What follows belongs to an exercise in optimizing a design on an open flow for small area and a short achievable clock period; a production flow would make more cautious choices.
RTL that was checked went through simulation tests only; none was proved equivalent to the original.
Some runs may be left out. An edit can pass the tests and still lose a function that they never use.
The RTL of run 2 was laid out without a check of its function.

[design.v]
module top_riscv_core 
#(
  parameter ADDR_WIDTH = 8,
  parameter ADDR_NUM = 256
) 
(
    input clk,
    input rst_n,
    input boot_up,
    output valid,
    output [ADDR_WIDTH-1:0] imem_addr,
    input  [32-1 :0] imem_rdata,
    output [ADDR_WIDTH-1:0] dmem_addr,
    output dmem_re,
    output dmem_we,
    output [3:0] dmem_wmask,
    output [32-1 :0] dmem_wdata,
    input  [32-1 :0] dmem_rdata,
    output rf_we,
    output [5-1 :0] rf_waddr,
    output [32-1 :0] rf_wdata
);
    wire [3-1: 0] rs1_ID_fwd;
    wire [3-1: 0] rs2_ID_fwd;
    wire [2-1: 0] rs2_EX_fwd;
    wire [32-1: 0] pc;
    wire [32-1: 0] pc_ID;
    wire [32-1: 0] pc_ID_org;
    wire [32-1 :0] pc_EX;
    wire [32-1: 0] pc_EX_org;
    wire [32-1 :0] pc_M;
    wire [32-1 :0] pc_RB;
    wire [32-1: 0] instr_IF;
    wire [32-1: 0] instr_ID;
    wire [32-1:0] instr_EX;
    wire [32-1:0] instr_M;
    wire [32-1:0] instr_RB;
    wire [32-1: 0] pc_branch_M;
    wire [32-1 :0] alu_result_EX;
    wire [32-1: 0] alu_result_M;
    wire [32-1 :0] alu_result_RB;
    wire [32-1: 0] rd_wdata_RB;
    wire branch_valid;
    wire branch_equal;
    wire jalr_ID;
    wire jalr_EX;
    wire jalr_M;
    wire [32-1: 0] mem_rdata_M;
    wire [32-1: 0] mem_rdata_RB;
    wire [ADDR_WIDTH-1:0] icache_addr;
    wire alu_src_EX;
    wire alu_src_ID;
    wire [4-1: 0] alu_ctrl_ID;
    wire [4-1: 0] alu_ctrl_EX;
    wire [2-1: 0] PMAItoReg_ID;
    wire [2-1: 0] PMAItoReg_EX;
    wire [2-1: 0] PMAItoReg_M;
    wire [2-1: 0] PMAItoReg_RB;
    wire [32-1: 0] imm_ID;
    wire [32-1: 0] imm_EX;
    wire [32-1: 0] imm_M;
    wire [32-1: 0] imm_RB;
    wire [32-1: 0] rs1_rdata_ID;
    wire [32-1: 0] rs1_rdata_EX;
    wire [32-1: 0] rs2_rdata_ID;
    wire [32-1: 0] rs2_rdata_EX;
    wire [32-1: 0] rs2_rdata_M;
    wire [5-1: 0] rd_waddr_ID;
    wire [5-1: 0] rd_waddr_EX;
    wire [5-1: 0] rd_waddr_M;
    wire [5-1: 0] rd_waddr_RB;
    wire rd_wen_ID;
    wire rd_wen_EX;
    wire rd_wen_M;
    wire rd_wen_RB;
    wire branch_ID;
    wire branch_EX;
    wire branch_M;
    wire [32-1 :0] opr1; 
    wire [32-1 :0] opr2;
    wire [3-1: 0] funct3_M;
    wire zero_EX;
    wire zero_M;
    wire mem_write_ID;
    wire mem_write_EX;
    wire mem_write_M;
    wire jal_ID;
    wire jal_EX;
    wire jal_M;
    wire [5-1: 0] rs1_raddr_ID;
    wire [5-1: 0] rs1_raddr_EX;
    wire [5-1: 0] rs1_raddr_M;
    wire [5-1: 0] rs1_raddr_RB;
    wire [5-1: 0] rs2_raddr_ID;
    wire [5-1: 0] rs2_raddr_EX;
    wire [5-1: 0] rs2_raddr_M;
    wire [5-1: 0] rs2_raddr_RB;
    wire [32-1:0] instr_ID_mux;
    wire keep_pc;
    wire keep_instr;
    wire nop_sel;
    wire pc_running;
    wire [31:0] pc_branch_ID;
    wire beq_ID;
    wire bne_ID;
    wire auipc_EX;
    wire [32-1: 0] rs1_rdata_ID_muxed;
    wire [32-1: 0] rs2_rdata_ID_muxed;
    wire [32-1: 0] rs2_rdata_EX_muxed;
    assign rs1_rdata_ID_muxed = (rs1_ID_fwd == 0)? rs1_rdata_ID:
        (rs1_ID_fwd == 1)? alu_result_EX:
        (rs1_ID_fwd == 2)? alu_result_M: 
        (rs1_ID_fwd == 4)? rd_wdata_RB: 
        (rs1_ID_fwd == 5)? pc_M: mem_rdata_M;
    assign rs2_rdata_ID_muxed = (rs2_ID_fwd == 0)? rs2_rdata_ID:
        (rs2_ID_fwd == 1)? alu_result_EX:
        (rs2_ID_fwd == 2)? alu_result_M:
        (rs2_ID_fwd == 4)? rd_wdata_RB: 
        (rs2_ID_fwd == 5)? pc_M: mem_rdata_M;
    assign rs2_rdata_EX_muxed = (rs2_EX_fwd == 0)? rs2_rdata_EX:
        (rs2_EX_fwd == 1)? alu_result_M: mem_rdata_M;
    assign rd_wdata_RB = (PMAItoReg_RB == 2'd3)? pc_RB:
        (PMAItoReg_RB == 2'd2)? mem_rdata_RB:
        (PMAItoReg_RB == 2'd1)? alu_result_RB: imm_RB;
    assign opr1 = (auipc_EX) ? pc_EX_org : rs1_rdata_EX;
    assign opr2 = (alu_src_EX)? rs2_rdata_EX: imm_EX;
    assign beq_ID = (instr_ID_mux[14:12] == 3'b000) && (rs1_rdata_ID_muxed == rs2_rdata_ID_muxed);
    assign bne_ID = (instr_ID_mux[14:12] == 3'b001) && ~(rs1_rdata_ID_muxed == rs2_rdata_ID_muxed);
    assign branch_valid = ((beq_ID || bne_ID) && branch_ID) || jal_ID;
    assign pc_branch_ID = (jal_ID || (branch_ID && ~nop_sel) ) ? pc_ID_org + $signed(imm_ID) : pc_ID_org + $signed(imm_ID) - 4;
    reg [4-1: 0] counter;
    assign valid = (counter == 12);
    always @(posedge clk) begin
        if (~rst_n) counter <= 0;
        else if (boot_up == 0 && instr_IF == 0) counter <= counter + 1;
        else counter <= 0;
    end
    PC PC_U0 (
        .clk(clk),
        .rst_n(rst_n),
        .pc_branch_M(pc_branch_ID),  
        .alu_result_M(alu_result_M),
        .boot_up(boot_up),
        .keep_PC(keep_pc),
        .branch_valid(branch_valid),
        .jalr_M(jalr_M),
        .pc(pc),
        .pc_running(pc_running)
    );
    assign imem_addr = pc[ADDR_WIDTH + 1: 2];
    assign instr_IF = imem_rdata;
    IF_ID IF_ID_U0 (
        .clk(clk),
        .rst_n(rst_n),
        .pc_running(pc_running),
        .pc(pc),
        .instr_IF(instr_IF),
        .keep_instr(keep_instr),
        .jalr_ID(jalr_ID),
        .jalr_EX(jalr_EX),
        .jalr_M(jalr_M),
        .PC_ID(pc_ID),
        .PC_ID_org(pc_ID_org),
        .instr_ID(instr_ID),
        .rs1_raddr(rs1_raddr_ID),
        .rs2_raddr(rs2_raddr_ID),
        .rd_waddr_ID(rd_waddr_ID),
        .branch_valid(branch_valid)
    );
    control_unit control_unit_U0 (
        .instr_ID(instr_ID_mux), .ALU_src(alu_src_ID), .ALU_ctrl(alu_ctrl_ID),
        .branch(branch_ID), .MemWrite(mem_write_ID), .jal(jal_ID),
        .jalr(jalr_ID), .PMAItoReg(PMAItoReg_ID), .rd_wen(rd_wen_ID)
    );
    imm_gen imm_gen_U0 (
        .instr(instr_ID_mux), .imm(imm_ID)
    );
    regfile regfile_U0 (
        .clk(clk), .srst_n(rst_n), .raddr1(rs1_raddr_ID), .raddr2(rs2_raddr_ID),
        .wen(rd_wen_RB), .waddr(rd_waddr_RB), .wdata(rd_wdata_RB),
        .rdata1(rs1_rdata_ID), .rdata2(rs2_rdata_ID)
    );
    ID_EX ID_EX_U0 (
        .clk(clk), 
        .rst_n(rst_n),
        .PC_ID(pc_ID),
        .PC_ID_org(pc_ID_org),
        .imm_ID(imm_ID),
        .rs1_rdata_ID(rs1_rdata_ID_muxed),
        .rs2_rdata_ID(rs2_rdata_ID_muxed),
        .rd_waddr_ID(rd_waddr_ID),
        .ALU_src_ID(alu_src_ID),
        .ALU_ctrl_ID(alu_ctrl_ID),
        .branch_ID(branch_ID),
        .MemWrite_ID(mem_write_ID),
        .jal_ID(jal_ID),
        .jalr_ID(jalr_ID),
        .PMAItoReg_ID(PMAItoReg_ID),
        .rd_wen_ID(rd_wen_ID),
        .PC_EX(pc_EX),
        .PC_EX_org(pc_EX_org),
        .imm_EX(imm_EX),
        .rs1_rdata_EX(rs1_rdata_EX),
        .rs2_rdata_EX(rs2_rdata_EX),
        .rd_waddr_EX(rd_waddr_EX),
        .ALU_src_EX(alu_src_EX),
        .ALU_ctrl_EX(alu_ctrl_EX),
        .branch_EX(branch_EX),
        .MemWrite_EX(mem_write_EX),
        .jal_EX(jal_EX),
        .jalr_EX(jalr_EX),
        .PMAItoReg_EX(PMAItoReg_EX),
        .rd_wen_EX(rd_wen_EX),
        .rs1_raddr_ID(rs1_raddr_ID), .rs2_raddr_ID(rs2_raddr_ID),
        .rs1_raddr_EX(rs1_raddr_EX), .rs2_raddr_EX(rs2_raddr_EX),
        .instr_ID(instr_ID_mux), .instr_EX(instr_EX),
        .auipc_EX(auipc_EX)
    );
    ALU ALU_U0 (
        .opr1(opr1), .opr2(opr2), 
        .alu_ctrl(alu_ctrl_EX), .zero(zero_EX), 
        .alu_out(alu_result_EX)
    );
    EX_M EX_M_U0(
        .clk(clk),
        .rst_n(rst_n),
        .PC_EX(pc_EX),
        .imm_EX(imm_EX),
        .rs2_rdata_EX(rs2_rdata_EX_muxed),
        .rd_waddr_EX(rd_waddr_EX),
        .ALU_ctrl_EX(alu_ctrl_EX),
        .zero_EX(zero_EX),
        .alu_result_EX(alu_result_EX),
        .branch_EX(branch_EX),
        .MemWrite_EX(mem_write_EX),
        .jal_EX(jal_EX),
        .jalr_EX(jalr_EX),
        .PMAItoReg_EX(PMAItoReg_EX),
        .rd_wen_EX(rd_wen_EX),
        .PC_M(pc_M),
        .PC_branch_M(pc_branch_M),
        .imm_M(imm_M),
        .rs2_rdata_M(rs2_rdata_M),
        .rd_waddr_M(rd_waddr_M),
        .funct3_M(funct3_M),
        .alu_result_M(alu_result_M),
        .branch_M(branch_M),
        .MemWrite_M(mem_write_M),
        .jal_M(jal_M),
        .jalr_M(jalr_M),
        .PMAItoReg_M(PMAItoReg_M),
        .rd_wen_M(rd_wen_M),
        .rs1_raddr_EX(rs1_raddr_EX),
        .rs2_raddr_EX(rs2_raddr_EX),
        .rs1_raddr_M(rs1_raddr_M),
        .rs2_raddr_M(rs2_raddr_M),
        .instr_EX(instr_EX),
        .instr_M(instr_M)
    );
    Dcache Dcache_U0(
        .clk(clk),
        .rst_n(rst_n),
        .MemWrite(mem_write_M), 
        .alu_result_M(alu_result_M), 
        .rs2_rdata_M(rs2_rdata_M),
        .funct3(funct3_M),
        .mem_rdata(mem_rdata_M),
        .dmem_rdata(dmem_rdata),
        .dmem_addr(dmem_addr),
        .dmem_we(dmem_we),
        .dmem_wmask(dmem_wmask),
        .dmem_wdata(dmem_wdata)
    );
    assign dmem_re = (instr_M[6:0] == 7'b0000011);
    assign rf_we = rd_wen_RB;
    assign rf_waddr = rd_waddr_RB;
    assign rf_wdata = rd_wdata_RB;
    M_RB M_RB_U0(
        .clk(clk),
        .rst_n(rst_n),
        .PMAItoReg_M(PMAItoReg_M),
        .rd_wen_M(rd_wen_M),
        .imm_M(imm_M),
        .mem_rdata_M(mem_rdata_M),
        .alu_result_M(alu_result_M),
        .PC_M(pc_M),
        .rd_waddr_M(rd_waddr_M),
        .PMAItoReg_RB(PMAItoReg_RB),
        .rd_wen_RB(rd_wen_RB),
        .imm_RB(imm_RB),
        .mem_rdata_RB(mem_rdata_RB),
        .alu_result_RB(alu_result_RB),
        .PC_RB(pc_RB),
        .rd_waddr_RB(rd_waddr_RB),
        .rs1_raddr_RB(rs1_raddr_RB),
        .rs2_raddr_RB(rs2_raddr_RB),
        .rs1_raddr_M(rs1_raddr_M),
        .rs2_raddr_M(rs2_raddr_M),
        .instr_M(instr_M),
        .instr_RB(instr_RB)
    );
    stall_unit stall_unit_U0(
        .instr_ID(instr_ID),
        .instr_EX(instr_EX),
        .instr_M(instr_M),
        .keep_PC(keep_pc),
        .keep_instr(keep_instr),
        .nop_sel(nop_sel)
    );
    nop_mux nop_mux_U0(
        .instr_ID(instr_ID),
        .nop_sel(nop_sel),
        .instr_ID_mux(instr_ID_mux)
    );
    forward_unit forward_unit(
        .instr_IF(instr_IF),
        .instr_ID(instr_ID_mux),
        .instr_EX(instr_EX),
        .instr_M(instr_M),
        .instr_RB(instr_RB),
        .rs1_raddr_ID(rs1_raddr_ID),
        .rs2_raddr_ID(rs2_raddr_ID),
        .rs1_raddr_EX(rs1_raddr_EX),
        .rs2_raddr_EX(rs2_raddr_EX),
        .rd_waddr_EX(rd_waddr_EX),
        .rs1_raddr_M(rs1_raddr_M),
        .rs2_raddr_M(rs2_raddr_M),
        .rd_waddr_M(rd_waddr_M),
        .rs1_raddr_RB(rs1_raddr_RB),
        .rs2_raddr_RB(rs2_raddr_RB),
        .rd_waddr_RB(rd_waddr_RB),
        .rs1_ID_fwd(rs1_ID_fwd),
        .rs2_ID_fwd(rs2_ID_fwd),
        .rs2_EX_fwd(rs2_EX_fwd)
    );
endmodule
module PC(
    input clk,
    input rst_n,
    input [31:0] pc_branch_M,  
    input [31:0] alu_result_M,
    input boot_up,
    input branch_valid,
    input jalr_M,
    input keep_PC,
    output reg [31:0] pc,
    output pc_running
);
localparam  PC_IDLE = 2'b00,
            PC_LOAD = 2'b01,
            PC_RUN  = 2'b10;
wire [32-1: 0] pc_IF;
reg [1:0] state, state_n;
reg [31:0] pc_temp;
assign pc_running = (state == PC_RUN);
assign pc_IF = pc + 4;
always@(posedge clk)
    if(!rst_n)
        state <= PC_IDLE;
    else
        state <= state_n;
always@*
    case(state)
        PC_IDLE: state_n = boot_up ? PC_LOAD : PC_IDLE;
        PC_LOAD: state_n = ~boot_up ? PC_RUN : PC_LOAD;
        default   : state_n = PC_RUN;
    endcase
always@(posedge clk) begin
    if(~rst_n || (state != PC_RUN))
        pc <= 0;
    else
        pc <= pc_temp;
end
always@* begin
    case(1'b1)
        branch_valid: pc_temp = pc_branch_M;  
        jalr_M: pc_temp = alu_result_M;
        keep_PC: pc_temp = pc;
        default: pc_temp = pc_IF;
    endcase
end
endmodule
module IF_ID(
    input clk,
    input rst_n,
    input pc_running,
    input [31:0] pc,
    input [31:0] instr_IF,
    input branch_valid,
    input keep_instr,
    input jalr_ID,
    input jalr_EX,
    input jalr_M,
    output reg [31:0] PC_ID,
    output reg [31:0] PC_ID_org,
    output reg [31:0] instr_ID,
    output [4:0] rs1_raddr,
    output [4:0] rs2_raddr,
    output [4:0] rd_waddr_ID
);
wire [31:0] instr_ID_n;    
wire [31:0] PC_IF;
assign PC_IF = pc + 4;
assign rs1_raddr = instr_ID[19:15];
assign rs2_raddr = instr_ID[24:20];
assign rd_waddr_ID = instr_ID[11:7];
always@(posedge clk) begin
    if(~(rst_n & pc_running))begin
        PC_ID <= 0;
        instr_ID <= 0;
        PC_ID_org <= 0;
    end
    else begin
        PC_ID <= PC_IF;
        instr_ID <= instr_ID_n;
        PC_ID_org <= pc;
    end
end
reg keep_instr_n;
assign instr_ID_n = ((branch_valid) || jalr_EX || jalr_ID || jalr_M)? 0: (keep_instr) ? instr_ID : instr_IF;
always @(posedge clk) begin
    keep_instr_n <= keep_instr;
end
endmodule
module control_unit(
    input [31:0] instr_ID,
    output reg ALU_src,  
    output reg [3:0] ALU_ctrl,
    output reg branch,
    output reg MemWrite,
    output reg jal,
    output reg jalr,
    output reg [1:0] PMAItoReg,  
    output reg rd_wen
);
wire [6:0] opcode;
wire [2:0] funct3;
wire [6:0] funct7;
assign opcode = instr_ID[6:0];
assign funct3 = instr_ID[14:12];
assign funct7 = instr_ID[31:25];
reg state, state_n;
wire r_type;
wire i_type;
wire i_type_load;
wire i_type_jalr;
wire s_type;
wire b_type;
wire u_type_lui;
wire u_type_auipc;
wire j_type;
assign r_type		= (opcode == 7'b0110011);
assign i_type		= (opcode == 7'b0010011);
assign i_type_load	= (opcode == 7'b0000011);
assign i_type_jalr	= (opcode == 7'b1100111);
assign s_type		= (opcode == 7'b0100011);
assign b_type		= (opcode == 7'b1100011);
assign u_type_lui	= (opcode == 7'b0110111);
assign u_type_auipc	= (opcode == 7'b0010111);
assign j_type		= (opcode == 7'b1101111);
always@* begin
    case(1'b1) 
        i_type_jalr: begin
            jal = 0;
            jalr = 1;
        end
        j_type: begin
            jal = 1;
            jalr = 0;
        end
        default: begin
            jal = 0;
            jalr = 0;
        end
    endcase
end
always@* begin
    case(1'b1) 
        r_type: begin 
            ALU_src = 1'b1;
            ALU_ctrl[2:0] = funct3;
            ALU_ctrl[3] = funct7[5];
            branch = 1'b0;
            MemWrite = 1'b0;
            PMAItoReg = 2'b01;
            rd_wen = 1'b1;
        end
        i_type: begin 
            ALU_src = 1'b0;
            ALU_ctrl[2:0] = funct3;
            ALU_ctrl[3] = (funct3 == 3'h1 | funct3 == 3'h5 | funct3 == 3'h5)? funct7[5]:
                          0;
            branch = 1'b0;
            MemWrite = 1'b0;
            PMAItoReg = 2'b01;
            rd_wen = 1'b1;
        end
        i_type_load: begin 
            ALU_src = 1'b0;
            ALU_ctrl[2:0] = 3'h0;
            ALU_ctrl[3] = 0;
            branch = 1'b0;
            MemWrite = 1'b0;
            PMAItoReg = 2'b10;
            rd_wen = 1'b1;
        end
        i_type_jalr: begin 
            ALU_src = 1'b0;
            ALU_ctrl[2:0] = funct3;
            ALU_ctrl[3] = 0;
            branch = 1'b0;
            MemWrite = 1'b0;
            PMAItoReg = 2'b11;
            rd_wen = 1'b1;
        end
        s_type: begin 
            ALU_src = 1'b0;
            ALU_ctrl[2:0] = 3'h0;
            ALU_ctrl[3] = 0;
            branch = 1'b0;
            MemWrite = 1'b1;
            PMAItoReg = 2'b00;
            rd_wen = 1'b0;
        end
        b_type: begin 
            ALU_src = 1'b1;
            ALU_ctrl[2:0] = 3'h0;
            ALU_ctrl[3] = 1;
            branch = 1'b1;
            MemWrite = 1'b0;
            PMAItoReg = 2'b00;
            rd_wen = 1'b0;
        end
        u_type_lui: begin  
            ALU_src = 1'b1;
            ALU_ctrl[2:0] = funct3;
            ALU_ctrl[3] = funct7;
            branch = 1'b0;
            MemWrite = 1'b0;
            PMAItoReg = 2'b00;
            rd_wen = 1'b1;
        end
        u_type_auipc: begin 
            ALU_src = 1'b0;
            ALU_ctrl[2:0] = 3'h0;
            ALU_ctrl[3] = 0;
            branch = 1'b0;
            MemWrite = 1'b0;
            PMAItoReg = 2'b01;
            rd_wen = 1'b1;
        end
        j_type: begin 
            ALU_src = 1'b1;
            ALU_ctrl[2:0] = 3'h0;
            ALU_ctrl[3] = 0;
            branch = 1'b0;
            MemWrite = 1'b0;
            PMAItoReg = 2'b11;
            rd_wen = 1'b1;
        end
        default: begin 
            ALU_src = 1'b0;
            ALU_ctrl[2:0] = funct3;
            ALU_ctrl[3] = funct7;
            branch = 1'b0;
            MemWrite = 1'b0;
            PMAItoReg = 2'b00;
            rd_wen = 1'b0;
        end
    endcase
end
endmodule
module imm_gen
(
    input [31:0] instr,
    output reg [31:0] imm
);
wire [6:0] opcode;
wire [31:0] i, s, b, j, u;
assign opcode = instr[6:0];
assign i = {{20{instr[31]}}, instr[31:20]};
assign s = {{20{instr[31]}}, instr[31:25], instr[11:7]};
assign b = {{20{instr[31]}}, instr[7], instr[30:25], instr[11:8], 1'b0};
assign j = {{12{instr[31]}}, instr[19:12], instr[20], instr[30:21], 1'b0};
assign u = {instr[31:12], 12'd0};
always @(*) begin
    case(opcode)
        7'b0110011:        imm = 0;
        7'b0010011: imm = i;
        7'b0000011:   imm = i;
        7'b0100011:        imm = s;
        7'b1100011:        imm = b;
        7'b1101111:        imm = j;
        7'b1100111:   imm = i;
        7'b0110111:    imm = u;
        7'b0010111:  imm = u;
        default:        imm = 0;
    endcase
end
endmodule
module regfile(
	input clk,
	input srst_n,
	input [4:0] raddr1,
	input [4:0] raddr2,
	input wen,
	input [4:0]  waddr,
	input [31:0] wdata,
	output [31:0] rdata1,
	output [31:0] rdata2
);
reg [31:0] gpr   [31:0];
reg [31:0] gpr_n [31:0];
integer i;
assign rdata1 = gpr[raddr1];
assign rdata2 = gpr[raddr2];
always @(posedge clk) begin
    if (~srst_n) begin
        for(i = 0; i < 32; i = i + 1) begin
		    gpr[i] <= 0;
	    end
    end
    else begin
		gpr [0] <= 0;
	    for(i = 1; i < 32; i = i + 1) begin
	    	gpr[i] <= gpr_n[i];
	    end
    end
end
always @(*) begin
	for(i = 0; i < 32; i = i + 1) begin
		gpr_n[i] = (wen && (i == waddr)) ? wdata : gpr[i];
	end
end
endmodule
module ID_EX(
    input clk,
    input rst_n,
    input [31:0] instr_ID,
    output reg [31:0] instr_EX,
    input [31:0] PC_ID,
    input [31:0] PC_ID_org,
    input [31:0] imm_ID,
    input [31:0] rs1_rdata_ID,
    input [31:0] rs2_rdata_ID,
    input [4:0] rd_waddr_ID,
    input ALU_src_ID,
    input [3:0] ALU_ctrl_ID,
    input branch_ID,
    input MemWrite_ID,
    input jal_ID,
    input jalr_ID,
    input [1:0] PMAItoReg_ID,
    input rd_wen_ID,
    input [5-1: 0] rs1_raddr_ID,
    input [5-1: 0] rs2_raddr_ID,
    output reg auipc_EX,
    output reg [5-1: 0] rs1_raddr_EX,
    output reg [5-1: 0] rs2_raddr_EX,
    output reg [31:0] PC_EX,
    output reg [31:0] PC_EX_org,
    output reg [31:0] imm_EX,
    output reg [31:0] rs1_rdata_EX,
    output reg [31:0] rs2_rdata_EX,
    output reg [4:0] rd_waddr_EX,
    output reg ALU_src_EX,
    output reg [3:0] ALU_ctrl_EX,
    output reg branch_EX,
    output reg MemWrite_EX,
    output reg jal_EX,
    output reg jalr_EX,
    output reg [1:0] PMAItoReg_EX,
    output reg rd_wen_EX
);
wire auipc_ID;
assign auipc_ID = (instr_ID[6:0] == 7'b0010111);
always@(posedge clk) begin
    if(!rst_n) begin
        rd_wen_EX <= 0;
        MemWrite_EX <= 0;
    end
    else begin
        rd_wen_EX <= rd_wen_ID;
        MemWrite_EX <= MemWrite_ID;
    end
end
always@(posedge clk) begin
    PC_EX <= PC_ID;
    PC_EX_org <= PC_ID_org;
    imm_EX <= imm_ID;
    rs1_rdata_EX <= rs1_rdata_ID;
    rs2_rdata_EX <= rs2_rdata_ID;
    rd_waddr_EX <= rd_waddr_ID;
    ALU_src_EX <= ALU_src_ID;
    ALU_ctrl_EX <= ALU_ctrl_ID;
    branch_EX <= branch_ID;
    jal_EX <= jal_ID;
    jalr_EX <= jalr_ID;
    PMAItoReg_EX <= PMAItoReg_ID;
    rs1_raddr_EX <= rs1_raddr_ID;
    rs2_raddr_EX <= rs2_raddr_ID;
    instr_EX <= instr_ID;
    auipc_EX <= auipc_ID;
end
endmodule
module ALU
(
    input [31:0] opr1,
    input [31:0] opr2,
    input [3:0]  alu_ctrl,
    output zero,
    output reg [31:0] alu_out
);
assign zero = (alu_out == 0) ? 1'b1 : 1'b0;
always @(*) begin
    case(1'b1)
        (alu_ctrl == {1'b0, 3'h0}):  alu_out = $signed(opr1) + $signed(opr2);
        (alu_ctrl == {1'b1, 3'h0}):  alu_out = $signed(opr1) - $signed(opr2);
        (alu_ctrl == {1'b0, 3'h4}):  alu_out = opr1 ^ opr2;
        (alu_ctrl == {1'b0, 3'h6}):   alu_out = opr1 | opr2;
        (alu_ctrl == {1'b0, 3'h7}):  alu_out = opr1 & opr2;
        (alu_ctrl == {1'b0, 3'h1}):  alu_out = opr1 << opr2[4:0];
        (alu_ctrl == {1'b0, 3'h5}):  alu_out = opr1 >> opr2;
        (alu_ctrl == {1'b1, 3'h5}):  alu_out = $signed(opr1) >>> opr2;
        (alu_ctrl == {1'b0, 3'h2}):  alu_out = ($signed(opr1) < $signed(opr2)) ? 1 : 0;
        (alu_ctrl == {1'b0, 3'h3}): alu_out = (opr1 < opr2) ? 1 : 0;
        default:                            alu_out = 0;
    endcase
end
endmodule
module EX_M(
    input clk,
    input rst_n,
    input [31:0] PC_EX,
    input [31:0] imm_EX,
    input [31:0] rs2_rdata_EX,
    input [4:0] rd_waddr_EX,
    input [3:0] ALU_ctrl_EX,
    input zero_EX,
    input [31:0] alu_result_EX,
    input branch_EX,
    input MemWrite_EX,
    input jal_EX,
    input jalr_EX,
    input [1:0] PMAItoReg_EX,
    input rd_wen_EX,
    input [5-1: 0] rs1_raddr_EX,
    input [5-1: 0] rs2_raddr_EX,
    input [32-1:0] instr_EX,
    output reg [32-1:0] instr_M,
    output reg [5-1: 0] rs1_raddr_M,
    output reg [5-1: 0] rs2_raddr_M,
    output reg [31:0] PC_M,
    output reg [31:0] PC_branch_M,
    output reg [31:0] imm_M,
    output reg [31:0] rs2_rdata_M,
    output reg [4:0] rd_waddr_M,
    output reg [2:0] funct3_M,
    output reg [31:0] alu_result_M,
    output reg branch_M,
    output reg MemWrite_M,
    output reg jal_M,
    output reg jalr_M,
    output reg [1:0] PMAItoReg_M,
    output reg rd_wen_M
);
wire [2:0] funct3_EX;    
wire [31:0] pc_branch_EX;
assign funct3_EX = instr_EX[14:12];
assign pc_branch_EX = PC_EX + (imm_EX << 2);
always@(posedge clk) begin
    if(!rst_n) begin
        rd_wen_M <= 0;
        MemWrite_M <= 0;
    end
    else begin
        rd_wen_M <= rd_wen_EX;
        MemWrite_M <= MemWrite_EX;
    end
end
always@(posedge clk) begin
    PC_M <= PC_EX;
    PC_branch_M <= pc_branch_EX;
    imm_M <= imm_EX;
    rs2_rdata_M <= rs2_rdata_EX;
    rd_waddr_M <= rd_waddr_EX;
    funct3_M <= funct3_EX;
    alu_result_M <= alu_result_EX;
    branch_M <= branch_EX;
    jal_M <= jal_EX;
    jalr_M <= jalr_EX;
    PMAItoReg_M <= PMAItoReg_EX;
    rs1_raddr_M <= rs1_raddr_EX;
    rs2_raddr_M <= rs2_raddr_EX;
    instr_M <= instr_EX;
end
endmodule
module Dcache 
#(
  parameter ADDR_WIDTH = 8,
  parameter ADDR_NUM = 256
) 
(
    input clk,
    input rst_n,
    input MemWrite,
    input [32-1: 0] alu_result_M,
    input [32-1: 0] rs2_rdata_M,
    input [2:0] funct3,
    output reg [32-1: 0] mem_rdata,
    input  [32-1: 0] dmem_rdata,
    output [ADDR_WIDTH-1: 0] dmem_addr,
    output dmem_we,
    output [3:0] dmem_wmask,
    output [32-1: 0] dmem_wdata
);
wire [ADDR_WIDTH-1: 0] addr;
wire ext;
wire mask_b;
wire mask_h;
assign ext = (funct3 == 0)? dmem_rdata[7]:
             (funct3 == 1)? dmem_rdata[15]:
             1'b0;
assign mask_b = (funct3 == 0)? 1'b1:
                (funct3 == 1)? 1'b0:
                1'b0;
assign mask_h = (funct3 == 0)? 1'b1:
                (funct3 == 1)? 1'b1:
                1'b0;
assign addr = alu_result_M [ADDR_WIDTH + 1: 2];
always @(*) begin
    mem_rdata = 
    (dmem_rdata & {{16{~(mask_b | mask_h)}}, {8{~mask_b}}, {8{1'b1}}}) |
    ({32{ext}} & {{16{(mask_b | mask_h)}}, {8{mask_b}}, {8{1'b0}}});
end
assign dmem_addr  = addr;
assign dmem_we    = MemWrite;
assign dmem_wmask = (funct3 == 0) ? 4'b0001 :
                    (funct3 == 1) ? 4'b0011 : 4'b1111;
assign dmem_wdata = rs2_rdata_M;
endmodule
module M_RB(
    input clk,
    input rst_n,
    input [1:0] PMAItoReg_M,
    input rd_wen_M,
    input [31:0] imm_M,
    input [31:0] mem_rdata_M,
    input [31:0] alu_result_M,
    input [31:0] PC_M,
    input [4:0] rd_waddr_M,
    input [5-1: 0] rs1_raddr_M,
    input [5-1: 0] rs2_raddr_M,
    input [31:0] instr_M,
    output reg [31:0] instr_RB,
    output reg [5-1: 0] rs1_raddr_RB,
    output reg [5-1: 0] rs2_raddr_RB,
    output reg [1:0] PMAItoReg_RB,
    output reg rd_wen_RB,
    output reg [31:0] imm_RB,
    output reg [31:0] mem_rdata_RB,
    output reg [31:0] alu_result_RB,
    output reg [31:0] PC_RB,
    output reg [4:0] rd_waddr_RB
);
always@(posedge clk) begin
    if(!rst_n) begin
        rd_wen_RB <= 0;
    end
    else begin
        rd_wen_RB <= rd_wen_M;
    end
end
always@(posedge clk) begin
    PMAItoReg_RB <= PMAItoReg_M;
    imm_RB <= imm_M;
    mem_rdata_RB <= mem_rdata_M;
    alu_result_RB <= alu_result_M;
    PC_RB <= PC_M;
    rd_waddr_RB <= rd_waddr_M;
    rs1_raddr_RB <= rs1_raddr_M;
    rs2_raddr_RB <= rs2_raddr_M;
    instr_RB <= instr_M;
end
endmodule
module stall_unit
(
    input [31:0] instr_ID,
    input [31:0] instr_EX,
    input [31:0] instr_M,
    output reg keep_PC,
    output reg keep_instr,
    output reg nop_sel
);
wire [6:0] opcode_ID;
wire [6:0] opcode_EX;
wire [6:0] opcode_M;
wire [4:0] rd_ID;
wire [4:0] rd_EX;
wire [4:0] rd_M;
wire [4:0] rs1_ID;
wire [4:0] rs1_EX;
wire [4:0] rs1_M;
wire [4:0] rs2_ID;
wire [4:0] rs2_EX;
wire [4:0] rs2_M;
assign opcode_ID = instr_ID[6:0];
assign opcode_EX = instr_EX[6:0];
assign opcode_M  = instr_M[6:0];
assign rd_ID = instr_ID[11:7];
assign rd_EX = instr_EX[11:7];
assign rd_M  = instr_M[11:7];
assign rs1_ID = instr_ID[19:15];
assign rs1_EX = instr_EX[19:15];
assign rs1_M  = instr_M[19:15];
assign rs2_ID = instr_ID[24:20];
assign rs2_EX = instr_EX[24:20];
assign rs2_M  = instr_M[24:20];
always @(*) begin
    case(1'b1)
        (opcode_EX == 7'b0000011 && opcode_ID == 7'b0110011): begin
            case(1'b1)
                (rd_EX == rs1_ID): {keep_PC, keep_instr, nop_sel} = 3'b111;
                (rd_EX == rs2_ID): {keep_PC, keep_instr, nop_sel} = 3'b111;
                default:           {keep_PC, keep_instr, nop_sel} = 3'b000;
            endcase
        end
        (opcode_EX == 7'b0000011 && opcode_ID == 7'b0010011): begin
            case(1'b1)
                (rd_EX == rs1_ID): {keep_PC, keep_instr, nop_sel} = 3'b111;
                default:           {keep_PC, keep_instr, nop_sel} = 3'b000;
            endcase
        end
        (opcode_EX == 7'b0000011 && opcode_ID == 7'b0100011): begin
            case(1'b1)
                (rd_EX == rs1_ID): {keep_PC, keep_instr, nop_sel} = 3'b111;
                default:           {keep_PC, keep_instr, nop_sel} = 3'b000;
            endcase
        end
        (opcode_EX == 7'b0000011 && opcode_ID == 7'b1100011): begin
            case(1'b1)
                (rd_EX == rs1_ID): {keep_PC, keep_instr, nop_sel} = 3'b111;
                (rd_EX == rs2_ID): {keep_PC, keep_instr, nop_sel} = 3'b111;
                default:           {keep_PC, keep_instr, nop_sel} = 3'b000;
            endcase
        end
        (opcode_M == 7'b0000011 && opcode_ID == 7'b1100011): begin
            case(1'b1)
                (rd_M == rs1_ID): {keep_PC, keep_instr, nop_sel} = 3'b111;
                (rd_M == rs2_ID): {keep_PC, keep_instr, nop_sel} = 3'b111;
                default:          {keep_PC, keep_instr, nop_sel} = 3'b000;
            endcase
        end
        (opcode_EX == 7'b1100011 && ~(opcode_ID == 7'b1101111) ): begin
            {keep_PC, keep_instr, nop_sel} = 3'b111;
        end
        default: {keep_PC, keep_instr, nop_sel} = 3'b000;
    endcase
end
endmodule
module nop_mux
(
    input [31:0] instr_ID,
    input nop_sel,
    output [31:0] instr_ID_mux
);
assign instr_ID_mux = (nop_sel) ? 32'd0 : instr_ID;
endmodule
module forward_unit (
        input [32-1: 0] instr_IF,
        input [32-1: 0] instr_ID,
        input [32-1:0] instr_EX,
        input [32-1:0] instr_M,
        input [32-1:0] instr_RB,
        input [5-1: 0] rs1_raddr_ID,
        input [5-1: 0] rs2_raddr_ID,
        input [5-1: 0] rs1_raddr_EX,
        input [5-1: 0] rs2_raddr_EX,
        input [5-1: 0] rd_waddr_EX,
        input [5-1: 0] rs1_raddr_M,
        input [5-1: 0] rs2_raddr_M,
        input [5-1: 0] rd_waddr_M,
        input [5-1: 0] rs1_raddr_RB,
        input [5-1: 0] rs2_raddr_RB,
        input [5-1: 0] rd_waddr_RB,
        output [3-1: 0] rs1_ID_fwd, 
        output [3-1: 0] rs2_ID_fwd, 
        output [2-1: 0] rs2_EX_fwd 
);
    wire [6:0] op_IF;
    wire [6:0] op_ID;
    wire [6:0] op_EX;
    wire [6:0] op_M;
    wire [6:0] op_RB;
    assign op_IF = instr_IF[6:0];
    assign op_ID = instr_ID[6:0];
    assign op_EX = instr_EX[6:0];
    assign op_M = instr_M[6:0];
    assign op_RB = instr_RB[6:0];
    assign rs1_ID_fwd = (((op_EX==7'b0110011 || op_EX==7'b0010011) && (op_ID==7'b0110011 || op_ID==7'b0000011 || op_ID==7'b0010011 || op_ID==7'b0100011 || op_ID==7'b1100011) && rd_waddr_EX == rs1_raddr_ID && ~(rs1_raddr_ID == 0))==1)? 1:
        (((op_M==7'b1101111) && (op_ID==7'b1100011) && rd_waddr_M == rs1_raddr_ID && ~(rs1_raddr_ID == 0))==1)? 5:
        (((op_M==7'b0110011 || op_M==7'b0010011) && (op_ID==7'b1100011 || op_ID==7'b0100011) && rd_waddr_M == rs1_raddr_ID)==1 && ~(rs1_raddr_ID == 0))? 2:
        (((op_M==7'b0110011 || op_M==7'b0010011) && (op_ID==7'b0110011 || op_ID==7'b0010011) && rd_waddr_M == rs1_raddr_ID)==1 && ~(rs1_raddr_ID == 0))? 2:
        ((op_M==7'b0000011 && (op_ID==7'b0110011 || op_ID==7'b0000011 || op_ID==7'b0010011 || op_ID==7'b0100011 || op_ID==7'b1100111) && rd_waddr_M == rs1_raddr_ID && ~(rs1_raddr_ID == 0))==1)? 3: 
        ((((op_RB==7'b0000011 || op_RB==7'b0110011 || op_RB==7'b0010011 || op_RB == 7'b1101111) && (op_ID==7'b1100011 || op_ID==7'b0100011)) && rd_waddr_RB == rs1_raddr_ID && ~(rs1_raddr_ID == 0))==1) ? 4:
        ((op_RB==7'b0010011 && op_ID==7'b0010011 && rd_waddr_RB == rs1_raddr_ID && ~(rs1_raddr_ID == 0))==1)? 4: 0;
    assign rs2_ID_fwd = ((op_EX==7'b0110011 && (op_ID==7'b0110011 || op_ID==7'b1100011) && rd_waddr_EX == rs2_raddr_ID && ~(rs2_raddr_ID == 0))==1)? 1:
        (((op_M==7'b1101111) && (op_ID==7'b1100011) && rd_waddr_M == rs2_raddr_ID && ~(rs2_raddr_ID == 0))==1)? 5:
        ((((op_RB == 7'b1101111) && (op_ID==7'b0100011)) && rd_waddr_RB == rs2_raddr_ID && ~(rs2_raddr_ID == 0))==1) ? 4:
        ((op_M==7'b0110011 && op_ID==7'b1100011 && rd_waddr_M == rs2_raddr_ID && ~(rs2_raddr_ID == 0))==1)? 2:
        (((op_M==7'b0110011) && (op_ID==7'b0110011) && rd_waddr_M == rs2_raddr_ID)==1 && ~(rs2_raddr_ID == 0))? 2:
        ((op_M==7'b0000011 && (op_ID==7'b0110011 || op_ID==7'b0100011) && rd_waddr_M == rs2_raddr_ID && ~(rs2_raddr_ID == 0))==1)? 3: 
        (((op_RB==7'b0000011 && op_ID==7'b1100011) && rd_waddr_RB == rs2_raddr_ID && ~(rs2_raddr_ID == 0))==1) ? 4: 0;
    assign rs2_EX_fwd = (((op_M==7'b0110011 || op_M==7'b0010011 ) && op_EX==7'b0100011 && rd_waddr_M == rs2_raddr_EX && ~(rs2_raddr_EX == 0))==1)? 1:
        ((op_M==7'b0000011 && op_EX==7'b0100011 && rd_waddr_M == rs2_raddr_EX && ~(rs2_raddr_EX == 0))==1)? 2: 0;
endmodule
[run.sh]
#!/bin/bash
# synth_recipe.tcl (not shown) runs the flow's synth.tcl, then flattens the netlist and writes it again
# the make line also repeats each setting of config.mk as NAME=value (left out here)
make -C /OpenROAD-flow-scripts/flow DESIGN_CONFIG=/design/flow/config.mk WORK_HOME=/design/flow/orfs CLKGATE_MAP_FILE= SYNTH_SCRIPT=/design/flow/synth_recipe.tcl finish
[config.mk]
export PLATFORM = sky130hd
export DESIGN_NAME = top_riscv_core
export DESIGN_NICKNAME = top_riscv_core
export VERILOG_FILES = /design/flow/design.v
export SDC_FILE = /design/flow/constraint.sdc
export NUM_CORES = 8
export LEC_CHECK = 0
export CAP_MARGIN = 20
export CORE_MARGIN = 2
export CORE_UTILIZATION = 30
export SLEW_MARGIN = 20
[constraint.sdc]
create_clock -name core_clock -period 11.0 [get_ports {clk}]
set_input_delay 2.2000 -clock core_clock [delete_from_list [all_inputs] [get_ports {clk}]]
set_output_delay 2.2000 -clock core_clock [all_outputs]
set_load 0.01 [all_outputs]
==> results_dict.tcl, run 1 <==
set metrics [dict create \
    clk_pin_slew_ns 0.07 \
    grt_pass1_vias 84700 \
    antenna_found_initial 56 \
    post-cts-setup-buffer-count 0 \
    cts_sinks 1614 \
    placed_cells 14100 \
    maxCapViolCount 0 \
    ys_ff_latch 1614 \
    synthFlopType "dfxtp_1" \
    die-area_sq_mm 0.289 \
    tns_ns 0 \
    grt_max_degree 223 \
    viasPerCell 6.58 \
    grt-ovfl-total 0 \
    ios 160 \
    slowest_stage "dfxtp_2" \
    htree_levels 4 \
    outcome "no timing/DRC/antenna violations" \
    hold_class "reg2reg" \
    area_growth_pct 14.3 \
    synth_top_area_share_pct 37.9 \
    top_register "regfile_U0.gpr" \
    cts_resized 0 \
    die_x_um 537 \
    yosysSeqAreaShare_pct 37.9 \
    critPathLaunchType "flop" \
    maxSlewHeadroom_pct 12.6 \
    synth_edf_count 0 \
    layout_setup_ws_ns 1.81 \
    slowest_delay_ns 0.97 \
    drv_slew 0 \
    dpl_cell_area_sq_mm 0.0912 \
]
-- run 1: per-layer routing --
layer	up-vias	GRT usage (%)	share of wire [%]
met3	2771	15.8	17
met5	-	0.247	0.053
li1	37900	-	-
met2	9427	47.2	38
met4	40	26.0	9.5
met1	44900	44.7	36
-- run 1: stage by stage --
step	utilization (%)	hold WS (ns)
after floorplan	-	0.310
after global placement	32.3	0.310
after detailed placement	32.3	0.312
after CTS	34.4	0.289
after global routing	34.5	0.298
final	34.5	0.291
-- run 1: cell families after synthesis --
family | Yosys count | synth area share, %
adder cells (fa/ha/maj) | 135 | 2.01
other | 1 | 0.00440
buffers and inverters | 1060 | 5.05
AND/OR/NAND/NOR | 4215 | 21.4
flip-flops | 1614 | 37.9
multiplexers | 298 | 4.21
XOR/XNOR | 164 | 1.68
AO/OA/AOI/OAI | 3278 | 27.8
-- run 1: worst paths after layout --
path                                     startpoint                    to  slack, ns  depth (start not counted)
worst max register to register  ID_EX_U0.ALU_src_EX  IF_ID_U0.instr_ID[0]       1.81                         22
worst max-delay path            ID_EX_U0.ALU_src_EX  IF_ID_U0.instr_ID[0]       1.81                         22
worst min-delay path               EX_M_U0.imm_M[8]     M_RB_U0.imm_RB[8]       0.29                          0
worst min register to register     EX_M_U0.imm_M[8]     M_RB_U0.imm_RB[8]       0.29                          0
-- run 1: cell usage in the layout, fill, tap and decap left out, drive strengths merged, types with 39 or more instances in the layout --
master and instances:
xor2 82, dfxtp 1614, a221oi 58, o21ai 299, nand2 2714, mux2 42, inv 170, a22o 41
nor2b 46, o211ai 56, and2 80, nand2b 53, nor3 181, clkdlybuf4s50 157, a21boi 1007, a21oi 321
o22ai 64, a21o 84, nor4 84, ha 132, clkbuf 249, a31oi 54, a22oi 838, mux4 39
mux2i 217, nand4 116, or3 43, a222oi 49, and3 99, xnor2 82, buf 321, o31ai 51
a211oi 66, nor2 459, clkinv 40, nand3 206
-- run 1: cell type report --
type / instances / area [sq um]
flip-flops and latches: 1614 / 32300
clock buffers: 249 / 5250
inverters: 164 / 618
repair buffers: 478 / 4020
fillers: 29400 / 185000
well taps: 3743 / 4680
multi-input cells: 8091 / 49600
clock inverters: 68 / 853
diodes: 36 / 90.1
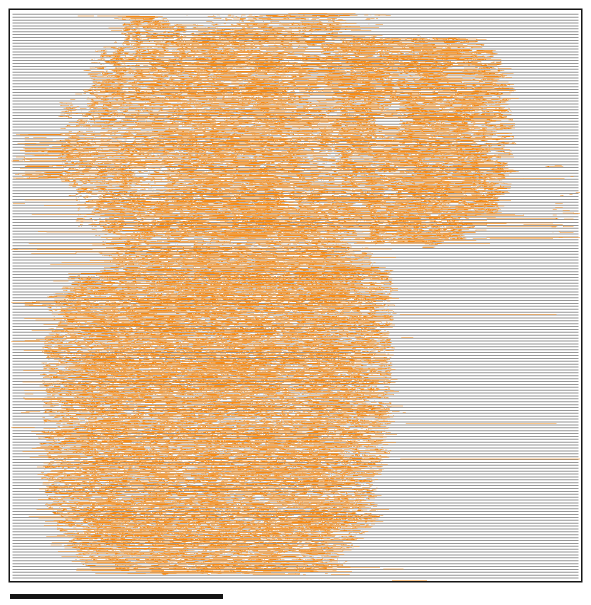
Run 1: met1 routing
Bar = 200 um. Supply wires on this layer in gray.
The longest straight run is 169 um. The layer holds 36% of the routed length. The wires run mostly horizontal.
met1 Use GR: 44.7%
via count: 95,100

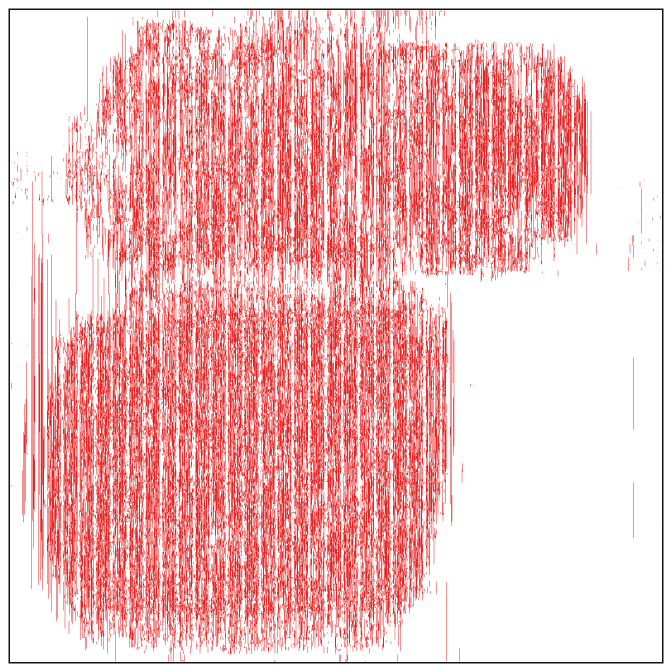
Run 1: M2 wires
8,057 nets have wire on it. The layer holds 38% of the routed length. The wires run mostly vertical. The longest straight run is 280 um. The layer carries 202 mm of wire.

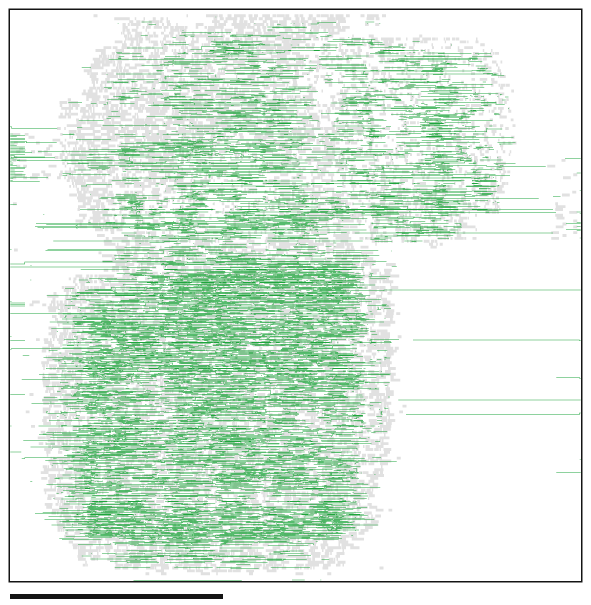
Run 1: the metal 3 layer
Bar = 200 um. Cells faint in the background.
The layer holds 17% of the routed length. 1,843 nets have wire on it. The layer carries 89.2 mm of wire. The wires run mostly horizontal. The longest straight run is 286 um.
Detailed Route WL: 537,000 um
GRT met3 Usage: 15.8%

--- run 2 (changed files replaced; the others as in run 1) ---
==> design.v <==
module top_riscv_core
#(
  parameter ADDR_WIDTH = 8,
  parameter ADDR_NUM = 256
)
(
    input clk,
    input rst_n,
    input boot_up,
    output valid,
    output [ADDR_WIDTH-1:0] imem_addr,
    input  [32-1 :0] imem_rdata,
    output [ADDR_WIDTH-1:0] dmem_addr,
    output dmem_re,
    output dmem_we,
    output [3:0] dmem_wmask,
    output [32-1 :0] dmem_wdata,
    input  [32-1 :0] dmem_rdata,
    output rf_we,
    output [5-1 :0] rf_waddr,
    output [32-1 :0] rf_wdata
);
    localparam OP_R     = 7'b0110011;
    localparam OP_I     = 7'b0010011;
    localparam OP_L     = 7'b0000011;
    localparam OP_S     = 7'b0100011;
    localparam OP_B     = 7'b1100011;
    localparam OP_J     = 7'b1101111;
    localparam OP_JR    = 7'b1100111;
    localparam OP_LUI   = 7'b0110111;
    localparam OP_AUIPC = 7'b0010111;
    reg        loaded, running;
    reg [31:0] pc;
    reg [3:0]  cnt;
    reg        valid_r;
    reg [31:0] ir;
    reg        iv;
    reg [31:0] pcid;
    reg [31:0] op1_ex, op2_ex, x_ex;
    reg        big_ex;
    reg        a_add, a_sub, a_xor, a_or, a_and, a_sll, a_srl, a_sra, a_slt, a_sltu;
    reg        exR, exI, exL, exS, exB, exJ, exJR, exX, wen_ex;
    reg [4:0]  rd_ex, rs2_ex;
    reg        nb_ex, w_ex;
    reg [31:0] res_m, aux_m;
    reg        mR, mI, mL, mS, mJ, mJR, wen_m;
    reg [4:0]  rd_m;
    reg        nb_m, w_m;
    reg [31:0] res_rb;
    reg        rbL, rbR, rbI, rbJ, wen_rb;
    reg [4:0]  rd_rb;
    reg [31:0] gpr [1:31];
    always @(posedge clk) begin
        running <= rst_n & (running | (loaded & ~boot_up));
        loaded  <= rst_n & ~running & boot_up;
    end
    wire [3:0] cnt_n = (~rst_n) ? 4'd0 : (~boot_up && imem_rdata == 32'd0) ? cnt + 4'd1 : 4'd0;
    always @(posedge clk) begin
        cnt     <= cnt_n;
        valid_r <= (cnt_n == 4'd12);
    end
    assign valid = valid_r;
    assign imem_addr = pc[ADDR_WIDTH+1:2];
    wire [6:0] op = ir[6:0];
    wire [2:0] f3 = ir[14:12];
    wire [4:0] rs1 = ir[19:15];
    wire [4:0] rs2 = ir[24:20];
    wire [4:0] rd  = ir[11:7];
    wire rawR   = iv & (op == OP_R);
    wire rawI   = iv & (op == OP_I);
    wire rawL   = iv & (op == OP_L);
    wire rawS   = iv & (op == OP_S);
    wire rawB   = iv & (op == OP_B);
    wire rawJ   = iv & (op == OP_J);
    wire rawJR  = iv & (op == OP_JR);
    wire rawLUI = iv & (op == OP_LUI);
    wire rawAU  = iv & (op == OP_AUIPC);
    wire e1 = (rd_ex == rs1);
    wire e2 = (rd_ex == rs2);
    wire m1 = (rd_m == rs1);
    wire m2 = (rd_m == rs2);
    wire r1 = (rd_rb == rs1);
    wire r2 = (rd_rb == rs2);
    wire nz1 = |rs1;
    wire nz2 = |rs2;
    wire stall = exL ? (((rawR | rawB) & (e1 | e2)) | ((rawI | rawS) & e1)) :
                 (mL & rawB) ? (m1 | m2) :
                 (exB & ~rawJ);
    wire idB  = rawB & ~stall;
    wire idJ  = rawJ & ~stall;
    wire idJR = rawJR & ~stall;
    wire f1E = (exR | exI) & (rawR | rawL | rawI | rawS | rawB) & e1 & nz1;
    wire f1M = ((mJ & rawB) | ((mR | mI) & (rawB | rawS | rawR | rawI)) |
                (mL & (rawR | rawL | rawI | rawS | rawJR))) & m1 & nz1;
    wire f1R = (((rbL | rbR | rbI | rbJ) & (rawB | rawS)) | (rbI & rawI)) & r1 & nz1;
    wire f2E  = exR & (rawR | rawB) & e2 & nz2;
    wire f2Ra = rbJ & rawS & r2 & nz2;
    wire f2M0 = ((mJ & rawB) | (mR & (rawB | rawR)) | (mL & (rawR | rawS))) & m2 & nz2;
    wire f2Rb = rbL & rawB & r2 & nz2;
    wire f2M  = f2M0 & ~f2Ra;
    wire f2R  = f2Ra | (f2Rb & ~f2M0);
    wire [31:0] rdata1 = (rs1 == 5'd0) ? 32'd0 : gpr[rs1];
    wire [31:0] rdata2 = (rs2 == 5'd0) ? 32'd0 : gpr[rs2];
    wire [31:0] alu_out;
    wire [31:0] mem_data;
    wire [31:0] c1 = f1E ? alu_out : f1M ? res_m : f1R ? res_rb : rdata1;
    wire [31:0] c2 = f2E ? alu_out : f2M ? res_m : f2R ? res_rb : rdata2;
    wire [31:0] v1 = (f1M & ~f1E & mL) ? mem_data : c1;
    wire [31:0] v2 = (f2M & ~f2E & mL) ? mem_data : c2;
    wire eq = (c1 == c2);
    wire taken = (idB & ((f3 == 3'd0 & eq) | (f3 == 3'd1 & ~eq))) | idJ;
    wire [31:0] immI = {{20{ir[31]}}, ir[31:20]};
    wire [31:0] immS = {{20{ir[31]}}, ir[31:25], ir[11:7]};
    wire [31:0] immB = {{20{ir[31]}}, ir[7], ir[30:25], ir[11:8], 1'b0};
    wire [31:0] immJ = {{12{ir[31]}}, ir[19:12], ir[20], ir[30:21], 1'b0};
    wire [31:0] immU = {ir[31:12], 12'd0};
    wire [31:0] immT = ir[2] ? (ir[3] ? immJ : immU) : immB;
    wire [31:0] target = pcid + immT;
    wire [31:0] link = pcid + 32'd4;
    wire [3:0] ctrl = rawR ? {ir[30], f3} :
                      rawI ? {((f3 == 3'd1) | (f3 == 3'd5)) & ir[30], f3} :
                      rawJR ? {1'b0, f3} : 4'b0000;
    wire c_sub  = (ctrl == 4'b1000) | (ctrl == 4'b0010) | (ctrl == 4'b0011);
    wire [31:0] b_val = rawR ? v2 : (rawS ? immS : immI);
    always @(posedge clk) begin
        op1_ex <= v1;
        op2_ex <= c_sub ? ~b_val : b_val;
        big_ex <= |b_val[31:5];
        x_ex   <= rawS ? v2 : rawLUI ? immU : rawAU ? target : link;
        a_add  <= (ctrl == 4'b0000) | (ctrl == 4'b1000);
        a_sub  <= c_sub;
        a_xor  <= (ctrl == 4'b0100);
        a_or   <= (ctrl == 4'b0110);
        a_and  <= (ctrl == 4'b0111);
        a_sll  <= (ctrl == 4'b0001);
        a_srl  <= (ctrl == 4'b0101);
        a_sra  <= (ctrl == 4'b1101);
        a_slt  <= (ctrl == 4'b0010);
        a_sltu <= (ctrl == 4'b0011);
        exR    <= rawR & ~stall;
        exI    <= rawI & ~stall;
        exL    <= rawL & ~stall;
        exS    <= rawS & ~stall;
        exB    <= rawB & ~stall;
        exJ    <= rawJ & ~stall;
        exJR   <= rawJR & ~stall;
        exX    <= (rawJ | rawLUI | rawAU) & ~stall;
        wen_ex <= (rawR | rawI | rawL | rawJR | rawLUI | rawAU | rawJ) & ~stall;
        rd_ex  <= rd;
        rs2_ex <= rs2;
        nb_ex  <= (f3 != 3'd0);
        w_ex   <= (f3[2:1] != 2'd0);
    end
    wire [32:0] sum = {1'b0, op1_ex} + {1'b0, op2_ex} + {32'd0, a_sub};
    wire b31 = ~op2_ex[31];    
    wire lt_s = (op1_ex[31] ^ b31) ? op1_ex[31] : sum[31];
    wire lt_u = ~sum[32];
    wire [31:0] sh_l = op1_ex << op2_ex[4:0];
    wire [31:0] sh_r = $signed({a_sra & op1_ex[31], op1_ex}) >>> op2_ex[4:0];
    wire [31:0] sh_rb = big_ex ? {32{a_sra & op1_ex[31]}} : sh_r;
    assign alu_out = ({32{a_add}} & sum[31:0]) |
                     ({32{a_xor}} & (op1_ex ^ op2_ex)) |
                     ({32{a_or}}  & (op1_ex | op2_ex)) |
                     ({32{a_and}} & (op1_ex & op2_ex)) |
                     ({32{a_sll}} & sh_l) |
                     ({32{a_srl | a_sra}} & sh_rb) |
                     {31'd0, (a_slt & lt_s) | (a_sltu & lt_u)};
    wire sf = (mR | mI | mL) & exS & (rd_m == rs2_ex) & (rs2_ex != 5'd0);
    wire [31:0] mval = mL ? mem_data : res_m;
    always @(posedge clk) begin
        res_m <= exX ? x_ex : alu_out;
        aux_m <= sf ? mval : x_ex;
        mR    <= exR;
        mI    <= exI;
        mL    <= exL;
        mS    <= exS;
        mJ    <= exJ;
        mJR   <= exJR;
        wen_m <= wen_ex;
        rd_m  <= rd_ex;
        nb_m  <= nb_ex;
        w_m   <= w_ex;
    end
    wire byte_m = ~nb_m;
    wire half_m = nb_m & ~w_m;
    wire sx = byte_m ? dmem_rdata[7] : dmem_rdata[15];
    assign mem_data = {w_m ? dmem_rdata[31:16] : {16{sx}},
                       byte_m ? {8{dmem_rdata[7]}} : dmem_rdata[15:8],
                       dmem_rdata[7:0]};
    assign dmem_addr  = res_m[ADDR_WIDTH+1:2];
    assign dmem_re    = mL;
    assign dmem_we    = mS;
    assign dmem_wmask = {w_m, w_m, nb_m, 1'b1};
    assign dmem_wdata = aux_m;
    always @(posedge clk) begin
        res_rb <= mL ? mem_data : mJR ? aux_m : res_m;
        rbL    <= mL;
        rbR    <= mR;
        rbI    <= mI;
        rbJ    <= mJ;
        wen_rb <= wen_m;
        rd_rb  <= rd_m;
    end
    assign rf_we    = wen_rb;
    assign rf_waddr = rd_rb;
    assign rf_wdata = res_rb;
    wire [31:0] wd = rst_n ? res_rb : 32'd0;
    integer i;
    always @(posedge clk) begin
        for (i = 1; i < 32; i = i + 1)
            if (~rst_n | (wen_rb & (rd_rb == i))) gpr[i] <= wd;
    end
    wire flush = taken | idJR | exJR | mJR;
    wire [31:0] pc_n = taken ? target : mJR ? res_m : stall ? pc : pc + 32'd4;
    always @(posedge clk) begin
        pc   <= (rst_n & running) ? pc_n : 32'd0;
        ir   <= stall ? ir : imem_rdata;
        iv   <= rst_n & running & ~flush & (~stall | iv);
        pcid <= pc;
    end
endmodule
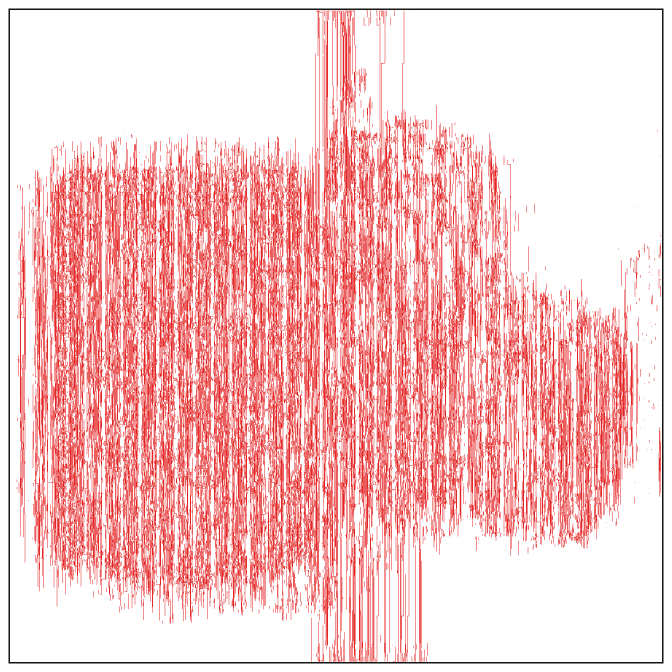
Run 2: M2 wires
via count: 66,400
Detailed Route WL: 390,000 um
GR Util met2: 44.5%

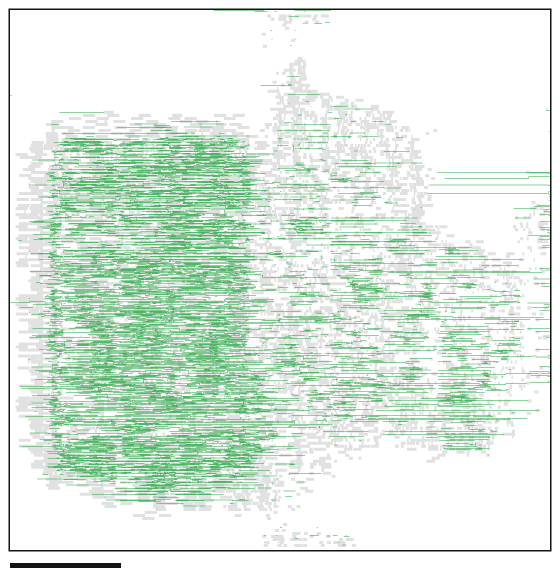
Run 2: the metal 3 layer
Bar = 100 um. Cells faint in the background.
The layer holds 16% of the routed length. The wires run mostly horizontal. The longest straight run is 193 um.

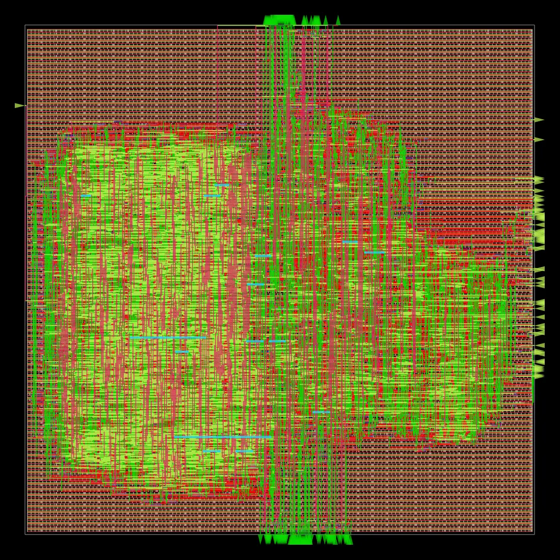
Run 2: signal routing as the flow saved it
DR WL met3: 62,100 um
Top Metal Used: met5
length of routed met2 wiring: 157,000 um
met1 WL: 133,000 um

==> results_dict.tcl, run 2 <==
set metrics [dict create \
    netlist_instances 6564 \
    hold_class "reg2reg" \
    antenna_found_initial 37 \
    htree_levels 4 \
    critPathLaunchType "flop" \
    worst_setup_path_end_kind "flop" \
    drv_slew 0 \
    fin_worst_skew_ns 0.0643 \
    cts_sinks 1344 \
    synth_top_area_share_pct 43.7 \
    area_growth_pct 15.4 \
    ios 160 \
    stdcell_count 9862 \
    grt-ovfl-total 0 \
    die_x_um 488 \
    grt_pass1_vias 61400 \
    cts_resized 0 \
    placed_cells 9562 \
    ys_ff_latch 1344 \
    final_cell_mix "edfxtp_1 (1,024), a22oi_1 (547), nand2_1 (469)" \
    yosysWarnings 34 \
    mostFrequentLayoutCell "edfxtp_1" \
    synth_common_cells "edfxtp_1 (1,024), a22oi_1 (547), nand2_1 (469)" \
    clock-root-buffer "clkbuf_16" \
    clk_pin_slew_ns 0.06 \
    synthFlopType "edfxtp_1" \
    grt_usage_pct 31.4 \
    outcome "no timing/DRC/antenna violations" \
    die-area_sq_mm 0.238 \
    viasPerCell 6.73 \
    synth_edf_count 1024 \
    maxSlewHeadroom_pct 12.0 \
    tns_ns 0 \
    drive_gt1_share_pct 11.5 \
    grt_max_degree 77 \
    yosysSeqAreaShare_pct 52.8 \
    top_register "gpr" \
    grt_pass1_wl_um 522000 \
    maxCapViolCount 0 \
    post-cts-setup-buffer-count 0 \
    hold_violations 0 \
]
run 2: final timing paths:
check | slack (ns) | cells past startpoint | from | endpoint
worst min-delay path | 0.33 | 0 | wen_m | wen_rb
worst min register to register | 0.33 | 0 | wen_m | wen_rb
worst max register to register | 2.53 | 26 | op2_ex[2] | pc[9]
worst max-delay path | 2.53 | 26 | op2_ex[2] | pc[9]
run 2: through the flow:
stage / hold slack, ns / setup WS (ns) / area (sq um) / util (%)
final: 0.327 / 2.53 / 81200 / 34.9
after global routing: 0.335 / 2.12 / 81100 / 34.8
after CTS: 0.329 / 2.51 / 81100 / 34.8
after detailed placement: 0.312 / 2.57 / 76200 / 32.7
after global placement: 0.314 / 2.46 / 76200 / 32.7
after floorplan: 0.310 / 4.47 / 70400 / -
run 2: layout make-up:
| type | count | area [sq um] |
|---|---|---|
| Clock inverter | 65 | 706 |
| Inverter | 144 | 541 |
| Timing Repair Buffer | 393 | 3340 |
| Antenna cell | 33 | 82.6 |
| Multi-Input combinational cell | 4550 | 31300 |
| Clock buffer | 201 | 4130 |
| Sequential cell | 1344 | 37200 |
| Fill cell | 23200 | 152000 |
| Tap cell | 3132 | 3920 |
run 2: critical path, cell delays in order, from the launching register on:
cell and delay, ns:
dfxtp_4 0.34, buf_4 0.55, ha_1 0.42, o211ai_1 0.14, o211a_1 0.31, nor4_1 0.45, o21ai_0 0.33, o31a_1 0.41
o21ai_0 0.24, o41ai_1 0.14, o21bai_1 0.15, a21oi_1 0.11, fa_1 0.50, o22ai_1 0.07, nor3_1 0.26, o311ai_1 0.32
mux2_2 0.38, xnor2_1 0.15, a2111oi_2 0.25, nand4bb_1 0.21, nor4_1 0.69, nand4b_1 0.21, nor3_2 0.23, mux2i_2 0.21
nor2_8 0.61, mux2_2 0.42, a211oi_1 0.21
run 2: logic make-up after synthesis:
logic type	count (synthesis)	synth area share (%)
XOR/XNOR	191	2.38
AO/OA/AOI/OAI	1869	18.4
other	1	0.00533
buffers and inverters	670	4.09
AND/OR/NAND/NOR	2101	15.5
multiplexers	286	4.92
adder cells (fa/ha/maj)	102	1.86
flip-flops	1344	52.8
run 2: routing by layer:
layer,wire (um),track usage (%),vias to the layer above
met1,133000,37.7,32100
met5,336,0,-
li1,-,-,25600
met4,37800,23.6,31
met2,157000,44.5,6842
met3,62100,13.4,1894
## Run 3: files that changed since run 2, shown whole
removed: run.sh
==> design.v <==
module top_riscv_core
#(
  parameter ADDR_WIDTH = 8,
  parameter ADDR_NUM = 256
)
(
    input clk,
    input rst_n,
    input boot_up,
    output valid,
    output [ADDR_WIDTH-1:0] imem_addr,
    input  [32-1 :0] imem_rdata,
    output [ADDR_WIDTH-1:0] dmem_addr,
    output dmem_re,
    output dmem_we,
    output [3:0] dmem_wmask,
    output [32-1 :0] dmem_wdata,
    input  [32-1 :0] dmem_rdata,
    output rf_we,
    output [5-1 :0] rf_waddr,
    output [32-1 :0] rf_wdata
);
    localparam OP_R     = 7'b0110011;
    localparam OP_I     = 7'b0010011;
    localparam OP_L     = 7'b0000011;
    localparam OP_S     = 7'b0100011;
    localparam OP_B     = 7'b1100011;
    localparam OP_J     = 7'b1101111;
    localparam OP_JR    = 7'b1100111;
    localparam OP_LUI   = 7'b0110111;
    localparam OP_AUIPC = 7'b0010111;
    reg        loaded, running;
    reg [31:0] pc;
    reg [3:0]  cnt;
    reg        valid_r;
    reg [31:0] ir;
    reg        iv;
    reg [31:0] pcid;
    reg [31:0] rd1_q, rd2_q;    
    reg [31:0] op1_ex, op2_ex, x_ex;
    reg [4:0]  shl_ex, shr_ex;  
    reg        a_add, a_sub, a_xor, a_or, a_and, a_sll, a_srl, a_sra, a_slt, a_sltu;
    reg        exR, exI, exL, exS, exB, exJ, exJR, exX, wen_ex;
    reg [4:0]  rd_ex, rs2_ex;
    reg        nb_ex, w_ex;
    reg [31:0] res_m, aux_m;
    reg        mR, mI, mL, mS, mJ, mJR, wen_m;
    reg [4:0]  rd_m;
    reg        nb_m, w_m;
    reg [31:0] res_rb;
    reg        rbL, rbR, rbI, rbJ, wen_rb;
    reg [4:0]  rd_rb;
    reg [31:0] gpr [1:31];
    always @(posedge clk) begin
        running <= rst_n & (running | (loaded & ~boot_up));
        loaded  <= rst_n & ~running & boot_up;
    end
    wire [3:0] cnt_n = (~rst_n) ? 4'd0 : (~boot_up && imem_rdata == 32'd0) ? cnt + 4'd1 : 4'd0;
    always @(posedge clk) begin
        cnt     <= cnt_n;
        valid_r <= (cnt_n == 4'd12);
    end
    assign valid = valid_r;
    assign imem_addr = pc[ADDR_WIDTH+1:2];
    wire [6:0] op = ir[6:0];
    wire [2:0] f3 = ir[14:12];
    wire [4:0] rs1 = ir[19:15];
    wire [4:0] rs2 = ir[24:20];
    wire [4:0] rd  = ir[11:7];
    wire rawR   = iv & (op == OP_R);
    wire rawI   = iv & (op == OP_I);
    wire rawL   = iv & (op == OP_L);
    wire rawS   = iv & (op == OP_S);
    wire rawB   = iv & (op == OP_B);
    wire rawJ   = iv & (op == OP_J);
    wire rawJR  = iv & (op == OP_JR);
    wire rawLUI = iv & (op == OP_LUI);
    wire rawAU  = iv & (op == OP_AUIPC);
    wire e1 = (rd_ex == rs1);
    wire e2 = (rd_ex == rs2);
    wire m1 = (rd_m == rs1);
    wire m2 = (rd_m == rs2);
    wire r1 = (rd_rb == rs1);
    wire r2 = (rd_rb == rs2);
    wire nz1 = |rs1;
    wire nz2 = |rs2;
    wire stall = exL ? (((rawR | rawB) & (e1 | e2)) | ((rawI | rawS) & e1)) :
                 (mL & rawB) ? (m1 | m2) :
                 (exB & ~rawJ);
    wire idB  = rawB & ~stall;
    wire idJ  = rawJ & ~stall;
    wire idJR = rawJR & ~stall;
    reg f1E, f1M, u1, f1ML, f2E, f2M, u2, f2ML;
    reg s_all, s_add, s_na, s_12;
    wire [31:0] alu_out, alu_na, alu_lg, sh;
    wire        alu_lt;
    wire [31:0] mem_data;
    wire [31:0] e1v = f1M ? res_m : res_rb;
    wire [31:0] e2v = f2M ? res_m : res_rb;
    wire [31:0] c1n = u1 ? e1v : rd1_q;
    wire [31:0] c2n = u2 ? e2v : rd2_q;
    wire [31:0] v1m = f1ML ? mem_data : c1n;
    wire [31:0] v1 = f1E ? alu_out : v1m;
    wire [31:0] v2s = f2ML ? mem_data : c2n;      
    wire [31:0] oth = f1E ? c2n : c1n;
    wire [31:0] eqb_add;
    eq_sum u_eqs (.x(op1_ex ^ op2_ex), .n(op1_ex & op2_ex), .o(op1_ex | op2_ex),
                  .k(oth), .cin(a_sub), .e(eqb_add));
    wire [31:0] eqp1, eqp0, eqb;
    genvar ge;
    generate
        for (ge = 0; ge < 32; ge = ge + 1) begin : g_eqb
            eq_pre u_pre (.s_all(s_all), .s_add(s_add), .s_na(s_na), .s_12(s_12),
                          .ea(eqb_add[ge]), .lg(alu_lg[ge]), .k(oth[ge]),
                          .c1(c1n[ge]), .c2(c2n[ge]), .p1(eqp1[ge]), .p0(eqp0[ge]));
            if (ge > 0) begin : g_m
                mux2_m u_mx (.s(sh[ge]), .a(eqp1[ge]), .b(eqp0[ge]), .y(eqb[ge]));
            end
        end
    endgenerate
    wire ne0;
    muxn2_m u_mx0 (.s(sh[0] | alu_lt), .a(eqp1[0]), .b(eqp0[0]), .y(ne0));
    assign eqb[0] = ~ne0;
    wire [7:0] eqn;
    nand3_m u_eqn0 (.a(eqb[3:1]), .y(eqn[0]));
    generate
        for (ge = 1; ge < 8; ge = ge + 1) begin : g_eqn
            nand4_m u_eqn (.a(eqb[4*ge+3:4*ge]), .y(eqn[ge]));
        end
    endgenerate
    wire [3:0] eqq;
    nor3_m u_eqq0 (.a({ne0, eqn[1:0]}), .y(eqq[0]));
    nor2_m u_eqq1 (.a(eqn[3:2]), .y(eqq[1]));
    nor2_m u_eqq2 (.a(eqn[5:4]), .y(eqq[2]));
    nor2_m u_eqq3 (.a(eqn[7:6]), .y(eqq[3]));
    wire tEq = idJ | (idB & (f3 == 3'd0));
    wire tNe = idJ | (idB & (f3 == 3'd1));
    wire [31:0] immI = {{20{ir[31]}}, ir[31:20]};
    wire [31:0] immS = {{20{ir[31]}}, ir[31:25], ir[11:7]};
    wire [31:0] immB = {{20{ir[31]}}, ir[7], ir[30:25], ir[11:8], 1'b0};
    wire [31:0] immJ = {{12{ir[31]}}, ir[19:12], ir[20], ir[30:21], 1'b0};
    wire [31:0] immU = {ir[31:12], 12'd0};
    wire [31:0] immT = ir[2] ? (ir[3] ? immJ : immU) : immB;
    wire [32:0] target_s;
    ks_add u_tgt (.a(pcid), .b(immT), .cin(1'b0), .s(target_s));
    wire [31:0] target = target_s[31:0];
    wire [31:0] link = pcid + 32'd4;
    wire [3:0] ctrl = rawR ? {ir[30], f3} :
                      rawI ? {((f3 == 3'd1) | (f3 == 3'd5)) & ir[30], f3} :
                      rawJR ? {1'b0, f3} : 4'b0000;
    wire c_sub  = (ctrl == 4'b1000) | (ctrl == 4'b0010) | (ctrl == 4'b0011);
    wire c_add  = (ctrl == 4'b0000) | (ctrl == 4'b1000);
    wire [31:0] imm_b = rawS ? immS : immI;
    wire [31:0] b_r  = (f2ML ? mem_data : c2n);
    wire [31:0] b_nx = (rawR ? b_r : imm_b);
    wire [31:0] b_x  = (rawR & f2E) ? alu_out : b_nx;
    wire [4:0]  sh_n = b_x[4:0];
    always @(posedge clk) begin
        op1_ex <= v1;
        op2_ex <= b_x ^ {32{c_sub}};
        shl_ex <= sh_n;
        shr_ex <= sh_n;
        x_ex   <= rawS ? v2s : rawLUI ? immU : rawAU ? target : link;
        a_add  <= c_add;
        a_sub  <= c_sub;
        a_xor  <= (ctrl == 4'b0100);
        a_or   <= (ctrl == 4'b0110);
        a_and  <= (ctrl == 4'b0111);
        a_sll  <= (ctrl == 4'b0001);
        a_srl  <= (ctrl == 4'b0101);
        a_sra  <= (ctrl == 4'b1101);
        a_slt  <= (ctrl == 4'b0010);
        a_sltu <= (ctrl == 4'b0011);
        exR    <= rawR & ~stall;
        exI    <= rawI & ~stall;
        exL    <= rawL & ~stall;
        exS    <= rawS & ~stall;
        exB    <= rawB & ~stall;
        exJ    <= rawJ & ~stall;
        exJR   <= rawJR & ~stall;
        exX    <= (rawJ | rawLUI | rawAU) & ~stall;
        wen_ex <= (rawR | rawI | rawL | rawJR | rawLUI | rawAU | rawJ) & ~stall;
        rd_ex  <= rd;
        rs2_ex <= rs2;
        nb_ex  <= (f3 != 3'd0);
        w_ex   <= (f3[2:1] != 2'd0);
    end
    wire [32:0] sum;
    ks_add u_add (.a(op1_ex), .b(op2_ex), .cin(a_sub), .s(sum));
    assign alu_lt = (a_slt & (op1_ex[31] ^ op2_ex[31] ^ sum[32])) | (a_sltu & ~sum[32]);
    shifter u_sh (.a(op1_ex), .sl(shl_ex), .sr(shr_ex), .hi(op2_ex[31:5]), .sll(a_sll),
                  .srl(a_srl), .sra(a_sra), .y(sh));
    assign alu_lg = ({32{a_xor}} & (op1_ex ^ op2_ex)) |
                         ({32{a_or}}  & (op1_ex | op2_ex)) |
                         ({32{a_and}} & (op1_ex & op2_ex));
    assign alu_na = alu_lg | sh;
    assign alu_out = a_add ? sum[31:0] : {alu_na[31:1], alu_na[0] | alu_lt};
    wire sf = (mR | mI | mL) & exS & (rd_m == rs2_ex) & (rs2_ex != 5'd0);
    wire [31:0] mval = mL ? mem_data : res_m;
    always @(posedge clk) begin
        res_m <= exX ? x_ex : alu_out;
        aux_m <= sf ? mval : x_ex;
        mR    <= exR;
        mI    <= exI;
        mL    <= exL;
        mS    <= exS;
        mJ    <= exJ;
        mJR   <= exJR;
        wen_m <= wen_ex;
        rd_m  <= rd_ex;
        nb_m  <= nb_ex;
        w_m   <= w_ex;
    end
    wire byte_m = ~nb_m;
    wire sx = byte_m ? dmem_rdata[7] : dmem_rdata[15];
    assign mem_data = {w_m ? dmem_rdata[31:16] : {16{sx}},
                       byte_m ? {8{dmem_rdata[7]}} : dmem_rdata[15:8],
                       dmem_rdata[7:0]};
    assign dmem_addr  = res_m[ADDR_WIDTH+1:2];
    assign dmem_re    = mL;
    assign dmem_we    = mS;
    assign dmem_wmask = {w_m, w_m, nb_m, 1'b1};
    assign dmem_wdata = aux_m;
    always @(posedge clk) begin
        res_rb <= mL ? mem_data : mJR ? aux_m : res_m;
        rbL    <= mL;
        rbR    <= mR;
        rbI    <= mI;
        rbJ    <= mJ;
        wen_rb <= wen_m;
        rd_rb  <= rd_m;
    end
    assign rf_we    = wen_rb;
    assign rf_waddr = rd_rb;
    assign rf_wdata = res_rb;
    reg rst_q;
    always @(posedge clk) rst_q <= rst_n;
    wire [31:0] wd = rst_q ? res_rb : 32'd0;
    integer i;
    always @(posedge clk) begin
        for (i = 1; i < 32; i = i + 1)
            if (~rst_q | (wen_rb & (rd_rb == i))) gpr[i] <= wd;
    end
    wire [31:0] ir_n = stall ? ir : imem_rdata;
    wire [31:1] fs1, fs2;
    wire [31:0] frd1, frd2;
    genvar gi, gb;
    generate
        for (gi = 1; gi < 32; gi = gi + 1) begin : g_dec
            assign fs1[gi] = (imem_rdata[19:15] == gi);
            assign fs2[gi] = (imem_rdata[24:20] == gi);
        end
        for (gb = 0; gb < 32; gb = gb + 1) begin : g_col
            wire [31:1] col;
            for (gi = 1; gi < 32; gi = gi + 1) begin : g_bit
                assign col[gi] = gpr[gi][gb];
            end
            rf_rd u_rd1 (.s(fs1), .d(col), .o(frd1[gb]));
            rf_rd u_rd2 (.s(fs2), .d(col), .o(frd2[gb]));
        end
    endgenerate
    wire [4:0] rs1N = ir_n[19:15];
    wire [4:0] rs2N = ir_n[24:20];
    wire nz1N = |rs1N;
    wire nz2N = |rs2N;
    wire wb1 = wen_rb & (stall ? ((rd_rb == ir[19:15]) & nz1) :
                                 ((rd_rb == imem_rdata[19:15]) & (|imem_rdata[19:15])));
    wire wb2 = wen_rb & (stall ? ((rd_rb == ir[24:20]) & nz2) :
                                 ((rd_rb == imem_rdata[24:20]) & (|imem_rdata[24:20])));
    wire [6:0] opN = ir_n[6:0];
    wire nR  = (opN == OP_R);
    wire nI  = (opN == OP_I);
    wire nL  = (opN == OP_L);
    wire nS  = (opN == OP_S);
    wire nB  = (opN == OP_B);
    wire nJR = (opN == OP_JR);
    wire xR  = rawR & ~stall;
    wire xI  = rawI & ~stall;
    wire e1N = (rd == rs1N);
    wire e2N = (rd == rs2N);
    wire m1N = (rd_ex == rs1N);
    wire m2N = (rd_ex == rs2N);
    wire r1N = (rd_m == rs1N);
    wire r2N = (rd_m == rs2N);
    wire g1E  = (xR | xI) & (nR | nL | nI | nS | nB) & e1N & nz1N;
    wire g1M  = ((exJ & nB) | ((exR | exI) & (nB | nS | nR | nI)) |
                 (exL & (nR | nL | nI | nS | nJR))) & m1N & nz1N;
    wire g1R  = (((mL | mR | mI | mJ) & (nB | nS)) | (mI & nI)) & r1N & nz1N;
    wire g2E  = xR & (nR | nB) & e2N & nz2N;
    wire g2Ra = mJ & nS & r2N & nz2N;
    wire g2M0 = ((exJ & nB) | (exR & (nB | nR)) | (exL & (nR | nS))) & m2N & nz2N;
    wire g2Rb = mL & nB & r2N & nz2N;
    wire g2M  = g2M0 & ~g2Ra;
    wire g2R  = g2Ra | (g2Rb & ~g2M0);
    always @(posedge clk) begin
        f1E   <= g1E;
        f1M   <= g1M;
        u1    <= g1M | g1R;
        f1ML  <= g1M & exL & ~g1E;
        f2E   <= g2E;
        f2M   <= g2M;
        u2    <= g2M | g2R;
        f2ML  <= g2M & exL & ~g2E;
        s_all <= g1E & g2E;
        s_add <= (g1E ^ g2E) & c_add;
        s_na  <= (g1E ^ g2E) & ~c_add;
        s_12  <= ~(g1E | g2E);
    end
    wire go = running;    
    wire [31:0] pc_rest = mJR ? res_m : stall ? pc : pc + 32'd4;
    wire [31:0] pc_eq = ~go ? 32'd0 : tEq ? target : pc_rest;
    wire [31:0] pc_ne = ~go ? 32'd0 : tNe ? target : pc_rest;
    wire iv_keep = go & ~(idJR | exJR | mJR) & (~stall | iv);
    wire iv_eq = iv_keep & ~tEq;
    wire iv_ne = iv_keep & ~tNe;
    wire [32:0] pcv_n;
    generate
        for (ge = 0; ge < 4; ge = ge + 1) begin : g_pcsel
            if (ge < 3) begin : g_q
                pc_sel #(.W(8)) u_sel (.q(eqq),
                    .a(pc_eq[8*ge+7:8*ge]), .b(pc_ne[8*ge+7:8*ge]), .y(pcv_n[8*ge+7:8*ge]));
            end else begin : g_l
                pc_sel #(.W(9)) u_sel (.q(eqq),
                    .a({iv_eq, pc_eq[31:24]}), .b({iv_ne, pc_ne[31:24]}), .y(pcv_n[32:24]));
            end
        end
    endgenerate
    always @(posedge clk) begin
        pc    <= pcv_n[31:0];
        iv    <= pcv_n[32];
        ir    <= ir_n;
        pcid  <= pc;
        rd1_q <= wb1 ? res_rb : stall ? rd1_q : frd1;
        rd2_q <= wb2 ? res_rb : stall ? rd2_q : frd2;
    end
endmodule
module rf_rd (
    input  [31:1] s,
    input  [31:1] d,
    output        o
);
    assign o = |(s & d);
endmodule
module eq_sum (
    input  [31:0] x,
    input  [31:0] n,
    input  [31:0] o,
    input  [31:0] k,
    input         cin,
    output [31:0] e
);
    wire [31:0] g = (n | (o & ~k));
    assign e = ~(x ^ k ^ {g[30:0], cin});
endmodule
module ks_add (
    input  [31:0] a,
    input  [31:0] b,
    input         cin,
    output [32:0] s
);
    wire [32:0] G [0:5];
    wire [32:0] P [0:5];
    assign G[0] = {a & b, cin};
    assign P[0] = {a ^ b, 1'b0};
    genvar l, i;
    generate
        for (l = 0; l < 5; l = l + 1) begin : g_lv
            for (i = 0; i < 33; i = i + 1) begin : g_b
                if (i >= (1 << l)) begin : g_op
                    assign G[l+1][i] = G[l][i] | (P[l][i] & G[l][i-(1<<l)]);
                    assign P[l+1][i] = P[l][i] & P[l][i-(1<<l)];
                end else begin : g_pass
                    assign G[l+1][i] = G[l][i];
                    assign P[l+1][i] = P[l][i];
                end
            end
        end
    endgenerate
    assign s = {G[5][32] | (P[5][32] & cin), (a ^ b) ^ G[5][31:0]};
endmodule
module shifter (
    input  [31:0] a,
    input  [4:0]  sl,
    input  [4:0]  sr,
    input  [26:0] hi,
    input         sll,
    input         srl,
    input         sra,
    output [31:0] y
);
    wire fill = sra & a[31];
    wire big = |hi;
    wire [31:0] l = a << sl;
    wire [31:0] r = $signed({fill, a}) >>> sr;
    wire use_r = (srl | sra) & ~big;
    wire use_f = (srl | sra) & big & fill;
    assign y = ({32{sll}} & l) | ({32{use_r}} & r) | {32{use_f}};
endmodule
module eq_pre (
    input  s_all,
    input  s_add,
    input  s_na,
    input  s_12,
    input  ea,
    input  lg,
    input  k,
    input  c1,
    input  c2,
    output p1,
    output p0
);
    wire early = s_all | (s_add & ea) | (s_12 & ~(c1 ^ c2));
    assign p1 = early | (s_na & k);
    assign p0 = early | (s_na & ~(lg ^ k));
endmodule
module mux2_m (
    input  s,
    input  a,
    input  b,
    output y
);
    assign y = s ? a : b;
endmodule
module muxn2_m (
    input  s,
    input  a,
    input  b,
    output y
);
    assign y = ~(s ? a : b);
endmodule
module nor2_m (
    input  [1:0] a,
    output       y
);
    assign y = ~|a;
endmodule
module nor3_m (
    input  [2:0] a,
    output       y
);
    assign y = ~|a;
endmodule
module nand3_m (
    input  [2:0] a,
    output       y
);
    assign y = ~&a;
endmodule
module nand4_m (
    input  [3:0] a,
    output       y
);
    assign y = ~&a;
endmodule
module pc_sel #(
    parameter W = 8
) (
    input  [3:0]   q,
    input  [W-1:0] a,
    input  [W-1:0] b,
    output [W-1:0] y
);
    wire ne = ~&q;
    assign y = ne ? b : a;
endmodule
==> flow/run.sh <==
#!/bin/bash
set -euo pipefail
export SETUP_SLACK_MARGIN=7.0
export CTS_ARGS="-sink_clustering_enable -repair_clock_nets -buf_list sky130_fd_sc_hd__clkbuf_8 -root_buf sky130_fd_sc_hd__clkbuf_16 -dont_use_dummy_load"
bash standard.sh > orfs_make.log 2>&1
==> standard.sh <==
#!/bin/bash
# synth_recipe.tcl (not shown) runs the flow's synth.tcl, then flattens the netlist and writes it again
# the make line also repeats each setting of config.mk as NAME=value (left out here)
make -C /OpenROAD-flow-scripts/flow DESIGN_CONFIG=/design/flow/config.mk WORK_HOME=/design/flow/orfs CLKGATE_MAP_FILE= SYNTH_SCRIPT=/design/flow/synth_recipe.tcl "${@:-finish}"
==> config.mk <==
export PLATFORM = sky130hd
export DESIGN_NAME = top_riscv_core
export DESIGN_NICKNAME = top_riscv_core
export VERILOG_FILES = /design/flow/design.v
export SDC_FILE = /design/flow/constraint.sdc
export NUM_CORES = 8
export LEC_CHECK = 0
export CAP_MARGIN = 20
export CORE_MARGIN = 2
export CORE_UTILIZATION = 60
export SLEW_MARGIN = 20
export SYNTH_HIERARCHICAL = 1
export SYNTH_MINIMUM_KEEP_SIZE = 0
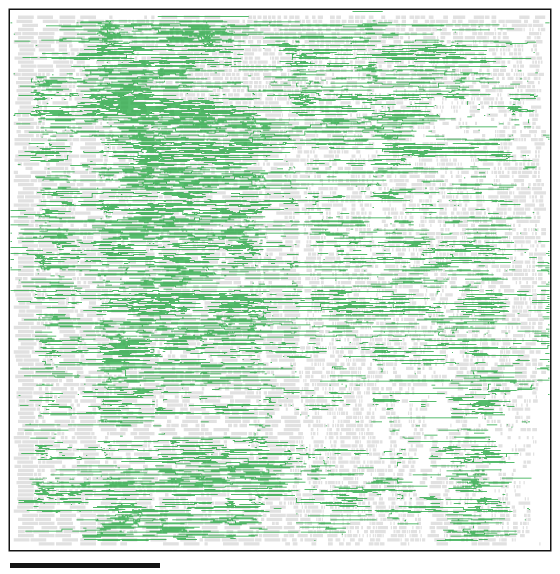
Run 3: the metal 3 layer
Bar = 100 um. Cells faint in the background.
The longest straight run is 192 um. The wires run mostly horizontal. The layer holds 15% of the routed length.

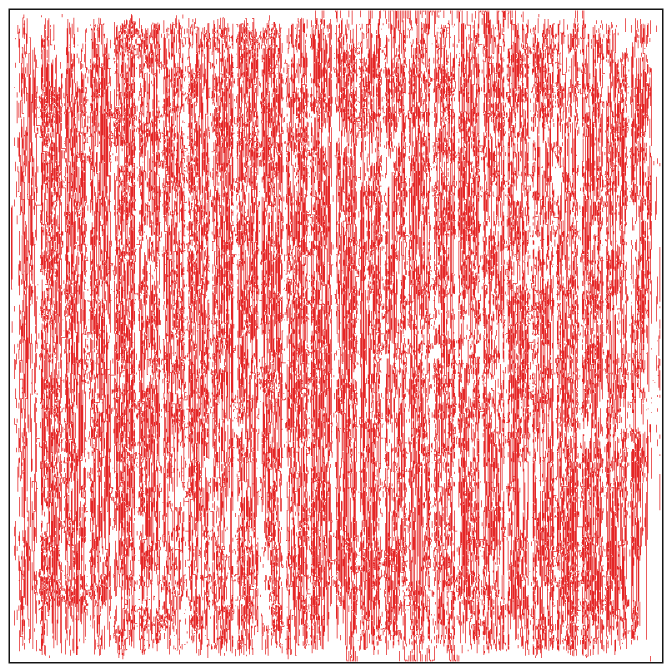
Run 3: M2 wires
The longest straight run is 146 um. The wires run mostly vertical. The layer holds 43% of the routed length.
Detailed Route WL: 312,000 um
via count: 66,200
GR Util met2: 69.3%

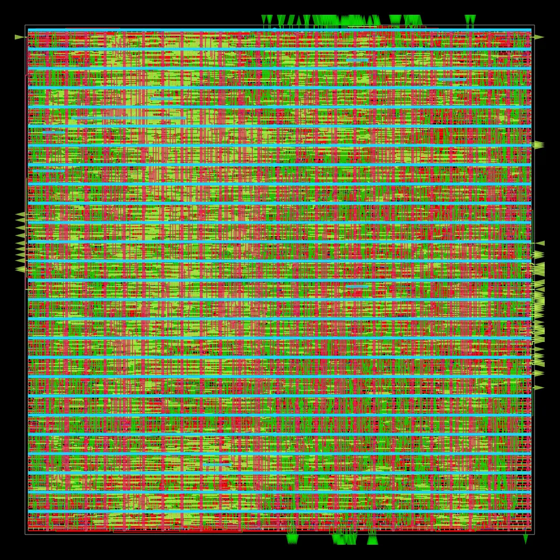
Run 3: final layout
Total Die Area: 0.129 sq mm
design area: 0.0866 sq mm
Die Span X: 360 um
fin util: 69.0%

==> results_dict.tcl, run 3 <==
set metrics [dict create \
    maxCapViolCount 0 \
    antenna_found_initial 16 \
    dpl_cell_area_sq_mm 0.0804 \
    clock-root-buffer "clkbuf_16" \
    viasPerCell 7.53 \
    ios 160 \
    netlist_instances 6750 \
    worst_setup_path_end_kind "flop" \
    area_growth_pct 14.0 \
    grt_pass1_wl_um 435000 \
    drv_slew 0 \
    grt_max_degree 93 \
    mostFrequentLayoutCell "edfxtp_1" \
    top_register "gpr" \
    whs_ns 0.325 \
    maxSlewHeadroom_pct 15.4 \
    grt-ovfl-total 0 \
    cp_cell_sequence "and2_4 -> nand2_1 -> o21ai_0 -> ha_2 -> a21oi_2 -> a2bb2oi_1 -> a21oi_1 -> a21oi_2 -> o221ai_1 -> a21oi_2 -> xnor2_1 -> mux2i_1 -> nand2_1 -> o211ai_1 -> o21ai_0" \
    final.fill_count 9263 \
    place_worst_setup_slack_ns 5.16 \
    fin_worst_skew_ns 0.164 \
    grt_pass1_vias 62200 \
    outcome "no timing/DRC/antenna violations" \
    drive_gt1_share_pct 18.9 \
    grt_usage_pct 46.5 \
    final-seq-area_sq_mm 0.0394 \
    hold_violations 0 \
    tns_ns 0 \
    htree_levels 4 \
]
-- run 3: what timing repair did --
action	4_1_cts	5_1_grt
gates resized for setup	378	123
hold buffers	0	0
buffers inserted	90	47
endpoints found under the setup margin	291	138
pin swaps	57	64
gates cloned	9	5
-- run 3: critical path, delay by kind of cell, from the launching register on --
family,cells,cell delay [ns]
mux,1,0.15
simple gates,3,0.41
compound gates,9,2.40
xor+xnor,1,0.13
fa+ha+maj,1,0.43
flops,1,0.44
-- run 3: through the flow --
stage | instances | utilization (%)
global placement | 8391 | 64.0
detailed placement | 8391 | 64.0
CTS | 8717 | 68.1
finish | 8781 | 69.0
floorplan | 6753 | -
global route | 8772 | 68.9
-- run 3: area by class of cell --
type / instances / share of cell area (%)
Antenna cell: 10 / 0.0289
Clock buffer: 227 / 3.62
Inverter: 315 / 1.40
Multi-Input combinational cell: 4689 / 41.4
Sequential cell: 1421 / 45.5
Tap cell: 1650 / 2.38
Timing Repair Buffer: 468 / 5.58
Timing Repair inverter: 1 / 0.00578
-- run 3: worst paths after layout --
path,cells past startpoint,endpoint,startpoint
max,15,x_ex[23],ir[2]
min reg2reg,0,wen_rb,wen_m
max reg2reg,15,x_ex[23],ir[2]
min,0,wen_rb,wen_m
-- run 3: metal layers --
layer / GRT usage (%) / part of all wire (%)
met5: 0 / 0.061
met3: 16.3 / 15
met2: 69.3 / 43
met1: 57.3 / 34
met4: 30.4 / 8.1
==> run 3 -> run 4 <==
--- a/design.v
+++ b/design.v
@@ -38,7 +38,8 @@
     reg [31:0] pcid;
     reg [31:0] rd1_q, rd2_q;    
     reg [31:0] op1_ex, op2_ex, x_ex;
-    reg [4:0]  shl_ex, shr_ex;  
+    reg [3:0]  sha_ex, shb_ex;  
+    reg [1:0]  shc_ex;          
     reg        a_add, a_sub, a_xor, a_or, a_and, a_sll, a_srl, a_sra, a_slt, a_sltu;
     reg        exR, exI, exL, exS, exB, exJ, exJR, exX, wen_ex;
     reg [4:0]  rd_ex, rs2_ex;
@@ -107,19 +108,21 @@
     eq_sum u_eqs (.x(op1_ex ^ op2_ex), .n(op1_ex & op2_ex), .o(op1_ex | op2_ex),
                   .k(oth), .cin(a_sub), .e(eqb_add));
     wire [31:0] eqp1, eqp0, eqb;
+    wire [31:0] eqp1z, eqp0z;    
     genvar ge;
     generate
         for (ge = 0; ge < 32; ge = ge + 1) begin : g_eqb
             eq_pre u_pre (.s_all(s_all), .s_add(s_add), .s_na(s_na), .s_12(s_12),
-                          .ea(eqb_add[ge]), .lg(alu_lg[ge]), .k(oth[ge]),
-                          .c1(c1n[ge]), .c2(c2n[ge]), .p1(eqp1[ge]), .p0(eqp0[ge]));
+                          .ea(eqb_add[ge]), .lg(alu_lg[ge]), .k(oth_s[ge]),
+                          .c1(c1n[ge]), .c2(c2n[ge]), .use_r(sh_use_r), .use_f(sh_use_f),
+                          .p1(eqp1[ge]), .p0(eqp0[ge]), .p1z(eqp1z[ge]), .p0z(eqp0z[ge]));
             if (ge > 0) begin : g_m
-                mux2_m u_mx (.s(sh[ge]), .a(eqp1[ge]), .b(eqp0[ge]), .y(eqb[ge]));
+                mux2_m u_mx (.s(shr[ge]), .a(eqp1[ge]), .b(eqp0[ge]), .y(eqb[ge]));
             end
         end
     endgenerate
     wire ne0;
-    muxn2_m u_mx0 (.s(sh[0] | alu_lt), .a(eqp1[0]), .b(eqp0[0]), .y(ne0));
+    muxn2_m u_mx0 (.s(alu_lt | (shr[0] & sh_use_r) | sh_use_f), .a(eqp1z[0]), .b(eqp0z[0]), .y(ne0));
     assign eqb[0] = ~ne0;
     wire [7:0] eqn;
     nand3_m u_eqn0 (.a(eqb[3:1]), .y(eqn[0]));
@@ -141,9 +144,8 @@
     wire [31:0] immJ = {{12{ir[31]}}, ir[19:12], ir[20], ir[30:21], 1'b0};
     wire [31:0] immU = {ir[31:12], 12'd0};
     wire [31:0] immT = ir[2] ? (ir[3] ? immJ : immU) : immB;
-    wire [32:0] target_s;
-    ks_add u_tgt (.a(pcid), .b(immT), .cin(1'b0), .s(target_s));
-    wire [31:0] target = target_s[31:0];
+    wire [31:0] target;
+    bk_add u_tgt (.a(pcid), .b(immT), .s(target));
     wire [31:0] link = pcid + 32'd4;
     wire [3:0] ctrl = rawR ? {ir[30], f3} :
                       rawI ? {((f3 == 3'd1) | (f3 == 3'd5)) & ir[30], f3} :
@@ -158,8 +160,9 @@
     always @(posedge clk) begin
         op1_ex <= v1;
         op2_ex <= b_x ^ {32{c_sub}};
-        shl_ex <= sh_n;
-        shr_ex <= sh_n;
+        sha_ex <= {sh_n[1:0] == 2'd3, sh_n[1:0] == 2'd2, sh_n[1:0] == 2'd1, sh_n[1:0] == 2'd0};
+        shb_ex <= {sh_n[3:2] == 2'd3, sh_n[3:2] == 2'd2, sh_n[3:2] == 2'd1, sh_n[3:2] == 2'd0};
+        shc_ex <= {sh_n[4], ~sh_n[4]};
         x_ex   <= rawS ? v2s : rawLUI ? immU : rawAU ? target : link;
         a_add  <= c_add;
         a_sub  <= c_sub;
@@ -188,8 +191,24 @@
     wire [32:0] sum;
     ks_add u_add (.a(op1_ex), .b(op2_ex), .cin(a_sub), .s(sum));
     assign alu_lt = (a_slt & (op1_ex[31] ^ op2_ex[31] ^ sum[32])) | (a_sltu & ~sum[32]);
-    shifter u_sh (.a(op1_ex), .sl(shl_ex), .sr(shr_ex), .hi(op2_ex[31:5]), .sll(a_sll),
-                  .srl(a_srl), .sra(a_sra), .y(sh));
+    wire [31:0] shr;
+    wire sh_fill = a_sra & op1_ex[31];
+    shifter u_sh (.a(op1_ex), .sll(a_sll), .fill(sh_fill), .da(sha_ex), .db(shb_ex),
+                  .dc(shc_ex), .y(shr));
+    wire sh_big = |op2_ex[31:5];    
+    wire sh_use_r = a_sll | ((a_srl | a_sra) & ~sh_big);
+    wire sh_use_f = (a_srl | a_sra) & sh_big & sh_fill;
+    wire [31:0] shr_rev, oth_rev;
+    genvar gr;
+    generate
+        for (gr = 0; gr < 32; gr = gr + 1) begin : g_rev
+            assign shr_rev[gr] = shr[31-gr];
+            assign oth_rev[gr] = oth[31-gr];
+        end
+    endgenerate
+    assign sh = ({32{sh_use_r & a_sll}} & shr_rev) | ({32{sh_use_r & ~a_sll}} & shr) |
+                {32{sh_use_f}};
+    wire [31:0] oth_s = a_sll ? oth_rev : oth;
     assign alu_lg = ({32{a_xor}} & (op1_ex ^ op2_ex)) |
                          ({32{a_or}}  & (op1_ex | op2_ex)) |
                          ({32{a_and}} & (op1_ex & op2_ex));
@@ -263,10 +282,12 @@
     wire [4:0] rs2N = ir_n[24:20];
     wire nz1N = |rs1N;
     wire nz2N = |rs2N;
-    wire wb1 = wen_rb & (stall ? ((rd_rb == ir[19:15]) & nz1) :
-                                 ((rd_rb == imem_rdata[19:15]) & (|imem_rdata[19:15])));
-    wire wb2 = wen_rb & (stall ? ((rd_rb == ir[24:20]) & nz2) :
-                                 ((rd_rb == imem_rdata[24:20]) & (|imem_rdata[24:20])));
+    wire wv = wen_rb & (rd_rb != 5'd0);
+    wire wbf1, wbf2;
+    eq5_m u_wbf1 (.a(rd_rb), .b(imem_rdata[19:15]), .y(wbf1));
+    eq5_m u_wbf2 (.a(rd_rb), .b(imem_rdata[24:20]), .y(wbf2));
+    wire wb1 = wv & (stall ? (rd_rb == ir[19:15]) : wbf1);
+    wire wb2 = wv & (stall ? (rd_rb == ir[24:20]) : wbf2);
     wire [6:0] opN = ir_n[6:0];
     wire nR  = (opN == OP_R);
     wire nI  = (opN == OP_I);
@@ -380,21 +401,41 @@
 endmodule
 module shifter (
     input  [31:0] a,
-    input  [4:0]  sl,
-    input  [4:0]  sr,
-    input  [26:0] hi,
     input         sll,
-    input         srl,
-    input         sra,
+    input         fill,
+    input  [3:0]  da,
+    input  [3:0]  db,
+    input  [1:0]  dc,
     output [31:0] y
 );
-    wire fill = sra & a[31];
-    wire big = |hi;
-    wire [31:0] l = a << sl;
-    wire [31:0] r = $signed({fill, a}) >>> sr;
-    wire use_r = (srl | sra) & ~big;
-    wire use_f = (srl | sra) & big & fill;
-    assign y = ({32{sll}} & l) | ({32{use_r}} & r) | {32{use_f}};
+    wire [31:0] a_rev;
+    genvar i;
+    generate
+        for (i = 0; i < 32; i = i + 1) begin : g_rev
+            assign a_rev[i] = a[31-i];
+        end
+    endgenerate
+    wire [31:0] ai = sll ? a_rev : a;
+    wire [34:0] x0 = {{3{fill}}, ai};
+    wire [31:0] t1;
+    generate
+        for (i = 0; i < 32; i = i + 1) begin : g_a
+            assign t1[i] = (da[0] & x0[i]) | (da[1] & x0[i+1]) | (da[2] & x0[i+2]) | (da[3] & x0[i+3]);
+        end
+    endgenerate
+    wire [43:0] x1 = {{12{fill}}, t1};
+    wire [31:0] t2;
+    generate
+        for (i = 0; i < 32; i = i + 1) begin : g_b
+            assign t2[i] = (db[0] & x1[i]) | (db[1] & x1[i+4]) | (db[2] & x1[i+8]) | (db[3] & x1[i+12]);
+        end
+    endgenerate
+    wire [47:0] x2 = {{16{fill}}, t2};
+    generate
+        for (i = 0; i < 32; i = i + 1) begin : g_c
+            assign y[i] = (dc[0] & x2[i]) | (dc[1] & x2[i+16]);
+        end
+    endgenerate
 endmodule
 module eq_pre (
     input  s_all,
@@ -406,12 +447,18 @@
     input  k,
     input  c1,
     input  c2,
+    input  use_r,
+    input  use_f,
     output p1,
-    output p0
+    output p0,
+    output p1z,
+    output p0z
 );
     wire early = s_all | (s_add & ea) | (s_12 & ~(c1 ^ c2));
-    assign p1 = early | (s_na & k);
-    assign p0 = early | (s_na & ~(lg ^ k));
+    assign p1z = early | (s_na & k);
+    assign p0z = early | (s_na & ~(lg ^ k));
+    assign p1 = (use_r | use_f) ? p1z : p0z;
+    assign p0 = use_f ? p1z : p0z;
 endmodule
 module mux2_m (
     input  s,
@@ -464,3 +511,84 @@
     wire ne = ~&q;
     assign y = ne ? b : a;
 endmodule
+module bk_add (
+    input  [31:0] a,
+    input  [31:0] b,
+    output [31:0] s
+);
+    wire [31:0] p = a ^ b;
+    wire [31:0] g0 = a & b;
+    wire [31:0] G1, P1, G2, P2, G3, P3, G4, P4, G5, P5;
+    genvar i;
+    generate
+        for (i = 0; i < 32; i = i + 1) begin : u1
+            if (i % 2 == 1) begin : o
+                assign G1[i] = g0[i] | (p[i] & g0[i-1]);
+                assign P1[i] = p[i] & p[i-1];
+            end else begin : e
+                assign G1[i] = g0[i]; assign P1[i] = p[i];
+            end
+        end
+        for (i = 0; i < 32; i = i + 1) begin : u2
+            if (i % 4 == 3) begin : o
+                assign G2[i] = G1[i] | (P1[i] & G1[i-2]);
+                assign P2[i] = P1[i] & P1[i-2];
+            end else begin : e
+                assign G2[i] = G1[i]; assign P2[i] = P1[i];
+            end
+        end
+        for (i = 0; i < 32; i = i + 1) begin : u3
+            if (i % 8 == 7) begin : o
+                assign G3[i] = G2[i] | (P2[i] & G2[i-4]);
+                assign P3[i] = P2[i] & P2[i-4];
+            end else begin : e
+                assign G3[i] = G2[i]; assign P3[i] = P2[i];
+            end
+        end
+        for (i = 0; i < 32; i = i + 1) begin : u4
+            if (i % 16 == 15) begin : o
+                assign G4[i] = G3[i] | (P3[i] & G3[i-8]);
+                assign P4[i] = P3[i] & P3[i-8];
+            end else begin : e
+                assign G4[i] = G3[i]; assign P4[i] = P3[i];
+            end
+        end
+        for (i = 0; i < 32; i = i + 1) begin : u5
+            if (i == 31) begin : o
+                assign G5[i] = G4[i] | (P4[i] & G4[i-16]);
+                assign P5[i] = P4[i] & P4[i-16];
+            end else begin : e
+                assign G5[i] = G4[i]; assign P5[i] = P4[i];
+            end
+        end
+    endgenerate
+    wire [31:0] C;
+    generate
+        for (i = 0; i < 32; i = i + 1) begin : d
+            if (i == 0 || i == 1 || i == 3 || i == 7 || i == 15 || i == 31) begin : k
+                assign C[i] = G5[i];
+            end else begin : c
+                localparam integer LOW = (i % 16 == 15) ? 16 : (i % 8 == 7) ? 8 : (i % 4 == 3) ? 4 : (i % 2 == 1) ? 2 : 1;
+                if (LOW == 1) begin : l1
+                    assign C[i] = g0[i] | (p[i] & C[i-1]);
+                end else if (LOW == 2) begin : l2
+                    assign C[i] = G1[i] | (P1[i] & C[i-2]);
+                end else if (LOW == 4) begin : l4
+                    assign C[i] = G2[i] | (P2[i] & C[i-4]);
+                end else if (LOW == 8) begin : l8
+                    assign C[i] = G3[i] | (P3[i] & C[i-8]);
+                end else begin : l16
+                    assign C[i] = G4[i] | (P4[i] & C[i-16]);
+                end
+            end
+        end
+    endgenerate
+    assign s = p ^ {C[30:0], 1'b0};
+endmodule
+module eq5_m (
+    input  [4:0] a,
+    input  [4:0] b,
+    output       y
+);
+    assign y = (a == b);
+endmodule
==> flow/run.sh (replaced) <==
#!/bin/bash
set -euo pipefail
export SETUP_SLACK_MARGIN=7.0
export CTS_ARGS="-sink_clustering_enable -repair_clock_nets -buf_list sky130_fd_sc_hd__clkbuf_8 -root_buf sky130_fd_sc_hd__clkbuf_16 -dont_use_dummy_load"
export BUFFER_PORTS_ARGS="-buffer_cell sky130_fd_sc_hd__buf_4"
bash standard.sh > orfs_make.log 2>&1
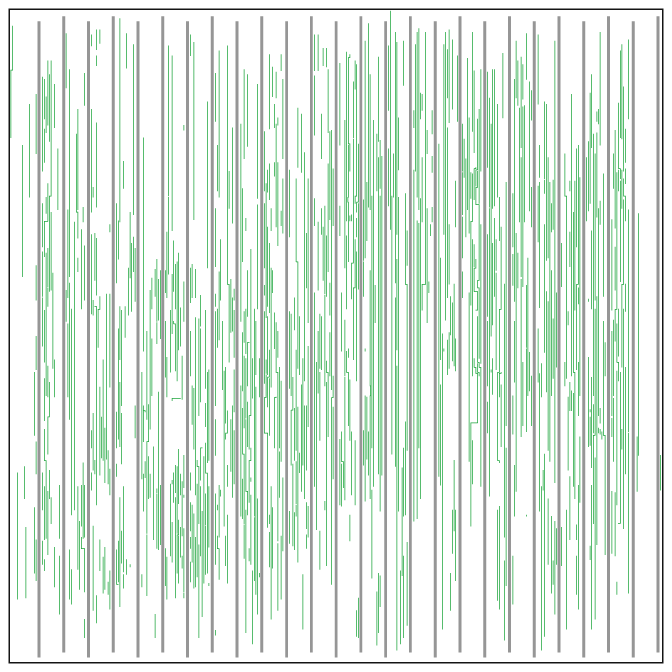
Run 4: M4 wires
Supply wires on this layer in gray.
The wires run mostly vertical. 380 nets have wire on it. The layer holds 9.9% of the routed length. The layer carries 31.8 mm of wire.
Detailed Route WL: 321,000 um
via count: 65,800

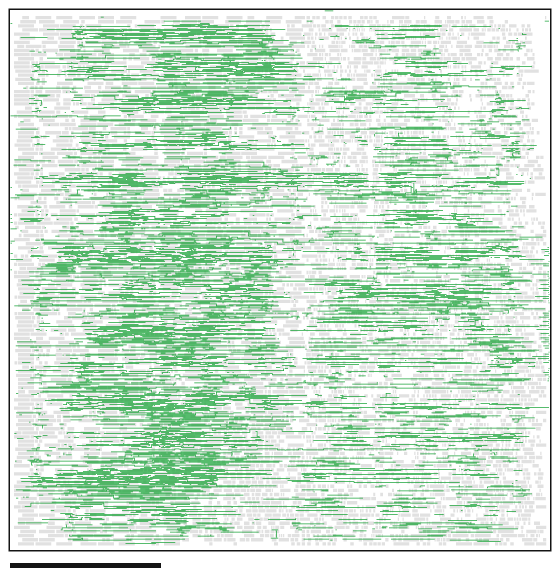
Run 4: the metal 3 layer
Bar = 100 um. Cells faint in the background.
The longest straight run is 136 um. 1,190 nets have wire on it. The layer holds 15% of the routed length. The layer carries 47.5 mm of wire.
GRT met3 Usage: 17.3%

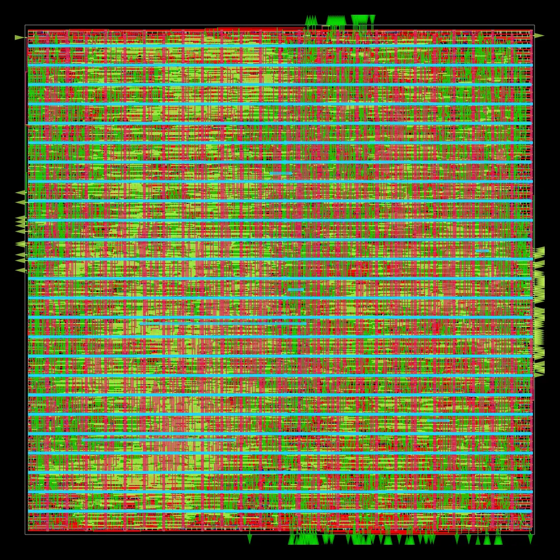
Run 4: final layout
fin util: 68.3%
design area: 0.0846 sq mm
Core Rows: 129

==> results_dict.tcl, run 4 <==
set metrics [dict create \
    drv_slew 0 \
    die_x_um 357 \
    outcome "no timing/DRC/antenna violations" \
    cts_hold_buf 0 \
    mostFrequentLayoutCell "edfxtp_1" \
    htree_levels 4 \
    grt_pass1_vias 62600 \
    final_cell_mix "edfxtp_1 (1,071), a22oi_1 (844), nand2_1 (439)" \
    maxCapViolCount 0 \
    reg2reg_depth 10 \
    fin_worst_skew_ns 0.139 \
    r2r_start "shb_ex[2]" \
    worst_setup_path_end_kind "flop" \
    drive_gt1_share_pct 19.4 \
    hold_violations 0 \
    reg2reg_slack_ns 6.91 \
    grt_usage_pct 49.1 \
    clk_pin_slew_ns 0.07 \
    critPathLaunchType "primary input" \
    min_from "wen_ex" \
    top_register "gpr" \
    rr_endpoint "pc[16]" \
    rsz0062_at_grt "true" \
    required_ns 11.66 \
    die-area_sq_mm 0.128 \
    maxSlewHeadroom_pct 22.4 \
    grt_max_degree 65 \
    hold_class "reg2reg" \
    grt-ovfl-total 0 \
    hold_path_depth 0 \
    tns_ns 0 \
    grt_pass1_wl_um 445000 \
    antenna_found_initial 17 \
    netlist_instances 6735 \
    area_growth_pct 13.0 \
    ios 160 \
]
-- run 4: how the worst max path moves through the flow --
| stage | from | to | slack (ns) | cells after the start |
|---|---|---|---|---|
| after CTS | ir[31] | x_ex[19] | 6.94 | 14 |
| after global placement | op2_ex[30] | pc[6] | 5.98 | 12 |
| after detailed placement | imem_rdata[17] | rd1_q[16] | 5.95 | 8 |
| after floorplan | imem_rdata[23] | rd2_q[10] | 6.81 | 9 |
| after global routing | a_sll | pc[16] | 6.95 | 12 |
| final | imem_rdata[21] | rd2_q[5] | 6.91 | 9 |
-- run 4: timing repair --
action,CTS,global route
buffers inserted,22,54
pin swaps,12,43
gates resized for setup,129,228
endpoints found under the setup margin,154,151
gates cloned,1,2
-- run 4: critical path, stage by stage --
cell,delay (ns)
buf_4,0.19
inv_4,0.09
or3_4,0.46
nor2_4,0.57
buf_4,0.47
a22oi_1,0.12
nand4_1,0.17
or4_1,0.26
mux2_4,0.19
-- run 4: metrics by stage --
step	worst slack (ns)	cells	hold slack [ns]
after global placement	5.98	8388	0.311
after detailed placement	5.95	8390	0.313
after global routing	6.95	8699	0.280
after floorplan	6.81	6735	0.310
final	6.91	8708	0.240
after CTS	6.94	8641	0.272
-- run 4: routing by layer --
metal | part of all wire (%) | global-route usage, % | vias to the layer above
met5 | 0.082 | 1.04 | -
met3 | 15 | 17.3 | 1720
li1 | - | - | 26700
met2 | 42 | 72.3 | 5970
met1 | 33 | 58.2 | 31400
met4 | 9.9 | 39.7 | 12
-- run 4: final cells by class --
type                            instances  area (sq um)
Multi-Input combinational cell       4697         35200
Inverter                              301          1140
Sequential cell                      1426         39400
Tap cell                             1637          2050
Timing Repair Buffer                  408          3670
Clock buffer                          228          3150
Fill cell                            9215         39200
Antenna cell                           11          27.5
==> run 4 -> run 5 <==
--- a/design.v
+++ b/design.v
@@ -37,6 +37,7 @@
     reg        iv;
     reg [31:0] pcid;
     reg [31:0] rd1_q, rd2_q;    
+    reg        tsel_j, tsel_u, tsel_b;    
     reg [31:0] op1_ex, op2_ex, x_ex;
     reg [3:0]  sha_ex, shb_ex;  
     reg [1:0]  shc_ex;          
@@ -95,6 +96,7 @@
     reg s_all, s_add, s_na, s_12;
     wire [31:0] alu_out, alu_na, alu_lg, sh;
     wire        alu_lt;
+    wire [32:0] sum;
     wire [31:0] mem_data;
     wire [31:0] e1v = f1M ? res_m : res_rb;
     wire [31:0] e2v = f2M ? res_m : res_rb;
@@ -122,7 +124,12 @@
         end
     endgenerate
     wire ne0;
-    muxn2_m u_mx0 (.s(alu_lt | (shr[0] & sh_use_r) | sh_use_f), .a(eqp1z[0]), .b(eqp0z[0]), .y(ne0));
+    wire lt1 = a_slt & ~(op1_ex[31] ^ op2_ex[31]);
+    wire lt0 = (a_slt & (op1_ex[31] ^ op2_ex[31])) | a_sltu;
+    wire q1 = lt1 ? eqp1z[0] : eqp0z[0];
+    wire q0 = lt0 ? eqp1z[0] : eqp0z[0];
+    bit0_m u_mx0 (.x((shr[0] & sh_use_r) | sh_use_f), .c(sum[32]), .p1(eqp1z[0]),
+                  .q1(q1), .q0(q0), .y(ne0));
     assign eqb[0] = ~ne0;
     wire [7:0] eqn;
     nand3_m u_eqn0 (.a(eqb[3:1]), .y(eqn[0]));
@@ -143,7 +150,7 @@
     wire [31:0] immB = {{20{ir[31]}}, ir[7], ir[30:25], ir[11:8], 1'b0};
     wire [31:0] immJ = {{12{ir[31]}}, ir[19:12], ir[20], ir[30:21], 1'b0};
     wire [31:0] immU = {ir[31:12], 12'd0};
-    wire [31:0] immT = ir[2] ? (ir[3] ? immJ : immU) : immB;
+    wire [31:0] immT = ({32{tsel_j}} & immJ) | ({32{tsel_u}} & immU) | ({32{tsel_b}} & immB);
     wire [31:0] target;
     bk_add u_tgt (.a(pcid), .b(immT), .s(target));
     wire [31:0] link = pcid + 32'd4;
@@ -163,7 +170,7 @@
         sha_ex <= {sh_n[1:0] == 2'd3, sh_n[1:0] == 2'd2, sh_n[1:0] == 2'd1, sh_n[1:0] == 2'd0};
         shb_ex <= {sh_n[3:2] == 2'd3, sh_n[3:2] == 2'd2, sh_n[3:2] == 2'd1, sh_n[3:2] == 2'd0};
         shc_ex <= {sh_n[4], ~sh_n[4]};
-        x_ex   <= rawS ? v2s : rawLUI ? immU : rawAU ? target : link;
+        x_ex   <= rawAU ? target : rawS ? v2s : rawLUI ? immU : link;
         a_add  <= c_add;
         a_sub  <= c_sub;
         a_xor  <= (ctrl == 4'b0100);
@@ -188,7 +195,6 @@
         nb_ex  <= (f3 != 3'd0);
         w_ex   <= (f3[2:1] != 2'd0);
     end
-    wire [32:0] sum;
     ks_add u_add (.a(op1_ex), .b(op2_ex), .cin(a_sub), .s(sum));
     assign alu_lt = (a_slt & (op1_ex[31] ^ op2_ex[31] ^ sum[32])) | (a_sltu & ~sum[32]);
     wire [31:0] shr;
@@ -240,8 +246,9 @@
     assign dmem_we    = mS;
     assign dmem_wmask = {w_m, w_m, nb_m, 1'b1};
     assign dmem_wdata = aux_m;
+    wire [31:0] res_rb_n = mL ? mem_data : mJR ? aux_m : res_m;
     always @(posedge clk) begin
-        res_rb <= mL ? mem_data : mJR ? aux_m : res_m;
+        res_rb <= res_rb_n;
         rbL    <= mL;
         rbR    <= mR;
         rbI    <= mI;
@@ -254,11 +261,11 @@
     assign rf_wdata = res_rb;
     reg rst_q;
     always @(posedge clk) rst_q <= rst_n;
-    wire [31:0] wd = rst_q ? res_rb : 32'd0;
+    wire [31:0] wd = rst_q ? res_rb_n : 32'd0;
     integer i;
     always @(posedge clk) begin
         for (i = 1; i < 32; i = i + 1)
-            if (~rst_q | (wen_rb & (rd_rb == i))) gpr[i] <= wd;
+            if (~rst_q | (wen_m & (rd_m == i))) gpr[i] <= wd;
     end
     wire [31:0] ir_n = stall ? ir : imem_rdata;
     wire [31:1] fs1, fs2;
@@ -274,8 +281,17 @@
             for (gi = 1; gi < 32; gi = gi + 1) begin : g_bit
                 assign col[gi] = gpr[gi][gb];
             end
-            rf_rd u_rd1 (.s(fs1), .d(col), .o(frd1[gb]));
-            rf_rd u_rd2 (.s(fs2), .d(col), .o(frd2[gb]));
+            wire [3:0] p1, p2;
+            rd8_m u_r1a (.s({fs1[7:1], 1'b0}), .d({col[7:1], 1'b0}), .o(p1[0]));
+            rd8_m u_r1b (.s(fs1[15:8]), .d(col[15:8]), .o(p1[1]));
+            rd8_m u_r1c (.s(fs1[23:16]), .d(col[23:16]), .o(p1[2]));
+            rd8_m u_r1d (.s(fs1[31:24]), .d(col[31:24]), .o(p1[3]));
+            rd8_m u_r2a (.s({fs2[7:1], 1'b0}), .d({col[7:1], 1'b0}), .o(p2[0]));
+            rd8_m u_r2b (.s(fs2[15:8]), .d(col[15:8]), .o(p2[1]));
+            rd8_m u_r2c (.s(fs2[23:16]), .d(col[23:16]), .o(p2[2]));
+            rd8_m u_r2d (.s(fs2[31:24]), .d(col[31:24]), .o(p2[3]));
+            assign frd1[gb] = |p1;
+            assign frd2[gb] = |p2;
         end
     endgenerate
     wire [4:0] rs1N = ir_n[19:15];
@@ -283,11 +299,8 @@
     wire nz1N = |rs1N;
     wire nz2N = |rs2N;
     wire wv = wen_rb & (rd_rb != 5'd0);
-    wire wbf1, wbf2;
-    eq5_m u_wbf1 (.a(rd_rb), .b(imem_rdata[19:15]), .y(wbf1));
-    eq5_m u_wbf2 (.a(rd_rb), .b(imem_rdata[24:20]), .y(wbf2));
-    wire wb1 = wv & (stall ? (rd_rb == ir[19:15]) : wbf1);
-    wire wb2 = wv & (stall ? (rd_rb == ir[24:20]) : wbf2);
+    wire wbs1 = wv & (rd_rb == ir[19:15]);
+    wire wbs2 = wv & (rd_rb == ir[24:20]);
     wire [6:0] opN = ir_n[6:0];
     wire nR  = (opN == OP_R);
     wire nI  = (opN == OP_I);
@@ -350,15 +363,18 @@
         pc    <= pcv_n[31:0];
         iv    <= pcv_n[32];
         ir    <= ir_n;
+        tsel_j <= ir_n[2] & ir_n[3];
+        tsel_u <= ir_n[2] & ~ir_n[3];
+        tsel_b <= ~ir_n[2];
         pcid  <= pc;
-        rd1_q <= wb1 ? res_rb : stall ? rd1_q : frd1;
-        rd2_q <= wb2 ? res_rb : stall ? rd2_q : frd2;
+        rd1_q <= ~stall ? frd1 : wbs1 ? res_rb : rd1_q;
+        rd2_q <= ~stall ? frd2 : wbs2 ? res_rb : rd2_q;
     end
 endmodule
-module rf_rd (
-    input  [31:1] s,
-    input  [31:1] d,
-    output        o
+module rd8_m (
+    input  [7:0] s,
+    input  [7:0] d,
+    output       o
 );
     assign o = |(s & d);
 endmodule
@@ -511,6 +527,16 @@
     wire ne = ~&q;
     assign y = ne ? b : a;
 endmodule
+module bit0_m (
+    input  x,
+    input  c,
+    input  p1,
+    input  q1,
+    input  q0,
+    output y
+);
+    assign y = ~(x ? p1 : (c ? q1 : q0));
+endmodule
 module bk_add (
     input  [31:0] a,
     input  [31:0] b,
@@ -585,10 +611,3 @@
     endgenerate
     assign s = p ^ {C[30:0], 1'b0};
 endmodule
-module eq5_m (
-    input  [4:0] a,
-    input  [4:0] b,
-    output       y
-);
-    assign y = (a == b);
-endmodule
==> flow/run.sh (replaced) <==
#!/bin/bash
set -euo pipefail
export SETUP_SLACK_MARGIN=7.25
export CTS_ARGS="-sink_clustering_enable -repair_clock_nets -buf_list sky130_fd_sc_hd__clkbuf_8 -root_buf sky130_fd_sc_hd__clkbuf_16 -dont_use_dummy_load -sink_clustering_size 12 -sink_clustering_max_diameter 50"
export BUFFER_PORTS_ARGS="-buffer_cell sky130_fd_sc_hd__buf_4"
bash standard.sh > orfs_make.log 2>&1
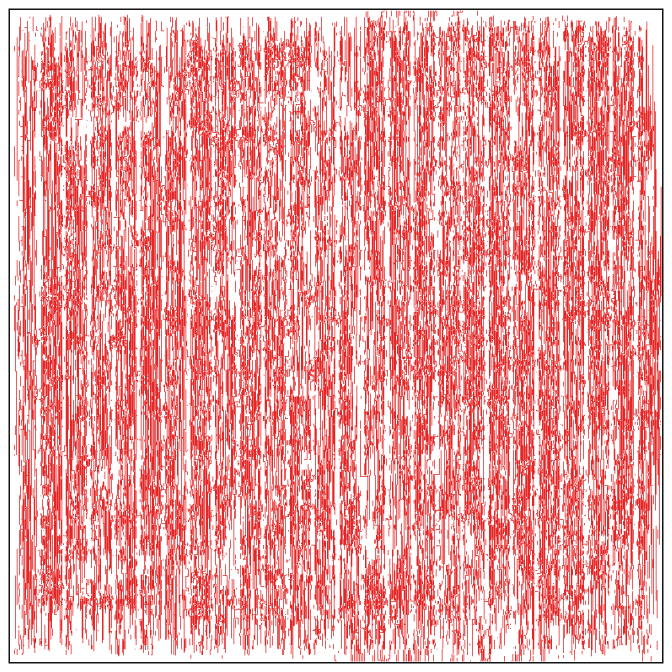
Run 5: M2 wires
via count: 65,100
Detailed Route WL: 306,000 um
GR Util met2: 69.8%

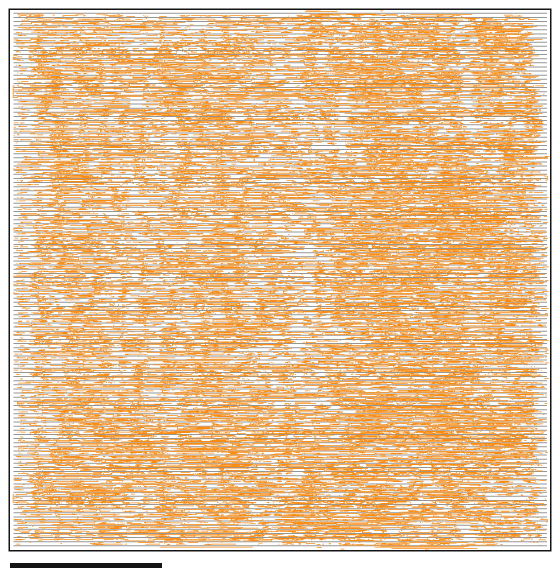
Run 5: met1 routing
Bar = 100 um. Supply wires on this layer in gray.
6,933 nets have wire on it. The longest straight run is 101 um. The wires run mostly horizontal. The layer holds 34% of the routed length. The layer carries 105 mm of wire.
met1 Use GR: 58.7%

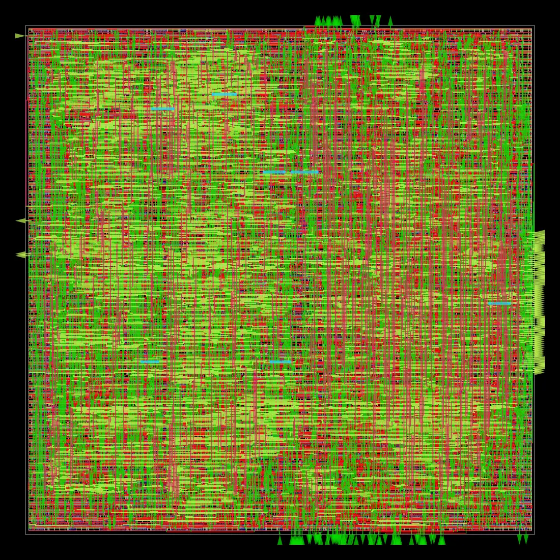
Run 5: signal routing as the flow saved it
length of routed met2 wiring: 133,000 um
DR WL met3: 44,500 um
all-layer global routing usage: 46.1%

==> results_dict.tcl, run 5 <==
set metrics [dict create \
    outcome "no timing/DRC/antenna violations" \
    slowest_stage "dfxtp_2" \
    multi_input_area_sq_mm 0.0361 \
    top_register "gpr" \
    hold_violations 0 \
    reg2reg_slack_ns 7.16 \
    reg2reg_depth 14 \
    antenna_found_initial 11 \
    rr_endpoint "pc[8]" \
    synth_area_sq_mm 0.0742 \
    die_x_um 356 \
    ios 160 \
    cts_sinks 1429 \
    grt-ovfl-total 0 \
    drv_slew 0 \
    htree_levels 4 \
    final-seq-area_sq_mm 0.0395 \
    r2r_start "op2_ex[8]" \
    worst_setup_path_end_kind "flop" \
    critPathTopFamily "compound AO/OA/AOI/OAI gates" \
    cts_hold_buf 0 \
    mostFrequentLayoutCell "edfxtp_1" \
    final.fill_count 9149 \
    clock-root-buffer "clkbuf_16" \
    hold_class "reg2reg" \
    netlist_instances 6718 \
    tns_ns 0 \
    path_depth 14 \
    layout_setup_ws_ns 7.16 \
    maxCapViolCount 0 \
    stdcell_count 8811 \
    hold_path_depth 0 \
    required_ns 11.62 \
    place_worst_setup_slack_ns 5.66 \
    min_from "w_ex" \
    viasPerCell 7.39 \
    grt_pass1_vias 59600 \
    cts_made_buffers 157 \
    grt_max_degree 96 \
    critPathBufInv 1 \
    fin_worst_skew_ns 0.106 \
    final_util_pct 69.1 \
    cp_cell_sequence "ha_1 -> nand2_1 -> o21ai_1 -> a31oi_4 -> nand4_4 -> a31oi_4 -> o21ai_2 -> a221o_2 -> mux2_4 -> mux2i_4 -> nor3_4 -> buf_12 -> nand4_4 -> mux2_4" \
    min_to "w_m" \
    area_growth_pct 14.8 \
    die-area_sq_mm 0.127 \
    slowest_delay_ns 0.46 \
    grt_pass1_wl_um 422000 \
    dp_hpwl_um 198000 \
    final_cell_mix "edfxtp_1 (1,071), a22oi_1 (1,062), nor2_1 (402)" \
    drive_gt1_share_pct 20.1 \
]
## run 5: stage by stage
step           hold WS [ns]  area, sq um
6_report              0.335        85200
4_1_cts               0.334        83200
3_5_place_dp          0.314        79000
3_3_place_gp          0.314        79000
2_1_floorplan         0.310        75600
5_1_grt               0.338        85200
## run 5: layout make-up
cell class,count,area share [%]
Timing Repair Buffer,460,5.07
Multi-Input combinational cell,4827,42.3
Antenna cell,6,0.0176
Tap cell,1637,2.40
Timing Repair inverter,1,0.0132
Inverter,294,1.33
Sequential cell,1429,46.3
Clock buffer,157,2.55
## run 5: routing by layer
metal  GRT usage [%]  routed length [um]  up-vias
li1                -                   -    26800
met3            14.0               44500     1327
met1            58.7              105000    31500
met5               0                  99        -
met2            69.8              133000     5457
met4            26.8               23700       14
## run 5: what timing repair did
action                                  4_1_cts  5_1_grt
endpoints found under the setup margin      667      715
resized for setup                           322      327
pin swaps                                    60       77
gates cloned                                  5       18
buffers inserted                             61       59
## run 5: worst register-to-register path: stages (launching register included)
cell and delay [ns]:
dfxtp_2 0.46, ha_1 0.36, nand2_1 0.15, o21ai_1 0.12, a31oi_4 0.26, nand4_4 0.14
a31oi_4 0.21, o21ai_2 0.11, a221o_2 0.46, mux2_4 0.25, mux2i_4 0.08, nor3_4 0.21
buf_12 0.17, nand4_4 0.30, mux2_4 0.41
## run 5: worst max-delay path by stage
stage / startpoint / endpoint
global placement: imem_rdata[17] / rd1_q[0]
CTS: ir[19] / pc[5]
floorplan: imem_rdata[24] / rd2_q[22]
finish: op2_ex[8] / pc[8]
global route: ir[31] / pc[29]
detailed placement: imem_rdata[17] / rd1_q[0]
==> run 5 -> run 6 <==
--- a/design.v
+++ b/design.v
@@ -282,11 +282,11 @@
                 assign col[gi] = gpr[gi][gb];
             end
             wire [3:0] p1, p2;
-            rd8_m u_r1a (.s({fs1[7:1], 1'b0}), .d({col[7:1], 1'b0}), .o(p1[0]));
+            rd7_m u_r1a (.s(fs1[7:1]), .d(col[7:1]), .o(p1[0]));
             rd8_m u_r1b (.s(fs1[15:8]), .d(col[15:8]), .o(p1[1]));
             rd8_m u_r1c (.s(fs1[23:16]), .d(col[23:16]), .o(p1[2]));
             rd8_m u_r1d (.s(fs1[31:24]), .d(col[31:24]), .o(p1[3]));
-            rd8_m u_r2a (.s({fs2[7:1], 1'b0}), .d({col[7:1], 1'b0}), .o(p2[0]));
+            rd7_m u_r2a (.s(fs2[7:1]), .d(col[7:1]), .o(p2[0]));
             rd8_m u_r2b (.s(fs2[15:8]), .d(col[15:8]), .o(p2[1]));
             rd8_m u_r2c (.s(fs2[23:16]), .d(col[23:16]), .o(p2[2]));
             rd8_m u_r2d (.s(fs2[31:24]), .d(col[31:24]), .o(p2[3]));
@@ -371,6 +371,13 @@
         rd2_q <= ~stall ? frd2 : wbs2 ? res_rb : rd2_q;
     end
 endmodule
+module rd7_m (
+    input  [6:0] s,
+    input  [6:0] d,
+    output       o
+);
+    assign o = |(s & d);
+endmodule
 module rd8_m (
     input  [7:0] s,
     input  [7:0] d,
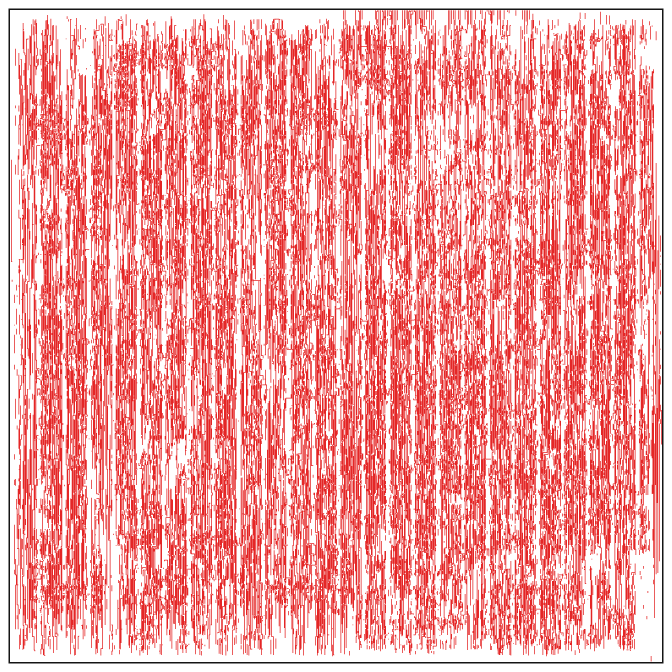
Run 6: M2 wires
The layer holds 43% of the routed length. 6,241 nets have wire on it.

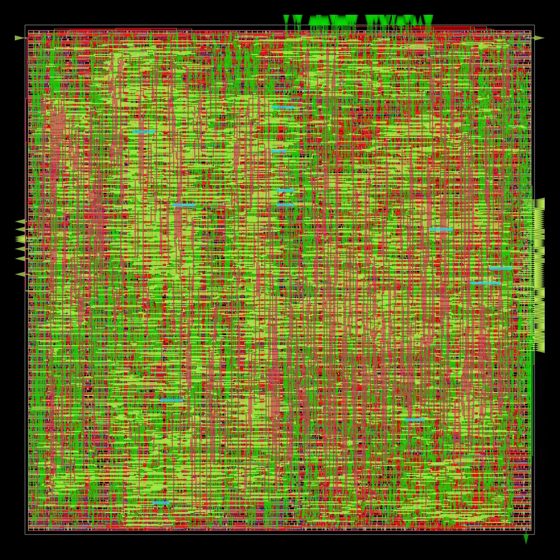
Run 6: signal routing as the flow saved it
Detailed Route WL: 315,000 um
length of routed met2 wiring: 134,000 um
routed len/inst: 36.4 um
via count: 65,600
met1 WL: 105,000 um

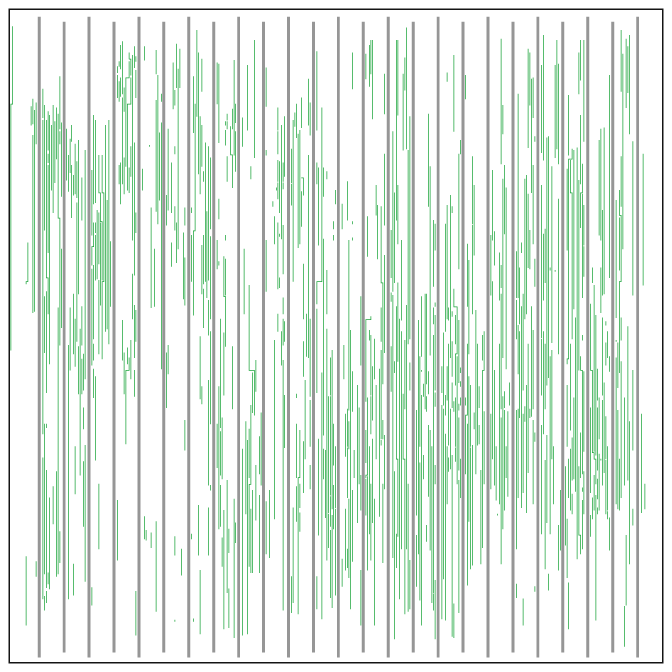
Run 6: M4 wires
Supply wires on this layer in gray.
The layer carries 27.1 mm of wire. The wires run mostly vertical. 461 nets have wire on it. The layer holds 8.6% of the routed length. The longest straight run is 224 um.

==> results_dict.tcl, run 6 <==
set metrics [dict create \
    outcome "no timing/DRC/antenna violations" \
    dp_hpwl_um 203000 \
    tns_ns 0 \
    drive_gt1_share_pct 20.9 \
    final_cell_mix "edfxtp_1 (1,071), a22oi_1 (962), buf_4 (407)" \
    dpl_cell_area_sq_mm 0.0780 \
    fin_worst_skew_ns 0.117 \
    clock-root-buffer "clkbuf_16" \
    worst_setup_path_end_kind "flop" \
    row_count 128 \
    htree_levels 4 \
    critPathBufInv 3 \
    grt-ovfl-total 0 \
    hold_violations 0 \
    stdcell_count 8666 \
    ios 160 \
    clk_pin_slew_ns 0.08 \
    top_register "gpr" \
    slowest_stage "dfxtp_2" \
    cts_hold_buf 0 \
    crit_path_frequent_cell "buf_12" \
    maxCapViolCount 0 \
    drv_slew 0 \
    grt_pass1_wl_um 431000 \
]
## run 6: worst paths after layout
| kind | startpoint | end | slack [ns] | depth (start not counted) |
|---|---|---|---|---|
| worst max-delay path | op1_ex[14] | pc[15] | 7.14 | 16 |
| worst min-delay path | nb_ex | nb_m | 0.30 | 0 |
| worst max register to register | op1_ex[14] | pc[15] | 7.14 | 16 |
| worst min register to register | nb_ex | nb_m | 0.30 | 0 |
## run 6: repair_timing
action	4_1_cts	5_1_grt
cloned	25	13
setup endpoints to repair	984	670
gates resized for setup	326	274
pin swaps	52	95
setup buffers	65	93
## run 6: area by class of cell
type,instances,area (sq um),area share [%]
flip-flops and latches,1429,39500,46.7
inverters,294,1130,1.34
repair inverters,2,17.5,0.0207
well taps,1625,2030,2.40
clock buffers,157,2170,2.57
diodes,17,42.5,0.0503
repair buffers,490,4480,5.29
multi-input cells,4652,35200,41.6
## run 6: per-stage QoR
stage | setup WS [ns] | utilization (%)
after floorplan | 7.20 | -
after CTS | 7.14 | 67.5
final | 7.14 | 69.4
after global routing | 7.12 | 69.4
after detailed placement | 5.75 | 64.0
after global placement | 5.84 | 64.0
## run 6: per-layer routing
layer | wire length [um] | vias up | GRT usage [%]
met3 | 49100 | 1535 | 15.4
met1 | 105000 | 31300 | 60.2
met2 | 134000 | 6159 | 71.1
met4 | 27100 | 24 | 29.6
li1 | - | 26600 | -
met5 | 151 | - | 0

what the ideal ports hide:
The results above use ideal ports. As a check the final layouts listed here were re-extracted and re-timed, cells and wires unchanged.
Step 1 sets driving cells, clkbuf_16 on the clock port and buf_2 on the other inputs (assumed; they add their load-dependent delay and slew).
Step 2, shift: input delay + t, output delay - t, t = (earliest + latest rising clock arrival at the registers) / 2. This alone moves slack from input paths to output paths.
Slacks: ideal ports / drivers / drivers and shift; pairs: ideal ports / drivers.
run	t, ns	slack for setup (ns)	worst setup path after step 2	clock arrival spread, ns	worst data-port slew with drivers (ns)
run 1	0.973	1.813 / 1.813 / 1.813	register to register	0.132 / 0.132	0.09
run 2	0.902	2.529 / 2.529 / 2.529	register to register	0.064 / 0.064	0.08
run 3	0.834	6.847 / 6.847 / 6.100	input to register	0.166 / 0.166	0.05
run 4	0.884	6.910 / 6.906 / 6.085	input to register	0.159 / 0.158	0.06
run 5	0.829	7.161 / 7.143 / 6.388	input to register	0.116 / 0.116	0.06
run 6	0.807	7.145 / 7.113 / 6.377	input to register	0.158 / 0.157	0.06
After both steps setup and hold are still met in every run listed. For run 4, which loses most, drivers alone change the setup slack by -0.004 ns; drivers and shift together by -0.825 ns.
